This is an optimization exercise on Yosys and OpenROAD, whose aim is small area, not a production implementation.
The RTL was checked by simulation tests, not by an equivalence proof against the original design.
Some runs may be left out. An edit can pass the tests and still lose a function that they never use.

`flow/design.v`:
```
`timescale 1ns/1ps
module ITAGelu (
  input  wire          io_clk,
  input  wire          io_rst_ni,
  input  wire [15:0]   io_b_i,
  input  wire [15:0]   io_c_i,
  input  wire          io_calc_en_i,
  input  wire          io_calc_en_q_i,
  input  wire [7:0]    io_data_i,
  output wire [25:0]   io_data_o
);
  wire       [15:0]   _zz_coreArea_erf_abs;
  wire       [15:0]   _zz_coreArea_erf_clipped;
  wire       [15:0]   _zz_coreArea_erf_clipped_1;
  wire       [25:0]   _zz_coreArea_poly_sq_d;
  wire       [31:0]   _zz_coreArea_poly_sq_d_1;
  wire       [25:0]   _zz_coreArea_erf_L_q1;
  wire       [25:0]   _zz_coreArea_gelu_erf_q1;
  wire       [25:0]   _zz_coreArea_gelu_sum_q1;
  wire       [25:0]   _zz_coreArea_gelu_out_q1;
  wire       [33:0]   _zz_coreArea_gelu_out_q1_1;
  reg        [15:0]   coreArea_c_q1;
  reg        [7:0]    coreArea_data_q1;
  reg                 coreArea_erf_sgn_q1;
  reg        [25:0]   coreArea_poly_sq_q1;
  reg        [25:0]   coreArea_gelu_out_q2;
  wire       [15:0]   coreArea_data_sign_ext;
  wire                coreArea_erf_sgn_d;
  wire       [15:0]   coreArea_erf_abs;
  wire       [15:0]   coreArea_erf_clipped;
  wire       [15:0]   coreArea_poly_d;
  wire       [25:0]   coreArea_poly_sq_d;
  wire       [25:0]   coreArea_erf_L_q1;
  wire       [25:0]   coreArea_gelu_erf_q1;
  wire       [25:0]   coreArea_gelu_sum_q1;
  wire       [25:0]   coreArea_gelu_out_q1;
  assign _zz_coreArea_erf_abs = (- coreArea_data_sign_ext);
  assign _zz_coreArea_erf_clipped = (- io_b_i);
  assign _zz_coreArea_erf_clipped_1 = (- io_b_i);
  assign _zz_coreArea_poly_sq_d_1 = ($signed(coreArea_poly_d) * $signed(coreArea_poly_d));
  assign _zz_coreArea_poly_sq_d = _zz_coreArea_poly_sq_d_1[25:0];
  assign _zz_coreArea_erf_L_q1 = {{10{coreArea_c_q1[15]}}, coreArea_c_q1};
  assign _zz_coreArea_gelu_erf_q1 = (- coreArea_erf_L_q1);
  assign _zz_coreArea_gelu_sum_q1 = {{10{coreArea_c_q1[15]}}, coreArea_c_q1};
  assign _zz_coreArea_gelu_out_q1_1 = ($signed(coreArea_data_q1) * $signed(coreArea_gelu_sum_q1));
  assign _zz_coreArea_gelu_out_q1 = _zz_coreArea_gelu_out_q1_1[25:0];
  assign coreArea_data_sign_ext = {{8{io_data_i[7]}}, io_data_i};
  assign coreArea_erf_sgn_d = ($signed(io_data_i) < $signed(8'h0));
  assign coreArea_erf_abs = (coreArea_erf_sgn_d ? _zz_coreArea_erf_abs : coreArea_data_sign_ext);
  assign coreArea_erf_clipped = (($signed(_zz_coreArea_erf_clipped) < $signed(coreArea_erf_abs)) ? _zz_coreArea_erf_clipped_1 : coreArea_erf_abs);
  assign coreArea_poly_d = ($signed(coreArea_erf_clipped) + $signed(io_b_i));
  assign coreArea_poly_sq_d = (io_calc_en_i ? _zz_coreArea_poly_sq_d : coreArea_poly_sq_q1);
  assign coreArea_erf_L_q1 = ($signed(coreArea_poly_sq_q1) + $signed(_zz_coreArea_erf_L_q1));
  assign coreArea_gelu_erf_q1 = (coreArea_erf_sgn_q1 ? _zz_coreArea_gelu_erf_q1 : coreArea_erf_L_q1);
  assign coreArea_gelu_sum_q1 = ($signed(coreArea_gelu_erf_q1) + $signed(_zz_coreArea_gelu_sum_q1));
  assign coreArea_gelu_out_q1 = (io_calc_en_q_i ? _zz_coreArea_gelu_out_q1 : coreArea_gelu_out_q2);
  assign io_data_o = coreArea_gelu_out_q2;
  always @(posedge io_clk or negedge io_rst_ni) begin
    if(!io_rst_ni) begin
      coreArea_c_q1 <= 16'h0;
      coreArea_data_q1 <= 8'h0;
      coreArea_erf_sgn_q1 <= 1'b0;
      coreArea_poly_sq_q1 <= 26'h0;
      coreArea_gelu_out_q2 <= 26'h0;
    end else begin
      coreArea_c_q1 <= io_c_i;
      coreArea_data_q1 <= io_data_i;
      coreArea_erf_sgn_q1 <= coreArea_erf_sgn_d;
      coreArea_poly_sq_q1 <= coreArea_poly_sq_d;
      coreArea_gelu_out_q2 <= coreArea_gelu_out_q1;
    end
  end
endmodule
```
`flow/run.sh`:
```
#!/bin/bash
# synth_recipe.tcl (not shown) runs the flow's synth.tcl, then flattens the netlist and writes it again
# the make line also repeats each setting of config.mk as NAME=value (left out here)
make -C /OpenROAD-flow-scripts/flow DESIGN_CONFIG=/design/flow/config.mk WORK_HOME=/design/flow/orfs CLKGATE_MAP_FILE= SYNTH_SCRIPT=/design/flow/synth_recipe.tcl finish
```
`flow/config.mk`:
```
export PLATFORM = sky130hd
export DESIGN_NAME = ITAGelu
export DESIGN_NICKNAME = ITAGelu
export VERILOG_FILES = /design/flow/design.v
export SDC_FILE = /design/flow/constraint.sdc
export NUM_CORES = 4
export LEC_CHECK = 0
export CAP_MARGIN = 20
export CORE_MARGIN = 2
export CORE_UTILIZATION = 40
export SLEW_MARGIN = 20
```
`flow/constraint.sdc`:
```
create_clock -name core_clock -period 16.0 [get_ports {io_clk}]
set_input_delay 3.2000 -clock core_clock [delete_from_list [all_inputs] [get_ports {io_clk}]]
set_output_delay 3.2000 -clock core_clock [all_outputs]
set_load 0.01 [all_outputs]
```
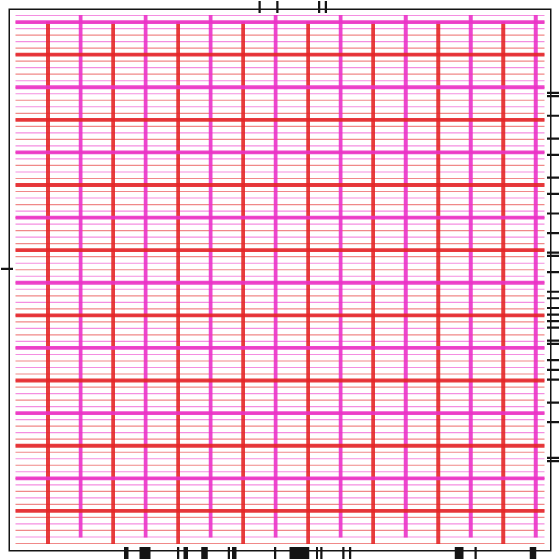
run_1/floorplan.png
Pins as bars on the die edge.
legend:
  red:
    net: VSS
  magenta:
    net: VDD
signal pins: 70
rows: 81
met4 straps: 16
met5 straps: 16

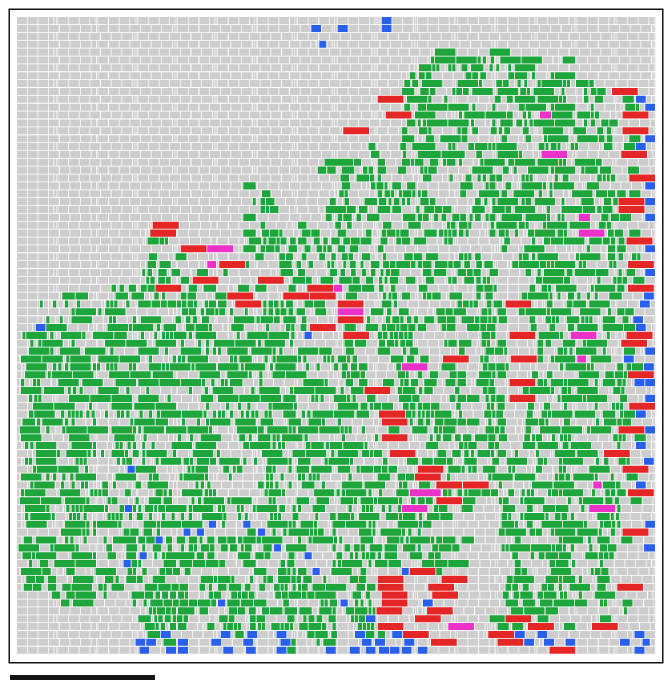
run_1/class_map.png
Scale bar: 50 µm. Fill, decap, tap and diode cells in gray.
legend:
  magenta:
    class: clock drivers and dummy loads
    cells: 16
    share_of_their_area: 1.5%
  red:
    class: registers
    cells: 75
    share_of_their_area: 9.1%
  green:
    class: remaining logic cells
    cells: 2090
    share_of_their_area: 85%
  blue:
    class: remaining buffers and delay cells
    cells: 88
    share_of_their_area: 4.0%

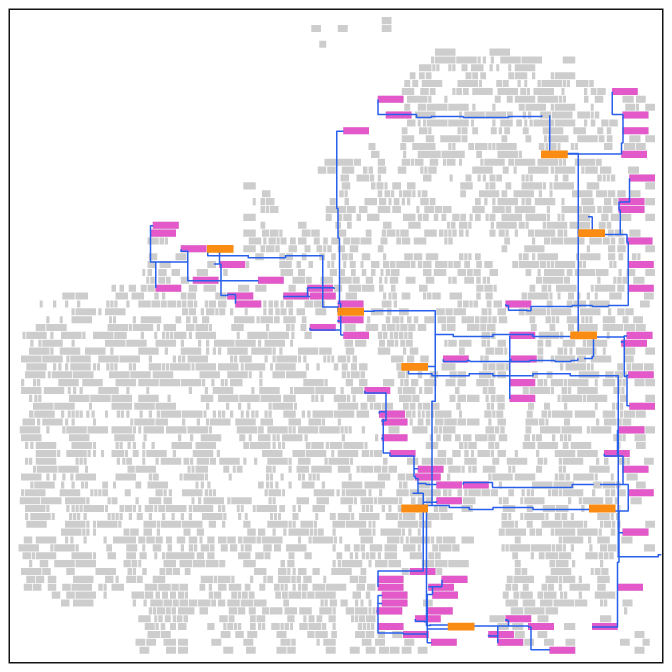
run_1/clock_wires.png
legend:
  magenta:
    item: flip-flops
    count: 75
  orange:
    item: clock-net drivers
    count: 9
  blue:
    item: clock wires
    length: 1560 µm
routed clock nets: 10

==> summary.txt, run 1 <==
Outcome
  • Status: finished clean

Logic synthesis
  • Xor/xnor share of the synthesized area: between 7 and 8%
  • Ranking of synthesized cells by area: fa_1 32%, ha_1 14%, dfrtp_1 9.6%, inv_1 9.1%, xnor2_1 5.3%
  • Cell taking the most area after synthesis: fa_1
  • Most frequent cell after synthesis: inv_1
  • Post-synth EDFFs: 0
  • Post-synthesis cell type count: 78
  • Cell count after synthesis: about 2200
  • #FFs+latches synth: between 70 and 80
  • Post-synthesis adder-cell area fraction: about 45%
  • Post-synth top area share: between 30% and 40%

Timing
  • Tcrit/Tclk final: 93.4%
  • Total negative slack: 0 ns
  • Worst hold slack: 0.502 ns

Worst setup path
  • CP endpoint kind: flop
  • Path depth of the worst reg2reg path: 33
  • CP delay by family, top: adder cells
  • Worst Setup SP: io_b_i[2]

Layout
  • Fill count: 4755
  • Inverters, non-clock: between 400 and 500
  • Multi-input gate count: approximately 1600

Global routing
  • Met1 usage: between 20% and 30%
  • Vias in the first global route: ~16000
  • GRT Total Usage: 18.7%

Placement
  • Detailed placement HPWL: approximately 37000 µm
  • Cell Area, Placed: ~0.021 mm²
  • Placed cells: around 2900

Clock tree
  • Post-CTS setup buffer count: 0
  • Num CTS Buffers: 9

Drt
  • Vias: 14600
  • Initial drt markers: 620

Floorplanning
  • DIE HEIGHT: roughly 230 µm
## Run 2: files that changed since run 1, shown whole
==> flow/design.v <==
`timescale 1ns/1ps
module ITAGelu (
  input  wire          io_clk,
  input  wire          io_rst_ni,
  input  wire [15:0]   io_b_i,
  input  wire [15:0]   io_c_i,
  input  wire          io_calc_en_i,
  input  wire          io_calc_en_q_i,
  input  wire [7:0]    io_data_i,
  output wire [25:0]   io_data_o
);
  reg  [14:0] q_q1;      
  reg  [15:0] cg_q1;     
  reg  [7:0]  x_q1;      
  reg  [25:0] out_q2;
  wire [25:0] prod;
  wire nb1;
  wire nb2;
  wire nb3;
  wire nb4;
  wire nb5;
  wire nb6;
  wire nb7;
  wire nb8;
  wire nb9;
  wire nb10;
  wire nb11;
  wire nb12;
  wire nb13;
  wire nb14;
  wire nb15;
  wire nb16;
  wire z17;
  wire z18;
  wire z19;
  wire z20;
  wire z21;
  wire z22;
  wire z23;
  wire ns24;
  wire s25;
  wire k26;
  wire s27;
  wire k28;
  wire s29;
  wire k30;
  wire s31;
  wire k32;
  wire s33;
  wire k34;
  wire s35;
  wire k36;
  wire s37;
  wire k38;
  wire s39;
  wire k40;
  wire s41;
  wire k42;
  wire s43;
  wire k44;
  wire s45;
  wire k46;
  wire s47;
  wire k48;
  wire s49;
  wire k50;
  wire s51;
  wire k52;
  wire s53;
  wire k54;
  wire s55;
  wire k56;
  wire s57;
  wire k58;
  wire s59;
  wire k60;
  wire s61;
  wire k62;
  wire s63;
  wire k64;
  wire s65;
  wire k66;
  wire s67;
  wire k68;
  wire s69;
  wire k70;
  wire s71;
  wire k72;
  wire s73;
  wire k74;
  wire s75;
  wire k76;
  wire s77;
  wire k78;
  wire s79;
  wire k80;
  wire s81;
  wire k82;
  wire s83;
  wire k84;
  wire s85;
  wire k86;
  wire s87;
  wire k88;
  wire s89;
  wire k90;
  wire p91;
  wire p92;
  wire p93;
  wire p94;
  wire p95;
  wire p96;
  wire p97;
  wire p98;
  wire p99;
  wire p100;
  wire p101;
  wire p102;
  wire p103;
  wire p104;
  wire p105;
  wire p106;
  wire p107;
  wire p108;
  wire p109;
  wire p110;
  wire p111;
  wire p112;
  wire p113;
  wire p114;
  wire p115;
  wire p116;
  wire p117;
  wire p118;
  wire p119;
  wire p120;
  wire p121;
  wire p122;
  wire p123;
  wire p124;
  wire p125;
  wire p126;
  wire p127;
  wire p128;
  wire p129;
  wire p130;
  wire p131;
  wire p132;
  wire p133;
  wire p134;
  wire p135;
  wire p136;
  wire p137;
  wire p138;
  wire p139;
  wire p140;
  wire p141;
  wire p142;
  wire p143;
  wire p144;
  wire p145;
  wire p146;
  wire p147;
  wire p148;
  wire p149;
  wire p150;
  wire p151;
  wire p152;
  wire p153;
  wire p154;
  wire p155;
  wire p156;
  wire p157;
  wire p158;
  wire p159;
  wire p160;
  wire p161;
  wire p162;
  wire p163;
  wire p164;
  wire p165;
  wire p166;
  wire p167;
  wire p168;
  wire p169;
  wire p170;
  wire p171;
  wire p172;
  wire p173;
  wire p174;
  wire p175;
  wire p176;
  wire p177;
  wire p178;
  wire p179;
  wire p180;
  wire p181;
  wire p182;
  wire p183;
  wire p184;
  wire p185;
  wire p186;
  wire p187;
  wire p188;
  wire p189;
  wire p190;
  wire p191;
  wire p192;
  wire p193;
  wire p194;
  wire p195;
  wire p196;
  wire p197;
  wire p198;
  wire p199;
  wire p200;
  wire p201;
  wire p202;
  wire p203;
  wire s204;
  wire k205;
  wire s206;
  wire k207;
  wire s208;
  wire k209;
  wire s210;
  wire k211;
  wire s212;
  wire k213;
  wire s214;
  wire k215;
  wire s216;
  wire k217;
  wire s218;
  wire k219;
  wire s220;
  wire k221;
  wire s222;
  wire k223;
  wire s224;
  wire k225;
  wire s226;
  wire k227;
  wire s228;
  wire k229;
  wire s230;
  wire k231;
  wire s232;
  wire k233;
  wire s234;
  wire k235;
  wire s236;
  wire k237;
  wire s238;
  wire k239;
  wire s240;
  wire k241;
  wire s242;
  wire k243;
  wire s244;
  wire k245;
  wire s246;
  wire k247;
  wire s248;
  wire k249;
  wire s250;
  wire k251;
  wire s252;
  wire k253;
  wire s254;
  wire k255;
  wire s256;
  wire k257;
  wire s258;
  wire k259;
  wire s260;
  wire k261;
  wire s262;
  wire k263;
  wire s264;
  wire k265;
  wire s266;
  wire k267;
  wire s268;
  wire k269;
  wire s270;
  wire k271;
  wire s272;
  wire k273;
  wire s274;
  wire k275;
  wire s276;
  wire k277;
  wire s278;
  wire k279;
  wire s280;
  wire k281;
  wire s282;
  wire k283;
  wire s284;
  wire k285;
  wire s286;
  wire k287;
  wire s288;
  wire k289;
  wire s290;
  wire k291;
  wire s292;
  wire k293;
  wire s294;
  wire k295;
  wire s296;
  wire k297;
  wire s298;
  wire k299;
  wire s300;
  wire k301;
  wire s302;
  wire k303;
  wire s304;
  wire k305;
  wire s306;
  wire k307;
  wire s308;
  wire k309;
  wire s310;
  wire k311;
  wire s312;
  wire k313;
  wire s314;
  wire k315;
  wire s316;
  wire k317;
  wire s318;
  wire k319;
  wire s320;
  wire k321;
  wire s322;
  wire k323;
  wire s324;
  wire k325;
  wire s326;
  wire k327;
  wire s328;
  wire k329;
  wire s330;
  wire k331;
  wire s332;
  wire k333;
  wire s334;
  wire k335;
  wire s336;
  wire k337;
  wire s338;
  wire k339;
  wire s340;
  wire k341;
  wire s342;
  wire k343;
  wire s344;
  wire k345;
  wire s346;
  wire k347;
  wire s348;
  wire k349;
  wire s350;
  wire k351;
  wire s352;
  wire k353;
  wire s354;
  wire k355;
  wire s356;
  wire k357;
  wire s358;
  wire k359;
  wire s360;
  wire k361;
  wire s362;
  wire k363;
  wire s364;
  wire k365;
  wire s366;
  wire k367;
  wire s368;
  wire k369;
  wire s370;
  wire k371;
  wire s372;
  wire k373;
  wire s374;
  wire k375;
  wire s376;
  wire k377;
  wire s378;
  wire k379;
  wire s380;
  wire k381;
  wire s382;
  wire k383;
  wire s384;
  wire k385;
  wire s386;
  wire k387;
  wire s388;
  wire k389;
  wire s390;
  wire k391;
  wire s392;
  wire k393;
  wire s394;
  wire k395;
  wire s396;
  wire k397;
  wire s398;
  wire k399;
  wire s400;
  wire k401;
  wire s402;
  wire k403;
  wire s404;
  wire k405;
  wire s406;
  wire k407;
  wire s408;
  wire k409;
  wire s410;
  wire k411;
  wire s412;
  wire k413;
  wire s414;
  wire k415;
  wire s416;
  wire k417;
  wire s418;
  wire k419;
  wire s420;
  wire k421;
  wire s422;
  wire k423;
  wire s424;
  wire k425;
  wire s426;
  wire k427;
  wire s428;
  wire k429;
  wire s430;
  wire k431;
  wire s432;
  wire k433;
  wire s434;
  wire k435;
  wire s436;
  wire k437;
  wire s438;
  wire k439;
  wire s440;
  wire k441;
  wire s442;
  wire k443;
  wire s444;
  wire k445;
  wire s446;
  wire k447;
  wire s448;
  wire k449;
  wire b1_450;
  wire b2_451;
  wire bn_452;
  wire p453;
  wire p454;
  wire p455;
  wire p456;
  wire p457;
  wire p458;
  wire p459;
  wire p460;
  wire p461;
  wire p462;
  wire p463;
  wire p464;
  wire p465;
  wire p466;
  wire p467;
  wire p468;
  wire p469;
  wire p470;
  wire p471;
  wire p472;
  wire p473;
  wire p474;
  wire p475;
  wire p476;
  wire p477;
  wire p478;
  wire p479;
  wire b1_480;
  wire b2_481;
  wire bn_482;
  wire p483;
  wire p484;
  wire p485;
  wire p486;
  wire p487;
  wire p488;
  wire p489;
  wire p490;
  wire p491;
  wire p492;
  wire p493;
  wire p494;
  wire p495;
  wire p496;
  wire p497;
  wire p498;
  wire p499;
  wire p500;
  wire p501;
  wire p502;
  wire p503;
  wire p504;
  wire p505;
  wire p506;
  wire p507;
  wire b1_508;
  wire b2_509;
  wire bn_510;
  wire p511;
  wire p512;
  wire p513;
  wire p514;
  wire p515;
  wire p516;
  wire p517;
  wire p518;
  wire p519;
  wire p520;
  wire p521;
  wire p522;
  wire p523;
  wire p524;
  wire p525;
  wire p526;
  wire p527;
  wire p528;
  wire p529;
  wire p530;
  wire p531;
  wire p532;
  wire p533;
  wire b1_534;
  wire b2_535;
  wire p536;
  wire p537;
  wire p538;
  wire p539;
  wire p540;
  wire p541;
  wire p542;
  wire p543;
  wire p544;
  wire p545;
  wire p546;
  wire p547;
  wire p548;
  wire p549;
  wire p550;
  wire p551;
  wire p552;
  wire p553;
  wire p554;
  wire p555;
  wire s556;
  wire k557;
  wire s558;
  wire k559;
  wire s560;
  wire k561;
  wire s562;
  wire k563;
  wire s564;
  wire k565;
  wire s566;
  wire k567;
  wire s568;
  wire k569;
  wire s570;
  wire k571;
  wire s572;
  wire k573;
  wire s574;
  wire k575;
  wire s576;
  wire k577;
  wire s578;
  wire k579;
  wire s580;
  wire k581;
  wire s582;
  wire k583;
  wire s584;
  wire k585;
  wire s586;
  wire k587;
  wire s588;
  wire k589;
  wire s590;
  wire k591;
  wire s592;
  wire k593;
  wire s594;
  wire k595;
  wire s596;
  wire k597;
  wire s598;
  wire k599;
  wire s600;
  wire k601;
  wire s602;
  wire k603;
  wire s604;
  wire k605;
  wire s606;
  wire k607;
  wire s608;
  wire k609;
  wire s610;
  wire k611;
  wire s612;
  wire k613;
  wire s614;
  wire k615;
  wire s616;
  wire k617;
  wire s618;
  wire k619;
  wire s620;
  wire k621;
  wire s622;
  wire k623;
  wire s624;
  wire k625;
  wire s626;
  wire k627;
  wire s628;
  wire k629;
  wire s630;
  wire k631;
  wire s632;
  wire k633;
  wire s634;
  wire k635;
  wire s636;
  wire k637;
  wire s638;
  wire k639;
  wire s640;
  wire k641;
  wire s642;
  wire k643;
  wire s644;
  wire k645;
  wire s646;
  wire k647;
  wire s648;
  wire k649;
  wire s650;
  wire k651;
  wire s652;
  wire k653;
  wire s654;
  wire k655;
  wire s656;
  wire k657;
  wire s658;
  wire k659;
  wire s660;
  wire k661;
  wire s662;
  wire k663;
  wire s664;
  wire k665;
  wire s666;
  wire k667;
  wire s668;
  wire k669;
  wire s670;
  wire k671;
  wire s672;
  wire k673;
  wire s674;
  wire k675;
  wire s676;
  wire k677;
  wire s678;
  wire k679;
  wire s680;
  wire k681;
  wire s682;
  wire k683;
  wire s684;
  wire k685;
  wire s686;
  wire k687;
  wire s688;
  wire k689;
  wire s690;
  wire k691;
  wire s692;
  wire k693;
  assign nb1 = ~io_b_i[0];
  assign nb2 = ~io_b_i[1];
  assign nb3 = ~io_b_i[2];
  assign nb4 = ~io_b_i[3];
  assign nb5 = ~io_b_i[4];
  assign nb6 = ~io_b_i[5];
  assign nb7 = ~io_b_i[6];
  assign nb8 = ~io_b_i[7];
  assign nb9 = ~io_b_i[8];
  assign nb10 = ~io_b_i[9];
  assign nb11 = ~io_b_i[10];
  assign nb12 = ~io_b_i[11];
  assign nb13 = ~io_b_i[12];
  assign nb14 = ~io_b_i[13];
  assign nb15 = ~io_b_i[14];
  assign nb16 = ~io_b_i[15];
  assign z17 = io_data_i[0] ^ ~io_data_i[7];
  assign z18 = io_data_i[1] ^ ~io_data_i[7];
  assign z19 = io_data_i[2] ^ ~io_data_i[7];
  assign z20 = io_data_i[3] ^ ~io_data_i[7];
  assign z21 = io_data_i[4] ^ ~io_data_i[7];
  assign z22 = io_data_i[5] ^ ~io_data_i[7];
  assign z23 = io_data_i[6] ^ ~io_data_i[7];
  assign ns24 = ~io_data_i[7];
  gelu_fa u_s25 (.a(io_data_i[7]), .b(nb1), .c(z17), .s(s25), .co(k26));
  gelu_fa u_s27 (.a(nb2), .b(ns24), .c(z18), .s(s27), .co(k28));
  gelu_ha u_s29 (.a(k26), .b(s27), .s(s29), .co(k30));
  gelu_fa u_s31 (.a(nb3), .b(z19), .c(k28), .s(s31), .co(k32));
  gelu_ha u_s33 (.a(k30), .b(s31), .s(s33), .co(k34));
  gelu_fa u_s35 (.a(nb4), .b(z20), .c(k32), .s(s35), .co(k36));
  gelu_ha u_s37 (.a(k34), .b(s35), .s(s37), .co(k38));
  gelu_fa u_s39 (.a(nb5), .b(z21), .c(k36), .s(s39), .co(k40));
  gelu_ha u_s41 (.a(k38), .b(s39), .s(s41), .co(k42));
  gelu_fa u_s43 (.a(nb6), .b(z22), .c(k40), .s(s43), .co(k44));
  gelu_ha u_s45 (.a(k42), .b(s43), .s(s45), .co(k46));
  gelu_fa u_s47 (.a(nb7), .b(z23), .c(k44), .s(s47), .co(k48));
  gelu_ha u_s49 (.a(k46), .b(s47), .s(s49), .co(k50));
  assign s51 = ~(nb8 ^ k48);
  assign k52 = nb8 | k48;
  gelu_ha u_s53 (.a(k50), .b(s51), .s(s53), .co(k54));
  assign s55 = ~(nb9 ^ k52);
  assign k56 = nb9 | k52;
  gelu_ha u_s57 (.a(k54), .b(s55), .s(s57), .co(k58));
  assign s59 = ~(nb10 ^ k56);
  assign k60 = nb10 | k56;
  gelu_ha u_s61 (.a(k58), .b(s59), .s(s61), .co(k62));
  assign s63 = ~(nb11 ^ k60);
  assign k64 = nb11 | k60;
  gelu_ha u_s65 (.a(k62), .b(s63), .s(s65), .co(k66));
  assign s67 = ~(nb12 ^ k64);
  assign k68 = nb12 | k64;
  gelu_ha u_s69 (.a(k66), .b(s67), .s(s69), .co(k70));
  assign s71 = ~(nb13 ^ k68);
  assign k72 = nb13 | k68;
  gelu_ha u_s73 (.a(k70), .b(s71), .s(s73), .co(k74));
  assign s75 = ~(nb14 ^ k72);
  assign k76 = nb14 | k72;
  gelu_ha u_s77 (.a(k74), .b(s75), .s(s77), .co(k78));
  assign s79 = ~(nb15 ^ k76);
  assign k80 = nb15 | k76;
  gelu_ha u_s81 (.a(k78), .b(s79), .s(s81), .co(k82));
  assign s83 = ~(nb16 ^ k80);
  assign k84 = nb16 | k80;
  gelu_ha u_s85 (.a(k82), .b(s83), .s(s85), .co(k86));
  assign s87 = ~(nb16 ^ k84);
  assign k88 = nb16 | k84;
  gelu_ha u_s89 (.a(k86), .b(s87), .s(s89), .co(k90));
  wire [16:0] q = {s89, s85, s81, s77, s73, s69, s65, s61, s57, s53, s49, s45, s41, s37, s33, s29, s25};
  wire        bmin = io_b_i[15] & ~(|io_b_i[14:0]);
  wire        take = ~q[16] & ~bmin;
  assign p91 = q_q1[0] & q_q1[2];
  assign p92 = q_q1[0] & q_q1[3];
  assign p93 = q_q1[0] & q_q1[4];
  assign p94 = q_q1[0] & q_q1[5];
  assign p95 = q_q1[0] & q_q1[6];
  assign p96 = q_q1[0] & q_q1[7];
  assign p97 = q_q1[0] & q_q1[8];
  assign p98 = q_q1[0] & q_q1[9];
  assign p99 = q_q1[0] & q_q1[10];
  assign p100 = q_q1[0] & q_q1[11];
  assign p101 = q_q1[0] & q_q1[12];
  assign p102 = q_q1[0] & q_q1[13];
  assign p103 = q_q1[0] & q_q1[14];
  assign p104 = q_q1[1] & q_q1[3];
  assign p105 = q_q1[1] & q_q1[4];
  assign p106 = q_q1[1] & q_q1[5];
  assign p107 = q_q1[1] & q_q1[6];
  assign p108 = q_q1[1] & q_q1[7];
  assign p109 = q_q1[1] & q_q1[8];
  assign p110 = q_q1[1] & q_q1[9];
  assign p111 = q_q1[1] & q_q1[10];
  assign p112 = q_q1[1] & q_q1[11];
  assign p113 = q_q1[1] & q_q1[12];
  assign p114 = q_q1[1] & q_q1[13];
  assign p115 = q_q1[1] & q_q1[14];
  assign p116 = q_q1[2] & q_q1[4];
  assign p117 = q_q1[2] & q_q1[5];
  assign p118 = q_q1[2] & q_q1[6];
  assign p119 = q_q1[2] & q_q1[7];
  assign p120 = q_q1[2] & q_q1[8];
  assign p121 = q_q1[2] & q_q1[9];
  assign p122 = q_q1[2] & q_q1[10];
  assign p123 = q_q1[2] & q_q1[11];
  assign p124 = q_q1[2] & q_q1[12];
  assign p125 = q_q1[2] & q_q1[13];
  assign p126 = q_q1[2] & q_q1[14];
  assign p127 = q_q1[3] & q_q1[5];
  assign p128 = q_q1[3] & q_q1[6];
  assign p129 = q_q1[3] & q_q1[7];
  assign p130 = q_q1[3] & q_q1[8];
  assign p131 = q_q1[3] & q_q1[9];
  assign p132 = q_q1[3] & q_q1[10];
  assign p133 = q_q1[3] & q_q1[11];
  assign p134 = q_q1[3] & q_q1[12];
  assign p135 = q_q1[3] & q_q1[13];
  assign p136 = q_q1[3] & q_q1[14];
  assign p137 = q_q1[4] & q_q1[6];
  assign p138 = q_q1[4] & q_q1[7];
  assign p139 = q_q1[4] & q_q1[8];
  assign p140 = q_q1[4] & q_q1[9];
  assign p141 = q_q1[4] & q_q1[10];
  assign p142 = q_q1[4] & q_q1[11];
  assign p143 = q_q1[4] & q_q1[12];
  assign p144 = q_q1[4] & q_q1[13];
  assign p145 = q_q1[4] & q_q1[14];
  assign p146 = q_q1[5] & q_q1[7];
  assign p147 = q_q1[5] & q_q1[8];
  assign p148 = q_q1[5] & q_q1[9];
  assign p149 = q_q1[5] & q_q1[10];
  assign p150 = q_q1[5] & q_q1[11];
  assign p151 = q_q1[5] & q_q1[12];
  assign p152 = q_q1[5] & q_q1[13];
  assign p153 = q_q1[5] & q_q1[14];
  assign p154 = q_q1[6] & q_q1[8];
  assign p155 = q_q1[6] & q_q1[9];
  assign p156 = q_q1[6] & q_q1[10];
  assign p157 = q_q1[6] & q_q1[11];
  assign p158 = q_q1[6] & q_q1[12];
  assign p159 = q_q1[6] & q_q1[13];
  assign p160 = q_q1[6] & q_q1[14];
  assign p161 = q_q1[7] & q_q1[9];
  assign p162 = q_q1[7] & q_q1[10];
  assign p163 = q_q1[7] & q_q1[11];
  assign p164 = q_q1[7] & q_q1[12];
  assign p165 = q_q1[7] & q_q1[13];
  assign p166 = q_q1[7] & q_q1[14];
  assign p167 = q_q1[8] & q_q1[10];
  assign p168 = q_q1[8] & q_q1[11];
  assign p169 = q_q1[8] & q_q1[12];
  assign p170 = q_q1[8] & q_q1[13];
  assign p171 = q_q1[8] & q_q1[14];
  assign p172 = q_q1[9] & q_q1[11];
  assign p173 = q_q1[9] & q_q1[12];
  assign p174 = q_q1[9] & q_q1[13];
  assign p175 = q_q1[9] & q_q1[14];
  assign p176 = q_q1[10] & q_q1[12];
  assign p177 = q_q1[10] & q_q1[13];
  assign p178 = q_q1[10] & q_q1[14];
  assign p179 = q_q1[11] & q_q1[13];
  assign p180 = q_q1[1] & ~q_q1[0];
  assign p181 = q_q1[1] & q_q1[0];
  assign p182 = q_q1[2] & ~q_q1[1];
  assign p183 = q_q1[2] & q_q1[1];
  assign p184 = q_q1[3] & ~q_q1[2];
  assign p185 = q_q1[3] & q_q1[2];
  assign p186 = q_q1[4] & ~q_q1[3];
  assign p187 = q_q1[4] & q_q1[3];
  assign p188 = q_q1[5] & ~q_q1[4];
  assign p189 = q_q1[5] & q_q1[4];
  assign p190 = q_q1[6] & ~q_q1[5];
  assign p191 = q_q1[6] & q_q1[5];
  assign p192 = q_q1[7] & ~q_q1[6];
  assign p193 = q_q1[7] & q_q1[6];
  assign p194 = q_q1[8] & ~q_q1[7];
  assign p195 = q_q1[8] & q_q1[7];
  assign p196 = q_q1[9] & ~q_q1[8];
  assign p197 = q_q1[9] & q_q1[8];
  assign p198 = q_q1[10] & ~q_q1[9];
  assign p199 = q_q1[10] & q_q1[9];
  assign p200 = q_q1[11] & ~q_q1[10];
  assign p201 = q_q1[11] & q_q1[10];
  assign p202 = q_q1[12] & ~q_q1[11];
  assign p203 = q_q1[12] & q_q1[11];
  gelu_ha u_s204 (.a(p180), .b(cg_q1[1]), .s(s204), .co(k205));
  gelu_fa u_s206 (.a(cg_q1[2]), .b(p91), .c(p181), .s(s206), .co(k207));
  gelu_ha u_s208 (.a(k205), .b(s206), .s(s208), .co(k209));
  gelu_fa u_s210 (.a(cg_q1[3]), .b(p92), .c(p182), .s(s210), .co(k211));
  gelu_fa u_s212 (.a(k207), .b(s210), .c(k209), .s(s212), .co(k213));
  gelu_fa u_s214 (.a(cg_q1[4]), .b(p93), .c(p104), .s(s214), .co(k215));
  gelu_fa u_s216 (.a(p183), .b(k211), .c(s214), .s(s216), .co(k217));
  gelu_ha u_s218 (.a(k213), .b(s216), .s(s218), .co(k219));
  gelu_fa u_s220 (.a(cg_q1[5]), .b(p94), .c(p105), .s(s220), .co(k221));
  gelu_fa u_s222 (.a(p184), .b(k215), .c(s220), .s(s222), .co(k223));
  gelu_fa u_s224 (.a(k217), .b(s222), .c(k219), .s(s224), .co(k225));
  gelu_fa u_s226 (.a(cg_q1[6]), .b(p95), .c(p106), .s(s226), .co(k227));
  gelu_fa u_s228 (.a(p116), .b(p185), .c(k221), .s(s228), .co(k229));
  gelu_fa u_s230 (.a(s226), .b(k223), .c(s228), .s(s230), .co(k231));
  gelu_ha u_s232 (.a(k225), .b(s230), .s(s232), .co(k233));
  gelu_fa u_s234 (.a(cg_q1[7]), .b(p96), .c(p107), .s(s234), .co(k235));
  gelu_fa u_s236 (.a(p117), .b(p186), .c(k227), .s(s236), .co(k237));
  gelu_fa u_s238 (.a(s234), .b(k229), .c(s236), .s(s238), .co(k239));
  gelu_fa u_s240 (.a(k231), .b(s238), .c(k233), .s(s240), .co(k241));
  gelu_fa u_s242 (.a(cg_q1[8]), .b(p97), .c(p108), .s(s242), .co(k243));
  gelu_fa u_s244 (.a(p118), .b(p127), .c(p187), .s(s244), .co(k245));
  gelu_fa u_s246 (.a(k235), .b(s242), .c(s244), .s(s246), .co(k247));
  gelu_fa u_s248 (.a(k237), .b(s246), .c(k239), .s(s248), .co(k249));
  gelu_ha u_s250 (.a(k241), .b(s248), .s(s250), .co(k251));
  gelu_fa u_s252 (.a(cg_q1[9]), .b(p98), .c(p109), .s(s252), .co(k253));
  gelu_fa u_s254 (.a(p119), .b(p128), .c(p188), .s(s254), .co(k255));
  gelu_fa u_s256 (.a(k243), .b(k245), .c(s252), .s(s256), .co(k257));
  gelu_fa u_s258 (.a(s254), .b(k247), .c(s256), .s(s258), .co(k259));
  gelu_fa u_s260 (.a(s258), .b(k249), .c(k251), .s(s260), .co(k261));
  gelu_fa u_s262 (.a(cg_q1[10]), .b(p99), .c(p110), .s(s262), .co(k263));
  gelu_fa u_s264 (.a(p120), .b(p129), .c(p137), .s(s264), .co(k265));
  gelu_fa u_s266 (.a(p189), .b(k253), .c(k255), .s(s266), .co(k267));
  gelu_fa u_s268 (.a(s262), .b(s264), .c(k257), .s(s268), .co(k269));
  gelu_fa u_s270 (.a(s266), .b(k259), .c(s268), .s(s270), .co(k271));
  gelu_ha u_s272 (.a(k261), .b(s270), .s(s272), .co(k273));
  gelu_fa u_s274 (.a(cg_q1[11]), .b(p100), .c(p111), .s(s274), .co(k275));
  gelu_fa u_s276 (.a(p121), .b(p130), .c(p138), .s(s276), .co(k277));
  gelu_fa u_s278 (.a(p190), .b(k263), .c(k265), .s(s278), .co(k279));
  gelu_fa u_s280 (.a(s274), .b(s276), .c(k267), .s(s280), .co(k281));
  gelu_fa u_s282 (.a(s278), .b(s280), .c(k269), .s(s282), .co(k283));
  gelu_fa u_s284 (.a(k271), .b(s282), .c(k273), .s(s284), .co(k285));
  gelu_fa u_s286 (.a(cg_q1[12]), .b(p101), .c(p112), .s(s286), .co(k287));
  gelu_fa u_s288 (.a(p122), .b(p131), .c(p139), .s(s288), .co(k289));
  gelu_fa u_s290 (.a(p146), .b(p191), .c(k275), .s(s290), .co(k291));
  gelu_fa u_s292 (.a(k277), .b(s286), .c(s288), .s(s292), .co(k293));
  gelu_fa u_s294 (.a(k279), .b(s290), .c(s292), .s(s294), .co(k295));
  gelu_fa u_s296 (.a(k281), .b(s294), .c(k283), .s(s296), .co(k297));
  gelu_ha u_s298 (.a(k285), .b(s296), .s(s298), .co(k299));
  gelu_fa u_s300 (.a(cg_q1[13]), .b(p102), .c(p113), .s(s300), .co(k301));
  gelu_fa u_s302 (.a(p123), .b(p132), .c(p140), .s(s302), .co(k303));
  gelu_fa u_s304 (.a(p147), .b(p192), .c(k287), .s(s304), .co(k305));
  gelu_fa u_s306 (.a(k289), .b(s300), .c(s302), .s(s306), .co(k307));
  gelu_fa u_s308 (.a(k291), .b(k293), .c(s304), .s(s308), .co(k309));
  gelu_fa u_s310 (.a(s306), .b(k295), .c(s308), .s(s310), .co(k311));
  gelu_fa u_s312 (.a(s310), .b(k297), .c(k299), .s(s312), .co(k313));
  gelu_fa u_s314 (.a(cg_q1[14]), .b(p103), .c(p114), .s(s314), .co(k315));
  gelu_fa u_s316 (.a(p124), .b(p133), .c(p141), .s(s316), .co(k317));
  gelu_fa u_s318 (.a(p148), .b(p154), .c(p193), .s(s318), .co(k319));
  gelu_fa u_s320 (.a(k301), .b(k303), .c(s314), .s(s320), .co(k321));
  gelu_fa u_s322 (.a(s316), .b(s318), .c(k305), .s(s322), .co(k323));
  gelu_fa u_s324 (.a(k307), .b(s320), .c(s322), .s(s324), .co(k325));
  gelu_fa u_s326 (.a(k309), .b(k311), .c(s324), .s(s326), .co(k327));
  gelu_ha u_s328 (.a(k313), .b(s326), .s(s328), .co(k329));
  gelu_fa u_s330 (.a(cg_q1[15]), .b(p115), .c(p125), .s(s330), .co(k331));
  gelu_fa u_s332 (.a(p134), .b(p142), .c(p149), .s(s332), .co(k333));
  gelu_fa u_s334 (.a(p155), .b(p194), .c(k315), .s(s334), .co(k335));
  gelu_fa u_s336 (.a(k317), .b(k319), .c(s330), .s(s336), .co(k337));
  gelu_fa u_s338 (.a(s332), .b(k321), .c(s334), .s(s338), .co(k339));
  gelu_fa u_s340 (.a(s336), .b(k323), .c(s338), .s(s340), .co(k341));
  gelu_fa u_s342 (.a(k325), .b(s340), .c(k327), .s(s342), .co(k343));
  gelu_ha u_s344 (.a(k329), .b(s342), .s(s344), .co(k345));
  gelu_fa u_s346 (.a(cg_q1[15]), .b(p126), .c(p135), .s(s346), .co(k347));
  gelu_fa u_s348 (.a(p143), .b(p150), .c(p156), .s(s348), .co(k349));
  gelu_fa u_s350 (.a(p161), .b(p195), .c(k331), .s(s350), .co(k351));
  gelu_fa u_s352 (.a(k333), .b(s346), .c(s348), .s(s352), .co(k353));
  gelu_fa u_s354 (.a(k335), .b(k337), .c(s350), .s(s354), .co(k355));
  gelu_fa u_s356 (.a(s352), .b(k339), .c(s354), .s(s356), .co(k357));
  gelu_fa u_s358 (.a(k341), .b(s356), .c(k343), .s(s358), .co(k359));
  gelu_ha u_s360 (.a(k345), .b(s358), .s(s360), .co(k361));
  gelu_fa u_s362 (.a(cg_q1[15]), .b(p136), .c(p144), .s(s362), .co(k363));
  gelu_fa u_s364 (.a(p151), .b(p157), .c(p162), .s(s364), .co(k365));
  gelu_fa u_s366 (.a(p196), .b(k347), .c(k349), .s(s366), .co(k367));
  gelu_fa u_s368 (.a(s362), .b(s364), .c(k351), .s(s368), .co(k369));
  gelu_fa u_s370 (.a(k353), .b(s366), .c(s368), .s(s370), .co(k371));
  gelu_fa u_s372 (.a(k355), .b(k357), .c(s370), .s(s372), .co(k373));
  gelu_fa u_s374 (.a(s372), .b(k359), .c(k361), .s(s374), .co(k375));
  gelu_fa u_s376 (.a(cg_q1[15]), .b(p145), .c(p152), .s(s376), .co(k377));
  gelu_fa u_s378 (.a(p158), .b(p163), .c(p167), .s(s378), .co(k379));
  gelu_fa u_s380 (.a(p197), .b(k363), .c(k365), .s(s380), .co(k381));
  gelu_fa u_s382 (.a(s376), .b(s378), .c(k367), .s(s382), .co(k383));
  gelu_fa u_s384 (.a(s380), .b(k369), .c(s382), .s(s384), .co(k385));
  gelu_fa u_s386 (.a(k371), .b(s384), .c(k373), .s(s386), .co(k387));
  gelu_ha u_s388 (.a(k375), .b(s386), .s(s388), .co(k389));
  gelu_fa u_s390 (.a(cg_q1[15]), .b(p153), .c(p159), .s(s390), .co(k391));
  gelu_fa u_s392 (.a(p164), .b(p168), .c(p198), .s(s392), .co(k393));
  gelu_fa u_s394 (.a(k377), .b(k379), .c(s390), .s(s394), .co(k395));
  gelu_fa u_s396 (.a(s392), .b(k381), .c(s394), .s(s396), .co(k397));
  gelu_fa u_s398 (.a(k383), .b(s396), .c(k385), .s(s398), .co(k399));
  gelu_fa u_s400 (.a(s398), .b(k387), .c(k389), .s(s400), .co(k401));
  gelu_fa u_s402 (.a(cg_q1[15]), .b(p160), .c(p165), .s(s402), .co(k403));
  gelu_fa u_s404 (.a(p169), .b(p172), .c(p199), .s(s404), .co(k405));
  gelu_fa u_s406 (.a(k391), .b(k393), .c(s402), .s(s406), .co(k407));
  gelu_fa u_s408 (.a(s404), .b(k395), .c(s406), .s(s408), .co(k409));
  gelu_fa u_s410 (.a(k397), .b(s408), .c(k399), .s(s410), .co(k411));
  gelu_ha u_s412 (.a(k401), .b(s410), .s(s412), .co(k413));
  gelu_fa u_s414 (.a(cg_q1[15]), .b(p166), .c(p170), .s(s414), .co(k415));
  gelu_fa u_s416 (.a(p173), .b(p200), .c(k403), .s(s416), .co(k417));
  gelu_fa u_s418 (.a(k405), .b(s414), .c(k407), .s(s418), .co(k419));
  gelu_fa u_s420 (.a(s416), .b(k409), .c(s418), .s(s420), .co(k421));
  gelu_fa u_s422 (.a(s420), .b(k411), .c(k413), .s(s422), .co(k423));
  gelu_fa u_s424 (.a(cg_q1[15]), .b(p171), .c(p174), .s(s424), .co(k425));
  gelu_fa u_s426 (.a(p176), .b(p201), .c(k415), .s(s426), .co(k427));
  gelu_fa u_s428 (.a(s424), .b(k417), .c(s426), .s(s428), .co(k429));
  gelu_fa u_s430 (.a(k419), .b(s428), .c(k421), .s(s430), .co(k431));
  gelu_ha u_s432 (.a(k423), .b(s430), .s(s432), .co(k433));
  gelu_fa u_s434 (.a(cg_q1[15]), .b(p175), .c(p177), .s(s434), .co(k435));
  gelu_fa u_s436 (.a(p202), .b(k425), .c(s434), .s(s436), .co(k437));
  gelu_fa u_s438 (.a(k427), .b(s436), .c(k429), .s(s438), .co(k439));
  gelu_fa u_s440 (.a(s438), .b(k431), .c(k433), .s(s440), .co(k441));
  gelu_fa u_s442 (.a(cg_q1[15]), .b(p178), .c(p179), .s(s442), .co(k443));
  gelu_fa u_s444 (.a(p203), .b(k435), .c(s442), .s(s444), .co(k445));
  gelu_fa u_s446 (.a(k437), .b(s444), .c(k439), .s(s446), .co(k447));
  gelu_ha u_s448 (.a(k441), .b(s446), .s(s448), .co(k449));
  assign b1_450 = x_q1[0] ^ 1'b0;
  assign b2_451 = (x_q1[1] & ~x_q1[0] & ~1'b0) | (~x_q1[1] & x_q1[0] & 1'b0);
  assign bn_452 = x_q1[1] ^ x_q1[7];
  assign p453 = (b1_450 & q_q1[0]);
  assign p454 = bn_452 & ~p453;
  assign p455 = ((b1_450 & cg_q1[0]) | (b2_451 & q_q1[0])) ^ bn_452;
  assign p456 = ((b1_450 & s204) | (b2_451 & cg_q1[0])) ^ bn_452;
  assign p457 = ((b1_450 & s208) | (b2_451 & s204)) ^ bn_452;
  assign p458 = ((b1_450 & s212) | (b2_451 & s208)) ^ bn_452;
  assign p459 = ((b1_450 & s218) | (b2_451 & s212)) ^ bn_452;
  assign p460 = ((b1_450 & s224) | (b2_451 & s218)) ^ bn_452;
  assign p461 = ((b1_450 & s232) | (b2_451 & s224)) ^ bn_452;
  assign p462 = ((b1_450 & s240) | (b2_451 & s232)) ^ bn_452;
  assign p463 = ((b1_450 & s250) | (b2_451 & s240)) ^ bn_452;
  assign p464 = ((b1_450 & s260) | (b2_451 & s250)) ^ bn_452;
  assign p465 = ((b1_450 & s272) | (b2_451 & s260)) ^ bn_452;
  assign p466 = ((b1_450 & s284) | (b2_451 & s272)) ^ bn_452;
  assign p467 = ((b1_450 & s298) | (b2_451 & s284)) ^ bn_452;
  assign p468 = ((b1_450 & s312) | (b2_451 & s298)) ^ bn_452;
  assign p469 = ((b1_450 & s328) | (b2_451 & s312)) ^ bn_452;
  assign p470 = ((b1_450 & s344) | (b2_451 & s328)) ^ bn_452;
  assign p471 = ((b1_450 & s360) | (b2_451 & s344)) ^ bn_452;
  assign p472 = ((b1_450 & s374) | (b2_451 & s360)) ^ bn_452;
  assign p473 = ((b1_450 & s388) | (b2_451 & s374)) ^ bn_452;
  assign p474 = ((b1_450 & s400) | (b2_451 & s388)) ^ bn_452;
  assign p475 = ((b1_450 & s412) | (b2_451 & s400)) ^ bn_452;
  assign p476 = ((b1_450 & s422) | (b2_451 & s412)) ^ bn_452;
  assign p477 = ((b1_450 & s432) | (b2_451 & s422)) ^ bn_452;
  assign p478 = ((b1_450 & s440) | (b2_451 & s432)) ^ bn_452;
  assign p479 = ((b1_450 & s448) | (b2_451 & s440)) ^ bn_452;
  assign b1_480 = x_q1[2] ^ x_q1[1];
  assign b2_481 = (x_q1[3] & ~x_q1[2] & ~x_q1[1]) | (~x_q1[3] & x_q1[2] & x_q1[1]);
  assign bn_482 = x_q1[3] ^ x_q1[7];
  assign p483 = (b1_480 & q_q1[0]);
  assign p484 = bn_482 & ~p483;
  assign p485 = ((b1_480 & cg_q1[0]) | (b2_481 & q_q1[0])) ^ bn_482;
  assign p486 = ((b1_480 & s204) | (b2_481 & cg_q1[0])) ^ bn_482;
  assign p487 = ((b1_480 & s208) | (b2_481 & s204)) ^ bn_482;
  assign p488 = ((b1_480 & s212) | (b2_481 & s208)) ^ bn_482;
  assign p489 = ((b1_480 & s218) | (b2_481 & s212)) ^ bn_482;
  assign p490 = ((b1_480 & s224) | (b2_481 & s218)) ^ bn_482;
  assign p491 = ((b1_480 & s232) | (b2_481 & s224)) ^ bn_482;
  assign p492 = ((b1_480 & s240) | (b2_481 & s232)) ^ bn_482;
  assign p493 = ((b1_480 & s250) | (b2_481 & s240)) ^ bn_482;
  assign p494 = ((b1_480 & s260) | (b2_481 & s250)) ^ bn_482;
  assign p495 = ((b1_480 & s272) | (b2_481 & s260)) ^ bn_482;
  assign p496 = ((b1_480 & s284) | (b2_481 & s272)) ^ bn_482;
  assign p497 = ((b1_480 & s298) | (b2_481 & s284)) ^ bn_482;
  assign p498 = ((b1_480 & s312) | (b2_481 & s298)) ^ bn_482;
  assign p499 = ((b1_480 & s328) | (b2_481 & s312)) ^ bn_482;
  assign p500 = ((b1_480 & s344) | (b2_481 & s328)) ^ bn_482;
  assign p501 = ((b1_480 & s360) | (b2_481 & s344)) ^ bn_482;
  assign p502 = ((b1_480 & s374) | (b2_481 & s360)) ^ bn_482;
  assign p503 = ((b1_480 & s388) | (b2_481 & s374)) ^ bn_482;
  assign p504 = ((b1_480 & s400) | (b2_481 & s388)) ^ bn_482;
  assign p505 = ((b1_480 & s412) | (b2_481 & s400)) ^ bn_482;
  assign p506 = ((b1_480 & s422) | (b2_481 & s412)) ^ bn_482;
  assign p507 = ((b1_480 & s432) | (b2_481 & s422)) ^ bn_482;
  assign b1_508 = x_q1[4] ^ x_q1[3];
  assign b2_509 = (x_q1[5] & ~x_q1[4] & ~x_q1[3]) | (~x_q1[5] & x_q1[4] & x_q1[3]);
  assign bn_510 = x_q1[5] ^ x_q1[7];
  assign p511 = (b1_508 & q_q1[0]);
  assign p512 = bn_510 & ~p511;
  assign p513 = ((b1_508 & cg_q1[0]) | (b2_509 & q_q1[0])) ^ bn_510;
  assign p514 = ((b1_508 & s204) | (b2_509 & cg_q1[0])) ^ bn_510;
  assign p515 = ((b1_508 & s208) | (b2_509 & s204)) ^ bn_510;
  assign p516 = ((b1_508 & s212) | (b2_509 & s208)) ^ bn_510;
  assign p517 = ((b1_508 & s218) | (b2_509 & s212)) ^ bn_510;
  assign p518 = ((b1_508 & s224) | (b2_509 & s218)) ^ bn_510;
  assign p519 = ((b1_508 & s232) | (b2_509 & s224)) ^ bn_510;
  assign p520 = ((b1_508 & s240) | (b2_509 & s232)) ^ bn_510;
  assign p521 = ((b1_508 & s250) | (b2_509 & s240)) ^ bn_510;
  assign p522 = ((b1_508 & s260) | (b2_509 & s250)) ^ bn_510;
  assign p523 = ((b1_508 & s272) | (b2_509 & s260)) ^ bn_510;
  assign p524 = ((b1_508 & s284) | (b2_509 & s272)) ^ bn_510;
  assign p525 = ((b1_508 & s298) | (b2_509 & s284)) ^ bn_510;
  assign p526 = ((b1_508 & s312) | (b2_509 & s298)) ^ bn_510;
  assign p527 = ((b1_508 & s328) | (b2_509 & s312)) ^ bn_510;
  assign p528 = ((b1_508 & s344) | (b2_509 & s328)) ^ bn_510;
  assign p529 = ((b1_508 & s360) | (b2_509 & s344)) ^ bn_510;
  assign p530 = ((b1_508 & s374) | (b2_509 & s360)) ^ bn_510;
  assign p531 = ((b1_508 & s388) | (b2_509 & s374)) ^ bn_510;
  assign p532 = ((b1_508 & s400) | (b2_509 & s388)) ^ bn_510;
  assign p533 = ((b1_508 & s412) | (b2_509 & s400)) ^ bn_510;
  assign b1_534 = x_q1[6] ^ x_q1[5];
  assign b2_535 = (x_q1[7] & ~x_q1[6] & ~x_q1[5]) | (~x_q1[7] & x_q1[6] & x_q1[5]);
  assign p536 = (b1_534 & q_q1[0]);
  assign p537 = ((b1_534 & cg_q1[0]) | (b2_535 & q_q1[0]));
  assign p538 = ((b1_534 & s204) | (b2_535 & cg_q1[0]));
  assign p539 = ((b1_534 & s208) | (b2_535 & s204));
  assign p540 = ((b1_534 & s212) | (b2_535 & s208));
  assign p541 = ((b1_534 & s218) | (b2_535 & s212));
  assign p542 = ((b1_534 & s224) | (b2_535 & s218));
  assign p543 = ((b1_534 & s232) | (b2_535 & s224));
  assign p544 = ((b1_534 & s240) | (b2_535 & s232));
  assign p545 = ((b1_534 & s250) | (b2_535 & s240));
  assign p546 = ((b1_534 & s260) | (b2_535 & s250));
  assign p547 = ((b1_534 & s272) | (b2_535 & s260));
  assign p548 = ((b1_534 & s284) | (b2_535 & s272));
  assign p549 = ((b1_534 & s298) | (b2_535 & s284));
  assign p550 = ((b1_534 & s312) | (b2_535 & s298));
  assign p551 = ((b1_534 & s328) | (b2_535 & s312));
  assign p552 = ((b1_534 & s344) | (b2_535 & s328));
  assign p553 = ((b1_534 & s360) | (b2_535 & s344));
  assign p554 = ((b1_534 & s374) | (b2_535 & s360));
  assign p555 = ((b1_534 & s388) | (b2_535 & s374));
  gelu_ha u_s556 (.a(p454), .b(p455), .s(s556), .co(k557));
  gelu_fa u_s558 (.a(p483), .b(k557), .c(p456), .s(s558), .co(k559));
  gelu_fa u_s560 (.a(p484), .b(p485), .c(k559), .s(s560), .co(k561));
  gelu_ha u_s562 (.a(p457), .b(s560), .s(s562), .co(k563));
  gelu_fa u_s564 (.a(p511), .b(p486), .c(k561), .s(s564), .co(k565));
  gelu_fa u_s566 (.a(p458), .b(k563), .c(s564), .s(s566), .co(k567));
  gelu_fa u_s568 (.a(p512), .b(p513), .c(p487), .s(s568), .co(k569));
  gelu_fa u_s570 (.a(s568), .b(p459), .c(k565), .s(s570), .co(k571));
  gelu_ha u_s572 (.a(k567), .b(s570), .s(s572), .co(k573));
  gelu_fa u_s574 (.a(p536), .b(p514), .c(p488), .s(s574), .co(k575));
  gelu_fa u_s576 (.a(k569), .b(s574), .c(p460), .s(s576), .co(k577));
  gelu_fa u_s578 (.a(k571), .b(k573), .c(s576), .s(s578), .co(k579));
  gelu_fa u_s580 (.a(p537), .b(p515), .c(p489), .s(s580), .co(k581));
  gelu_fa u_s582 (.a(k575), .b(s580), .c(p461), .s(s582), .co(k583));
  gelu_fa u_s584 (.a(k577), .b(s582), .c(k579), .s(s584), .co(k585));
  gelu_fa u_s586 (.a(p538), .b(p516), .c(p490), .s(s586), .co(k587));
  gelu_fa u_s588 (.a(k581), .b(s586), .c(k583), .s(s588), .co(k589));
  gelu_fa u_s590 (.a(p462), .b(s588), .c(k585), .s(s590), .co(k591));
  gelu_fa u_s592 (.a(p539), .b(p517), .c(p491), .s(s592), .co(k593));
  gelu_fa u_s594 (.a(k587), .b(s592), .c(p463), .s(s594), .co(k595));
  gelu_fa u_s596 (.a(k589), .b(s594), .c(k591), .s(s596), .co(k597));
  gelu_fa u_s598 (.a(p540), .b(p518), .c(k593), .s(s598), .co(k599));
  gelu_fa u_s600 (.a(p492), .b(s598), .c(k595), .s(s600), .co(k601));
  gelu_fa u_s602 (.a(p464), .b(s600), .c(k597), .s(s602), .co(k603));
  gelu_fa u_s604 (.a(p541), .b(p519), .c(p493), .s(s604), .co(k605));
  gelu_fa u_s606 (.a(k599), .b(s604), .c(p465), .s(s606), .co(k607));
  gelu_fa u_s608 (.a(k601), .b(s606), .c(k603), .s(s608), .co(k609));
  gelu_fa u_s610 (.a(p542), .b(p520), .c(k605), .s(s610), .co(k611));
  gelu_fa u_s612 (.a(p494), .b(s610), .c(p466), .s(s612), .co(k613));
  gelu_fa u_s614 (.a(k607), .b(s612), .c(k609), .s(s614), .co(k615));
  gelu_fa u_s616 (.a(p543), .b(p521), .c(p495), .s(s616), .co(k617));
  gelu_fa u_s618 (.a(k611), .b(s616), .c(p467), .s(s618), .co(k619));
  gelu_fa u_s620 (.a(k613), .b(s618), .c(k615), .s(s620), .co(k621));
  gelu_fa u_s622 (.a(p544), .b(p522), .c(p496), .s(s622), .co(k623));
  gelu_fa u_s624 (.a(k617), .b(s622), .c(p468), .s(s624), .co(k625));
  gelu_fa u_s626 (.a(k619), .b(s624), .c(k621), .s(s626), .co(k627));
  gelu_fa u_s628 (.a(p545), .b(p523), .c(p497), .s(s628), .co(k629));
  gelu_fa u_s630 (.a(k623), .b(s628), .c(p469), .s(s630), .co(k631));
  gelu_fa u_s632 (.a(k625), .b(s630), .c(k627), .s(s632), .co(k633));
  gelu_fa u_s634 (.a(p546), .b(p524), .c(p498), .s(s634), .co(k635));
  gelu_fa u_s636 (.a(k629), .b(p470), .c(s634), .s(s636), .co(k637));
  gelu_fa u_s638 (.a(k631), .b(s636), .c(k633), .s(s638), .co(k639));
  gelu_fa u_s640 (.a(p547), .b(p525), .c(p499), .s(s640), .co(k641));
  gelu_fa u_s642 (.a(k635), .b(p471), .c(s640), .s(s642), .co(k643));
  gelu_fa u_s644 (.a(k637), .b(s642), .c(k639), .s(s644), .co(k645));
  gelu_fa u_s646 (.a(p548), .b(p526), .c(p500), .s(s646), .co(k647));
  gelu_fa u_s648 (.a(k641), .b(s646), .c(p472), .s(s648), .co(k649));
  gelu_fa u_s650 (.a(k643), .b(s648), .c(k645), .s(s650), .co(k651));
  gelu_fa u_s652 (.a(p549), .b(p527), .c(p501), .s(s652), .co(k653));
  gelu_fa u_s654 (.a(k647), .b(s652), .c(p473), .s(s654), .co(k655));
  gelu_fa u_s656 (.a(k649), .b(s654), .c(k651), .s(s656), .co(k657));
  gelu_fa u_s658 (.a(p550), .b(p528), .c(p502), .s(s658), .co(k659));
  gelu_fa u_s660 (.a(k653), .b(s658), .c(p474), .s(s660), .co(k661));
  gelu_fa u_s662 (.a(k655), .b(s660), .c(k657), .s(s662), .co(k663));
  gelu_fa u_s664 (.a(p551), .b(p529), .c(p503), .s(s664), .co(k665));
  gelu_fa u_s666 (.a(k659), .b(s664), .c(p475), .s(s666), .co(k667));
  gelu_fa u_s668 (.a(k661), .b(s666), .c(k663), .s(s668), .co(k669));
  gelu_fa u_s670 (.a(p552), .b(p530), .c(p504), .s(s670), .co(k671));
  gelu_fa u_s672 (.a(k665), .b(s670), .c(p476), .s(s672), .co(k673));
  gelu_fa u_s674 (.a(k667), .b(s672), .c(k669), .s(s674), .co(k675));
  gelu_fa u_s676 (.a(p553), .b(p531), .c(p505), .s(s676), .co(k677));
  gelu_fa u_s678 (.a(k671), .b(s676), .c(p477), .s(s678), .co(k679));
  gelu_fa u_s680 (.a(k673), .b(s678), .c(k675), .s(s680), .co(k681));
  gelu_fa u_s682 (.a(p554), .b(p532), .c(p506), .s(s682), .co(k683));
  gelu_fa u_s684 (.a(k677), .b(s682), .c(p478), .s(s684), .co(k685));
  gelu_fa u_s686 (.a(k679), .b(s684), .c(k681), .s(s686), .co(k687));
  gelu_fa u_s688 (.a(p555), .b(p533), .c(p507), .s(s688), .co(k689));
  gelu_fa u_s690 (.a(k683), .b(s688), .c(p479), .s(s690), .co(k691));
  gelu_fa u_s692 (.a(k685), .b(s690), .c(k687), .s(s692), .co(k693));
  assign prod = {s692, s686, s680, s674, s668, s662, s656, s650, s644, s638, s632, s626, s620, s614, s608, s602, s596, s590, s584, s578, s572, s566, s562, s558, s556, p453};
  assign io_data_o = out_q2;
  always @(posedge io_clk or negedge io_rst_ni) begin
    if (!io_rst_ni) begin
      q_q1   <= 15'd0;
      cg_q1  <= 16'd0;
      x_q1   <= 8'd0;
      out_q2 <= 26'd0;
    end else begin
      if (io_calc_en_i) q_q1 <= take ? q[14:0] : 15'd0;
      cg_q1  <= io_data_i[7] ? 16'd0 : io_c_i;
      x_q1   <= io_data_i;
      if (io_calc_en_q_i) out_q2 <= prod;
    end
  end
endmodule
module gelu_fa (input wire a, input wire b, input wire c, output wire s, output wire co);
  assign s  = a ^ b ^ c;
  assign co = (a & b) | (a & c) | (b & c);
endmodule
module gelu_ha (input wire a, input wire b, output wire s, output wire co);
  assign s  = a ^ b;
  assign co = a & b;
endmodule
==> flow/config.mk <==
export PLATFORM = sky130hd
export DESIGN_NAME = ITAGelu
export DESIGN_NICKNAME = ITAGelu
export VERILOG_FILES = /design/flow/design.v
export SDC_FILE = /design/flow/constraint.sdc
export NUM_CORES = 4
export LEC_CHECK = 0
export ABC_AREA = 1
export CAP_MARGIN = 20
export CORE_MARGIN = 2
export CORE_UTILIZATION = 40
export SLEW_MARGIN = 20
export SYNTH_HIERARCHICAL = 1
export SYNTH_MINIMUM_KEEP_SIZE = 0
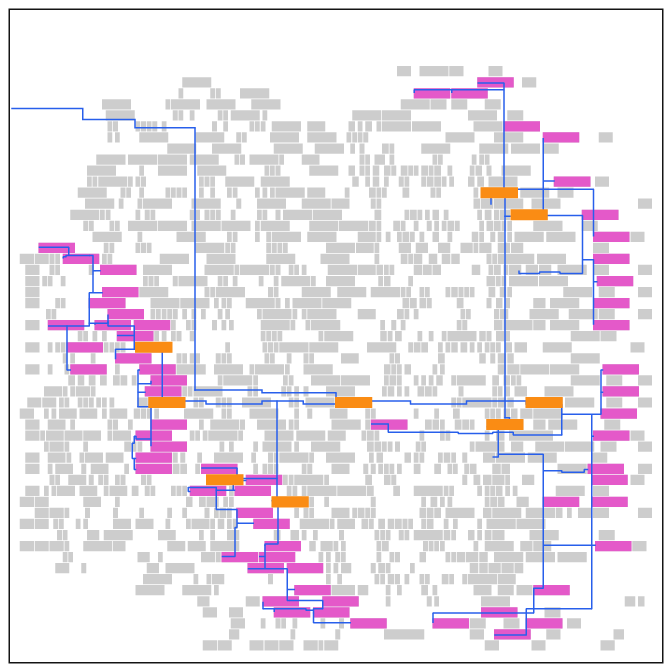
run_2/clock_wires.png
legend:
  magenta:
    item: flip-flops
    count: 65
  blue:
    item: clock wires
    length: 1140 µm
  orange:
    item: clock-net drivers
    count: 9
routed clock nets: 10
Clock Skew: 0.0127 ns
Clock Latency Late Sink: 0.35 ns

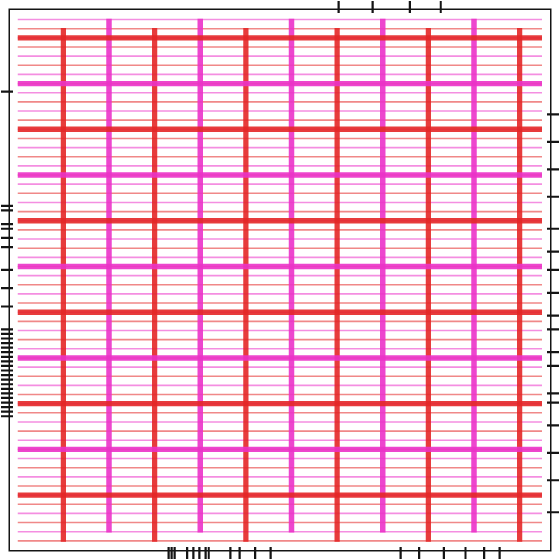
run_2/floorplan.png
Pins as bars on the die edge.
legend:
  magenta:
    net: VDD
  red:
    net: VSS
met5 straps: 11
met4 straps: 11
signal pins: 70
met1 rails: 58
DIE HEIGHT: 161 µm
core area: 0.0242 mm²
die width: 161 µm

==> run 2 against run 1 <==
Against the previous run:
- critical path depth down 19
- first-iteration DRC count up 7.4%
- non-clock buffer count is 13 lower
- cell area shrank 49%
- clock-buffer cell count is the same
- hold slack gained 0.0025 ns
- synthesized cell count decreased by 46%
- setup slack improved by 2.7 ns
- die area fell by 49%
- global-route usage is 0.28 points lower
- utilization is 1.2 points higher
- critical endpoint is now out_q2[25]
==> summary.txt, run 2 <==
Outcome
  • Status: finished clean

Layout
  • Inverters, non-clock: 204
  • Final core occ: about 45%
  • Fill count: about 2400
  • Multi-input gate count: approximately 840
  • ClkCell Share: ~2.8%

Logic synthesis
  • Most frequent cell after synthesis: nand2_1
  • Cell count after synthesis: 1180
  • Seq/Total Area, Yosys: around 17%
  • Post-synthesis adder-cell area fraction: between 40% and 50%
  • Post-synth EDFFs: 0
  • #FFs+latches synth: 65
  • Post-synth top area share: roughly 37%
  • Cell taking the most area after synthesis: fa_1
  • Ranking of synthesized cells by area: fa_1 37%, dfrtp_1 17%, nand2_1 14%, inv_1 7.7%, ha_1 5.4%

Drt
  • Initial drt markers: around 670
  • Vias: 7438
  • Antenna-violating nets left: 0

Worst setup path
  • CP endpoint kind: flop
  • Worst Setup EP: out_q2[25]
  • CP delay by family, top: adder cells
  • Worst Setup SP: x_q1[0]

Timing
  • Tcrit/Tclk final: between 70 and 80%
  • Total negative slack: 0 ns
  • Worst hold slack: 0.504 ns

Global routing
  • Largest net degree at the start of global routing: 66
  • Met1 usage: 25.1%
  • GRT Total Usage: between 10% and 20%
  • Vias in the first global route: between 7000 and 8000

Placement
  • Placed cells: ~1500
  • Detailed placement HPWL: 17600 µm

Clock tree
  • Post-CTS setup buffer count: 0
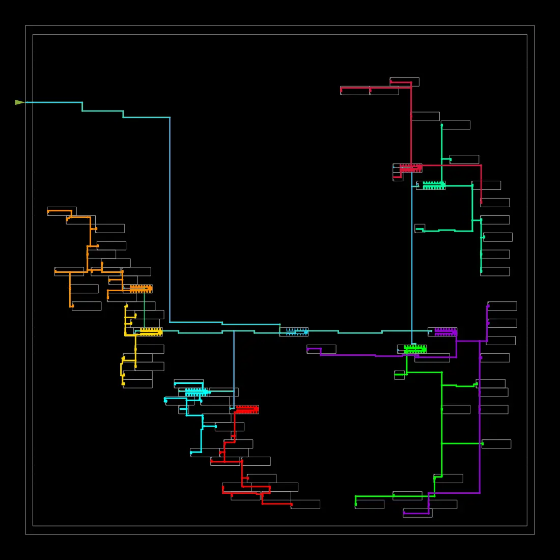
run_2/cts.png
seq_cells: 65
Num CTS Buffers: 9
CTS Root Cell: clkbuf_16
H-tree Lvls: 3
CTS Sinks: 65

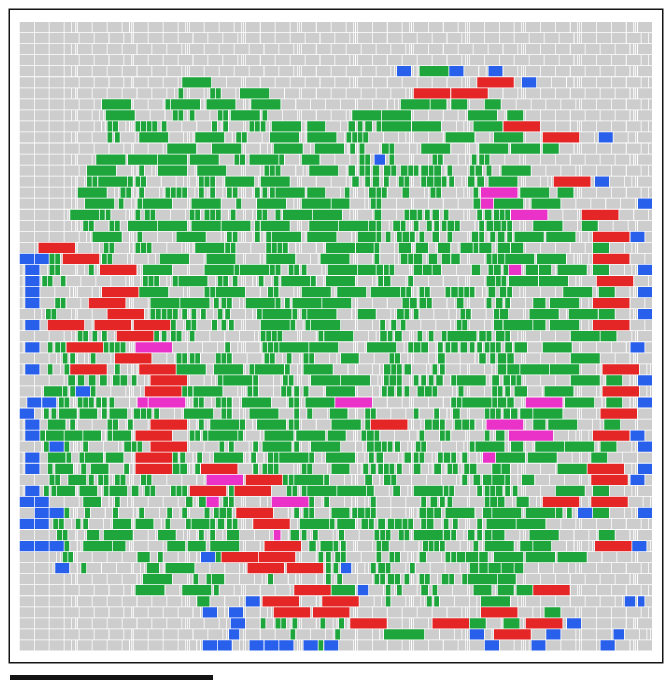
run_2/class_map.png
Scale bar: 50 µm. Fill, decap, tap and diode cells in gray.
legend:
  red:
    class: registers
    cells: 65
    share_of_their_area: 15%
  blue:
    class: remaining buffers and delay cells
    cells: 75
    share_of_their_area: 6.9%
  green:
    class: remaining logic cells
    cells: 1047
    share_of_their_area: 75%
  magenta:
    class: clock drivers and dummy loads
    cells: 16
    share_of_their_area: 2.9%
fraction of area in registers: 14.9%
design area: 0.0109 mm²

## Run 3: large edit since run 2, in outline
flow/design.v: 1214 -> 1360 lines; modules unchanged: 2
  ITAGelu: edited, 1205 -> 1330 lines
  gelu_a22o: new, 3 lines
  gelu_and2: new, 3 lines
  gelu_inv: new, 3 lines
  gelu_nand2: new, 3 lines
  gelu_nor2: new, 3 lines
  gelu_o22ai: new, 3 lines
  gelu_xor2: new, 3 lines
==> module gelu_nand2 as of run 3 <==
module gelu_nand2 (input wire a, input wire b, output wire y);
  assign y = ~(a & b);
endmodule
==> module gelu_o22ai as of run 3 <==
module gelu_o22ai (input wire a1, input wire a2, input wire b1, input wire b2, output wire y);
  assign y = ~((a1 | a2) & (b1 | b2));
endmodule
==> module gelu_nor2 as of run 3 <==
module gelu_nor2 (input wire a, input wire b, output wire y);
  assign y = ~(a | b);
endmodule
==> module gelu_xor2 as of run 3 <==
module gelu_xor2 (input wire a, input wire b, output wire y);
  assign y = a ^ b;
endmodule
==> module gelu_and2 as of run 3 <==
module gelu_and2 (input wire a, input wire b, output wire y);
  assign y = a & b;
endmodule
==> module gelu_inv as of run 3 <==
module gelu_inv (input wire a, output wire y);
  assign y = ~a;
endmodule
==> module gelu_a22o as of run 3 <==
module gelu_a22o (input wire a1, input wire a2, input wire b1, input wire b2, output wire y);
  assign y = (a1 & a2) | (b1 & b2);
endmodule
==> flow/flow/run.sh (new file) <==
#!/bin/bash
# Layout flow: the standard ORFS flow (standard.sh, unchanged synthesis)
# with two knobs changed:
#  - the port buffers that global placement inserts are sky130_fd_sc_hd__buf_1
#    instead of the default clkdlybuf4s50_1;
#  - clock tree synthesis uses clkbuf_8 buffers and no dummy loads.
# The full output of the ORFS run goes to flow_standard.log in this folder;
# each ORFS step also keeps its own log under orfs/logs/.
set -euo pipefail
bash standard.sh \
  "BUFFER_PORTS_ARGS=-buffer_cell sky130_fd_sc_hd__buf_1" \
  "CTS_ARGS=-sink_clustering_enable -repair_clock_nets -buf_list sky130_fd_sc_hd__clkbuf_8 -dont_use_dummy_load" \
  finish > flow_standard.log 2>&1
==> flow/standard.sh (new file) <==
#!/bin/bash
# synth_recipe.tcl (not shown) runs the flow's synth.tcl, then flattens the netlist and writes it again
# the make line also repeats each setting of config.mk as NAME=value (left out here)
make -C /OpenROAD-flow-scripts/flow DESIGN_CONFIG=/design/flow/config.mk WORK_HOME=/design/flow/orfs CLKGATE_MAP_FILE= SYNTH_SCRIPT=/design/flow/synth_recipe.tcl "${@:-finish}"
--- a/flow/config.mk
+++ b/flow/config.mk
@@ -6,5 +6,4 @@
 export NUM_CORES = 4
 export LEC_CHECK = 0
-export ABC_AREA = 1
 export CAP_MARGIN = 20
 export CORE_MARGIN = 2
removed: flow/run.sh
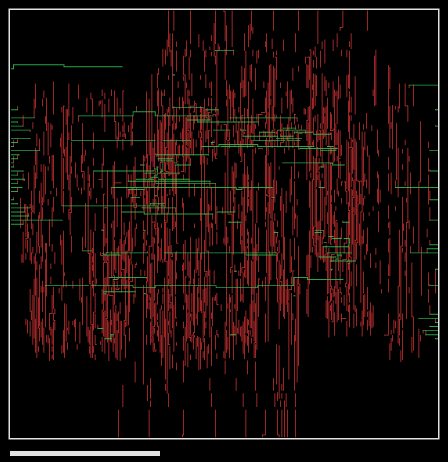
run_3/layers.png
Scale bar: 50 µm. Only two layers are drawn.
legend:
  red:
    layer: M2
    wire_length: 9530 µm
  green:
    layer: M3
    wire_length: 1090 µm
vias: 5527
GRT Total Usage: 19.9%
post-DR wirelength/cell: 19.0 µm

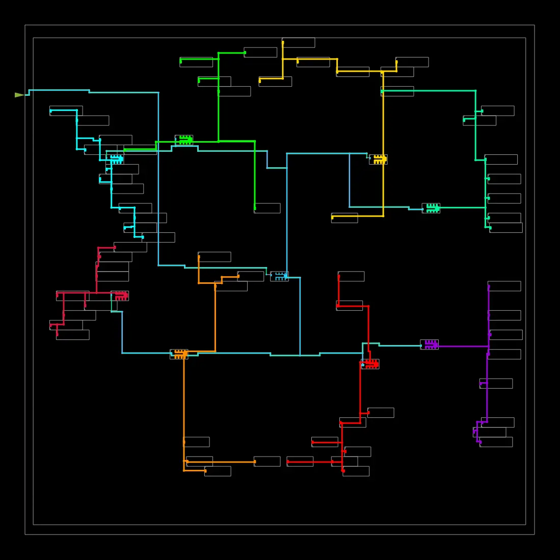
run_3/cts.png
CTS Root Cell: clkbuf_8

==> run 3 against run 2 <==
Against the previous run:
- still clean
- clock-buffer cell count is the same
- maximum frequency grew 1.2%
- hold slack lost 0.010 ns
- highest routed layer unchanged
==> summary.txt, run 3 <==
Timing
  • Total negative slack: 0 ns
  • Worst hold slack: about 0.5 ns
  • Clock Skew: just over 0.008 ns
  • Tcrit/Tclk final: between 70% and 80%

Layout
  • Fill count: about 1800
  • Fraction of area in registers: a little under a fifth
  • Design area: between 0.008 and 0.009 mm²
  • Multi-input gate count: 556
  • Seq_cells: 65
  • Inverters, non-clock: 20
  • ClkCell Share: between 1 and 1.5%

Logic synthesis
  • #FFs+latches synth: 65
  • Async SR Flop Fraction: between 70 and 80%
  • Post-synthesis cell type count: 19
  • Cell taking the most area after synthesis: fa_1
  • Most frequent cell after synthesis: fa_1
  • Ranking of synthesized cells by area: fa_1 47%, dfrtp_1 16%, xor2_1 10%, o22ai_1 7.2%, nand2_1 5.9%
  • Seq/Total Area, Yosys: 20.2%
  • Post-synth top area share: a little under half
  • Cell count after synthesis: ~640
  • Xor/xnor share of the synthesized area: between 10% and 20%
  • Post-synth EDFFs: 0

Worst setup path
  • CP delay by family, top: adder cells
  • Worst Setup EP: out_q2[25]
  • CP endpoint kind: flop
  • Worst Setup SP: p_q1[0]

Global routing
  • Met1 usage: between 20% and 30%
  • Vias in the first global route: 6359
  • Largest net degree at the start of global routing: 44

Clock tree
  • H-tree Lvls: 3
  • Clock Latency Late Sink: approximately 0.37 ns
  • Post-CTS setup buffer count: 0
  • Num CTS Buffers: 9
  • CTS Sinks: 65
  • Reg clk slew, reported paths: about 0.06 ns

Drt
  • Initial drt markers: 407
  • Antenna-violating nets left: 0
  • Metal-1 WL: between 7000 and 8000 µm

Floorplanning
  • Starting Density: about two fifths
  • Die width: about 140 µm
  • DIE HEIGHT: around 140 µm

Placement
  • Cell Area, Placed: 0.00832 mm²
  • Placed cells: 958
  • Pre-CTS setup slack: roughly 3.9 ns

Outcome
  • Status: finished clean
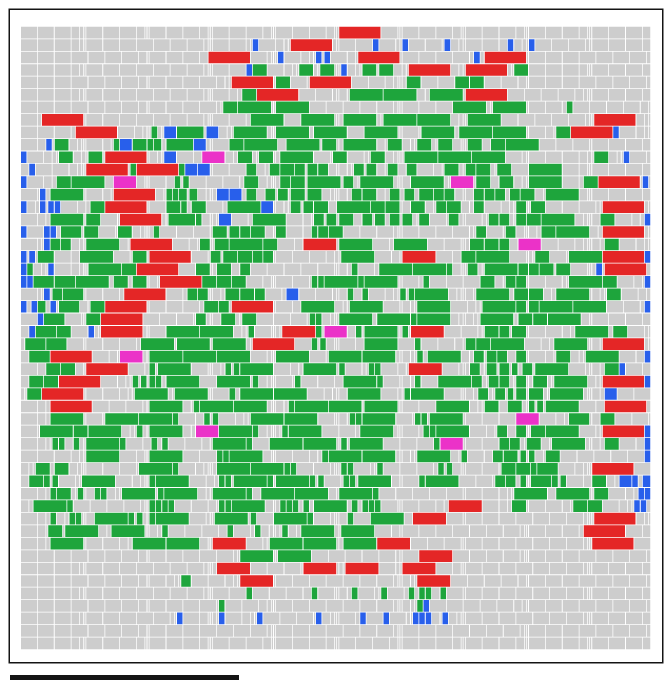
run_3/class_map.png
Scale bar: 50 µm. Fill, decap, tap and diode cells in gray.
legend:
  magenta:
    class: clock-net drivers
    cells: 9
    share_of_their_area: 1.5%
  blue:
    class: remaining buffers and delay cells
    cells: 83
    share_of_their_area: 4.5%
  green:
    class: remaining logic cells
    cells: 576
    share_of_their_area: 75%
  red:
    class: registers
    cells: 65
    share_of_their_area: 19%

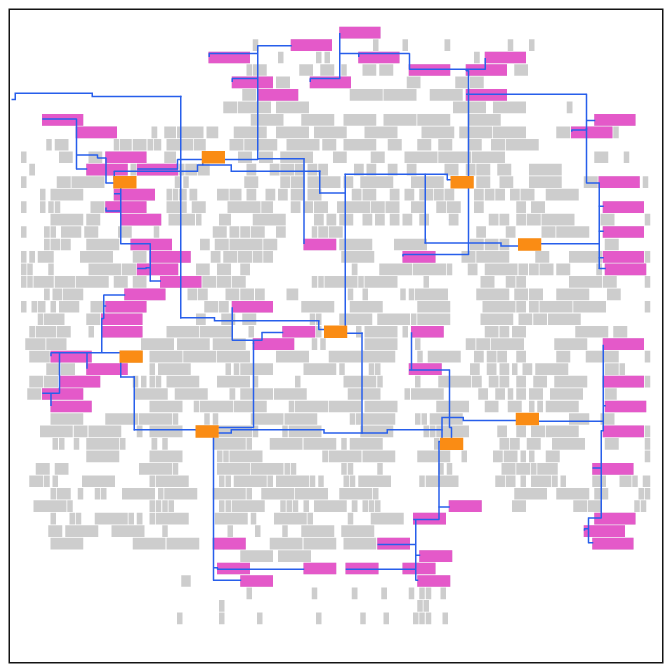
run_3/clock_wires.png
legend:
  blue:
    item: clock wires
    length: 1130 µm
  orange:
    item: clock-net drivers
    count: 9
  magenta:
    item: flip-flops
    count: 65
flops lie: all over the die
routed clock nets: 10

==> run 4: too many edits to list; what changed since run 3 <==
flow/design.v: 1360 -> 1392 lines; modules unchanged: 9
  ITAGelu: edited, 1330 -> 1362 lines
==> flow/flow/run.sh (replaced) <==
#!/bin/bash
# Layout flow: the standard ORFS flow (standard.sh, unchanged synthesis)
# with these knobs changed:
#  - the port buffers that global placement inserts are sky130_fd_sc_hd__buf_1
#    instead of the default clkdlybuf4s50_1;
#  - timing-driven global placement does not keep its trial buffering
#    (GPL_KEEP_OVERFLOW=0); the resizer step after placement still repairs
#    slew and capacitance as usual;
#  - clock tree synthesis uses clkbuf_8 buffers and no dummy loads.
# The full output of the ORFS run goes to flow_standard.log in this folder;
# each ORFS step also keeps its own log under orfs/logs/.
set -euo pipefail
bash standard.sh \
  "BUFFER_PORTS_ARGS=-buffer_cell sky130_fd_sc_hd__buf_1" \
  "GPL_KEEP_OVERFLOW=0" \
  "CTS_ARGS=-sink_clustering_enable -repair_clock_nets -buf_list sky130_fd_sc_hd__clkbuf_8 -dont_use_dummy_load" \
  finish > flow_standard.log 2>&1
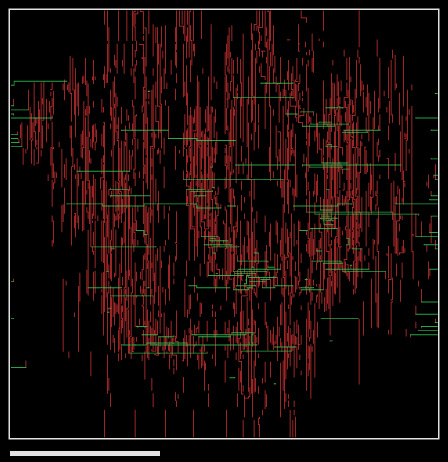
run_4/layers.png
Scale bar: 50 µm. Only two layers are drawn.
legend:
  red:
    layer: M2
    wire_length: 9700 µm
  green:
    layer: M3
    wire_length: 1050 µm

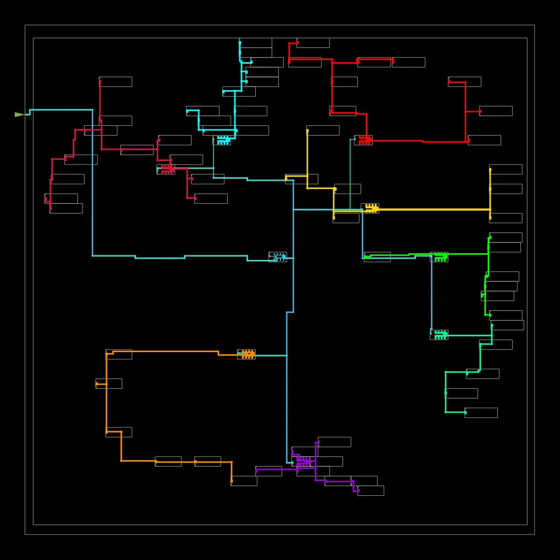
run_4/cts.png

==> run 4 against run 3 <==
Against the previous run:
- still clean
- first-iteration DRC count shrank 2.5%
- area after synthesis is essentially flat
- clock-buffer cell count is the same
- clock skew grew 0.021 ns
- sequential share of layout area grew 0.15 points
- critical path depth is the same
- cell area shrank 0.83%
- setup slack lost 0.14 ns
- die area is essentially flat
- utilization shrank 0.52 points
- wire length grew 2.6%
- critical path type unchanged
- largest cell class unchanged
==> summary.txt, run 4 <==
Outcome
  • Status: finished clean

Logic synthesis
  • Seq/Total Area, Yosys: 20.2%
  • #FFs+latches synth: 65
  • Ranking of synthesized cells by area: fa_1 47%, dfrtp_1 16%, xor2_1 10%, o22ai_1 7.2%, nand2_1 5.7%
  • Post-synth top area share: a little under half
  • Xor/xnor share of the synthesized area: a little over a tenth
  • Cell count after synthesis: about 640
  • Async SR Flop Fraction: about three quarters
  • Post-synthesis adder-cell area fraction: about half
  • Cell taking the most area after synthesis: fa_1
  • Most frequent cell after synthesis: fa_1

Worst setup path
  • CP endpoint kind: flop
  • CP delay by family, top: adder cells
  • Path depth of the worst reg2reg path: 30
  • Worst Setup EP: out_q2[25]
  • Worst Setup SP: p_q1[0]

Drt
  • Post-DR wirelength/cell: roughly 20 µm
  • Metal-1 WL: between 7000 and 8000 µm
  • Antenna-violating nets left: 0
  • Vias: approximately 5500
  • Initial drt markers: 397

Global routing
  • Vias in the first global route: between 6000 and 7000
  • Largest net degree at the start of global routing: 33
  • GRT Total Usage: 19.8%

Layout
  • Multi-input gate count: between 500 and 600
  • ClkCell Share: around 1.5%
  • Fill count: approximately 1800
  • Design area: 0.00837 mm²
  • Seq_cells: 65
  • Final core occ: 44.6%

Placement
  • Cell Area, Placed: roughly 0.0082 mm²
  • Pre-CTS setup slack: 3.79 ns
  • Detailed placement HPWL: 14300 µm
  • Placed cells: roughly 950

Timing
  • Total negative slack: 0 ns
  • Worst hold slack: roughly 0.5 ns
  • Tcrit/Tclk final: between 70% and 80%

Run
  • Max-cap viol count: 0

Clock tree
  • Num CTS Buffers: 9
  • H-tree Lvls: 3
  • CTS Sinks: 65

Min path
  • Worst hold start: out_q2[9]

Floorplanning
  • DIE HEIGHT: approximately 140 µm
  • Starting Density: between 40% and 50%
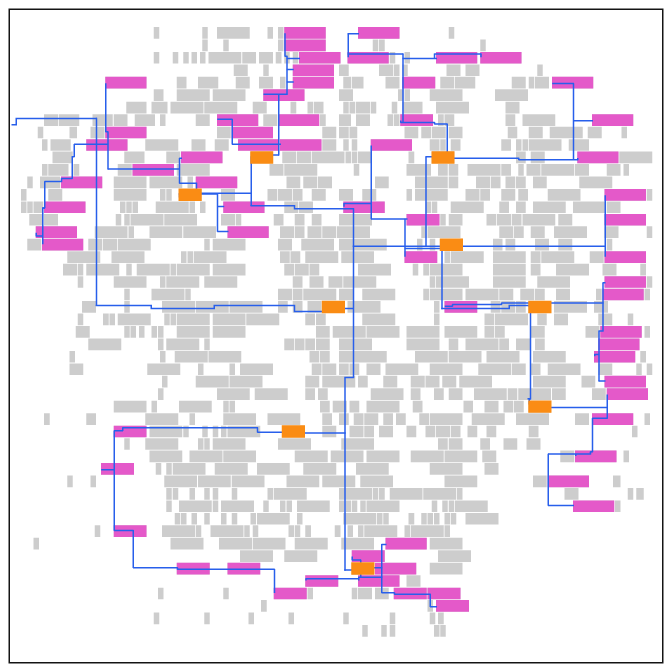
run_4/clock_wires.png
legend:
  orange:
    item: clock-net drivers
    count: 9
  blue:
    item: clock wires
    length: 1030 µm
  magenta:
    item: flip-flops
    count: 65
flops lie: all over the die
routed clock nets: 10
Clock Skew: 0.0295 ns
Clock Latency Late Sink: 0.37 ns

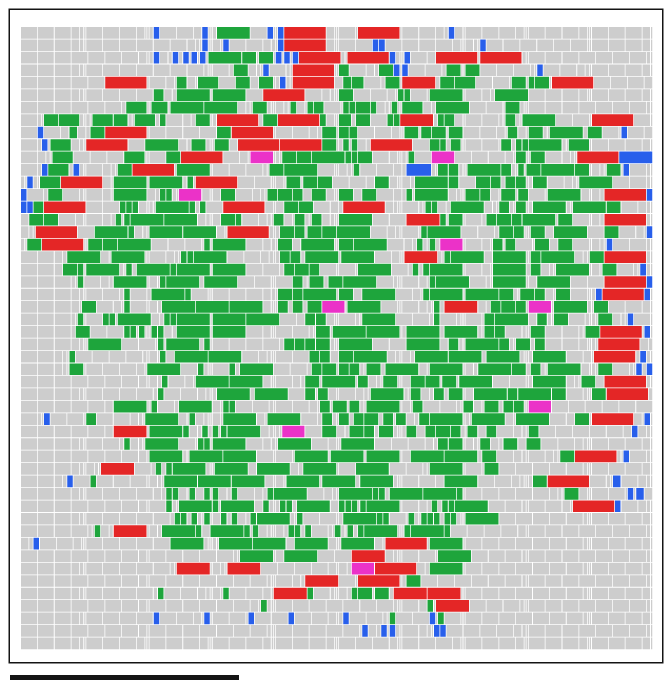
run_4/class_map.png
Scale bar: 50 µm. Fill, decap, tap and diode cells in gray.
legend:
  green:
    class: remaining logic cells
    cells: 578
    share_of_their_area: 76%
  magenta:
    class: clock-net drivers
    cells: 9
    share_of_their_area: 1.5%
  blue:
    class: remaining buffers and delay cells
    cells: 71
    share_of_their_area: 3.7%
  red:
    class: registers
    cells: 65
    share_of_their_area: 19%

==> run 4 -> run 5 <==
--- a/flow/flow/run.sh
+++ b/flow/flow/run.sh
@@ -7,5 +7,5 @@
 #    (GPL_KEEP_OVERFLOW=0); the resizer step after placement still repairs
 #    slew and capacitance as usual;
-#  - clock tree synthesis uses clkbuf_8 buffers and no dummy loads.
+#  - clock tree synthesis uses clkbuf_4 buffers and no dummy loads.
 # The full output of the ORFS run goes to flow_standard.log in this folder;
 # each ORFS step also keeps its own log under orfs/logs/.
@@ -14,4 +14,4 @@
   "BUFFER_PORTS_ARGS=-buffer_cell sky130_fd_sc_hd__buf_1" \
   "GPL_KEEP_OVERFLOW=0" \
-  "CTS_ARGS=-sink_clustering_enable -repair_clock_nets -buf_list sky130_fd_sc_hd__clkbuf_8 -dont_use_dummy_load" \
+  "CTS_ARGS=-sink_clustering_enable -repair_clock_nets -buf_list sky130_fd_sc_hd__clkbuf_4 -dont_use_dummy_load" \
   finish > flow_standard.log 2>&1
--- a/flow/config.mk
+++ b/flow/config.mk
@@ -8,5 +8,6 @@
 export CAP_MARGIN = 20
 export CORE_MARGIN = 2
-export CORE_UTILIZATION = 40
+export CORE_UTILIZATION = 65
+export PLACE_DENSITY = 0.75
 export SLEW_MARGIN = 20
 export SYNTH_HIERARCHICAL = 1
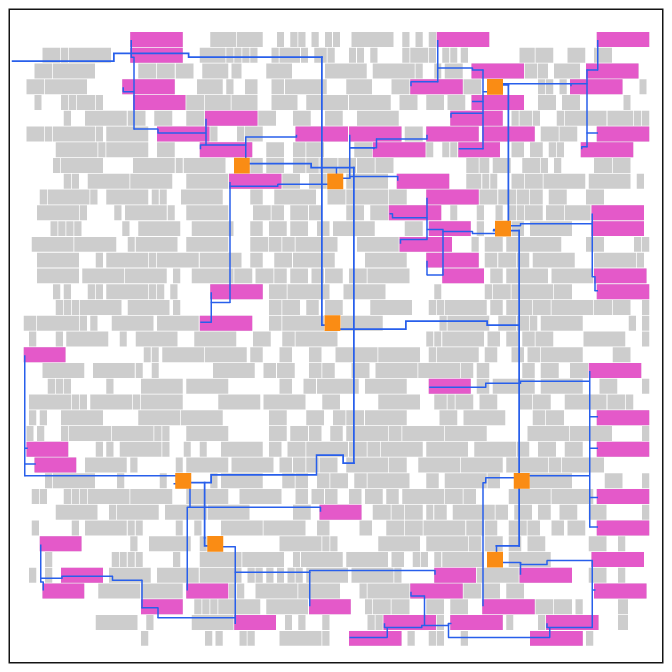
run_5/clock_wires.png
legend:
  orange:
    item: clock-net drivers
    count: 9
  magenta:
    item: flip-flops
    count: 65
  blue:
    item: clock wires
    length: 1050 µm
routed clock nets: 10
flops lie: all over the die

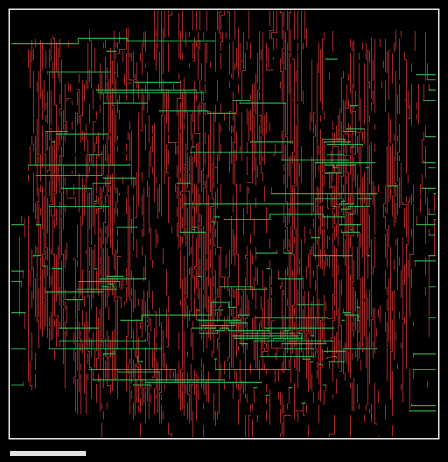
run_5/layers.png
Scale bar: 20 µm. Only two layers are drawn.
legend:
  green:
    layer: M3
    wire_length: 1220 µm
  red:
    layer: M2
    wire_length: 9570 µm

==> run 5 against run 4 <==
Against the previous run:
- synthesized cell count is the same
- maximum frequency grew 1.0%
- non-clock buffer count shrank 1
- clock skew shrank 0.0094 ns
- wire length shrank 3.2%
- critical endpoint unchanged
==> summary.txt, run 5 <==
Outcome
  • Status: finished clean

Worst setup path
  • Path depth of the worst reg2reg path: 30
  • Worst Setup EP: out_q2[25]
  • CP delay by family, top: adder cells
  • Worst Setup SP: p_q1[0]

Logic synthesis
  • Post-synthesis adder-cell area fraction: 48.5%
  • Post-synth top area share: 46.5%
  • Most frequent cell after synthesis: fa_1
  • Post-synthesis cell type count: 21
  • Cell taking the most area after synthesis: fa_1
  • Xor/xnor share of the synthesized area: between 10% and 20%
  • Cell count after synthesis: roughly 640

Global routing
  • Largest net degree at the start of global routing: 33
  • Vias in the first global route: slightly above 6000

Layout
  • Design area: just over 0.008 mm²
  • Multi-input gate count: 551
  • Fill count: around 880
  • Final core occ: between 70% and 80%
  • Fraction of area in registers: 18.9%
  • ClkCell Share: 0.825%

Placement
  • Cell Area, Placed: roughly 0.008 mm²

Drt
  • Post-DR wirelength/cell: between 20 and 25 µm
  • Initial drt markers: roughly 470
  • Metal-1 WL: just under 7000 µm

Clock tree
  • Post-CTS setup buffer count: 0
  • CTS Sinks: 65
  • Reg clk slew, reported paths: roughly 0.11 ns
  • H-tree Lvls: 3

Run
  • Max-cap viol count: 0

Timing
  • Worst hold slack: 0.499 ns
  • Total negative slack: 0 ns

Floorplanning
  • Starting Density: between 60 and 70%

Min path
  • Worst hold start: out_q2[10]
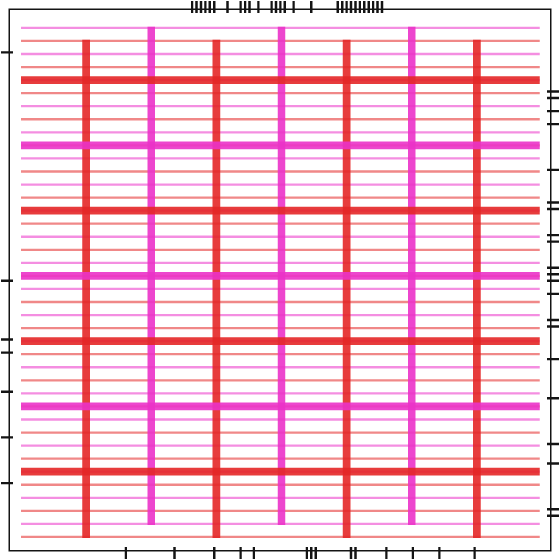
run_5/floorplan.png
Pins as bars on the die edge.
legend:
  magenta:
    net: VDD
  red:
    net: VSS
signal pins: 70
rows: 39
met5 straps: 7
met1 rails: 40
DIE HEIGHT: 113 µm
die width: 113 µm
core area: 0.0115 mm²

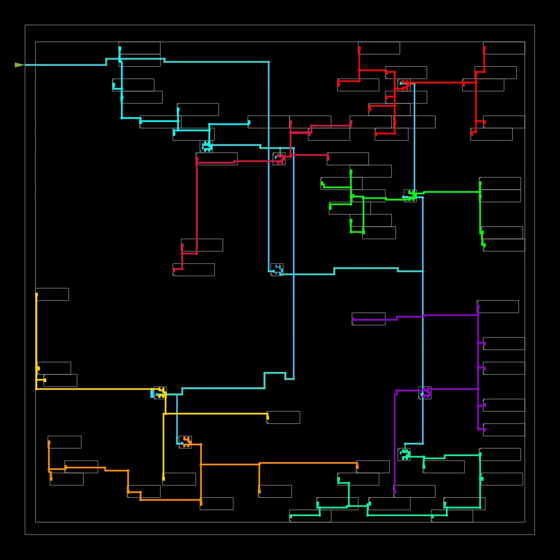
run_5/cts.png
CTS Root Cell: clkbuf_4

[port drivers added, routing unchanged]
How much do the figures lean on ideal ports? The routed layouts below were timed once more, with nothing changed but the port constraints. Step 1 assumes that a clkbuf_16 drives the clock port and a buf_2 every other input. Step 2 times the ports against the registers' clock, not the clock port: input delays grow and output delays shrink by t, the midpoint of the rising clock arrivals with the driver on. a / b / c = ideal ports / drivers / drivers and shift; a / b = the first two.
| run | shift t [ns] | setup slack, ns | worst setup path at the end | cell pins on the clock port's net |
|---|---|---|---|---|
| run 1 | 0.426 | 1.058 / 1.088 / 0.662 | input to register | 1 |
| run 2 | 0.393 | 3.749 / 3.749 / 3.749 | register to register | 1 |
| run 3 | 0.407 | 3.897 / 3.897 / 3.897 | register to register | 1 |
| run 4 | 0.392 | 3.753 / 3.753 / 3.753 | register to register | 1 |
| run 5 | 0.492 | 3.877 / 3.877 / 3.877 | register to register | 1 |
After both steps setup and hold are still met in every run listed. The setup slack of run 1, which loses most, moves by +0.030 ns with the drivers and by -0.396 ns with both steps.
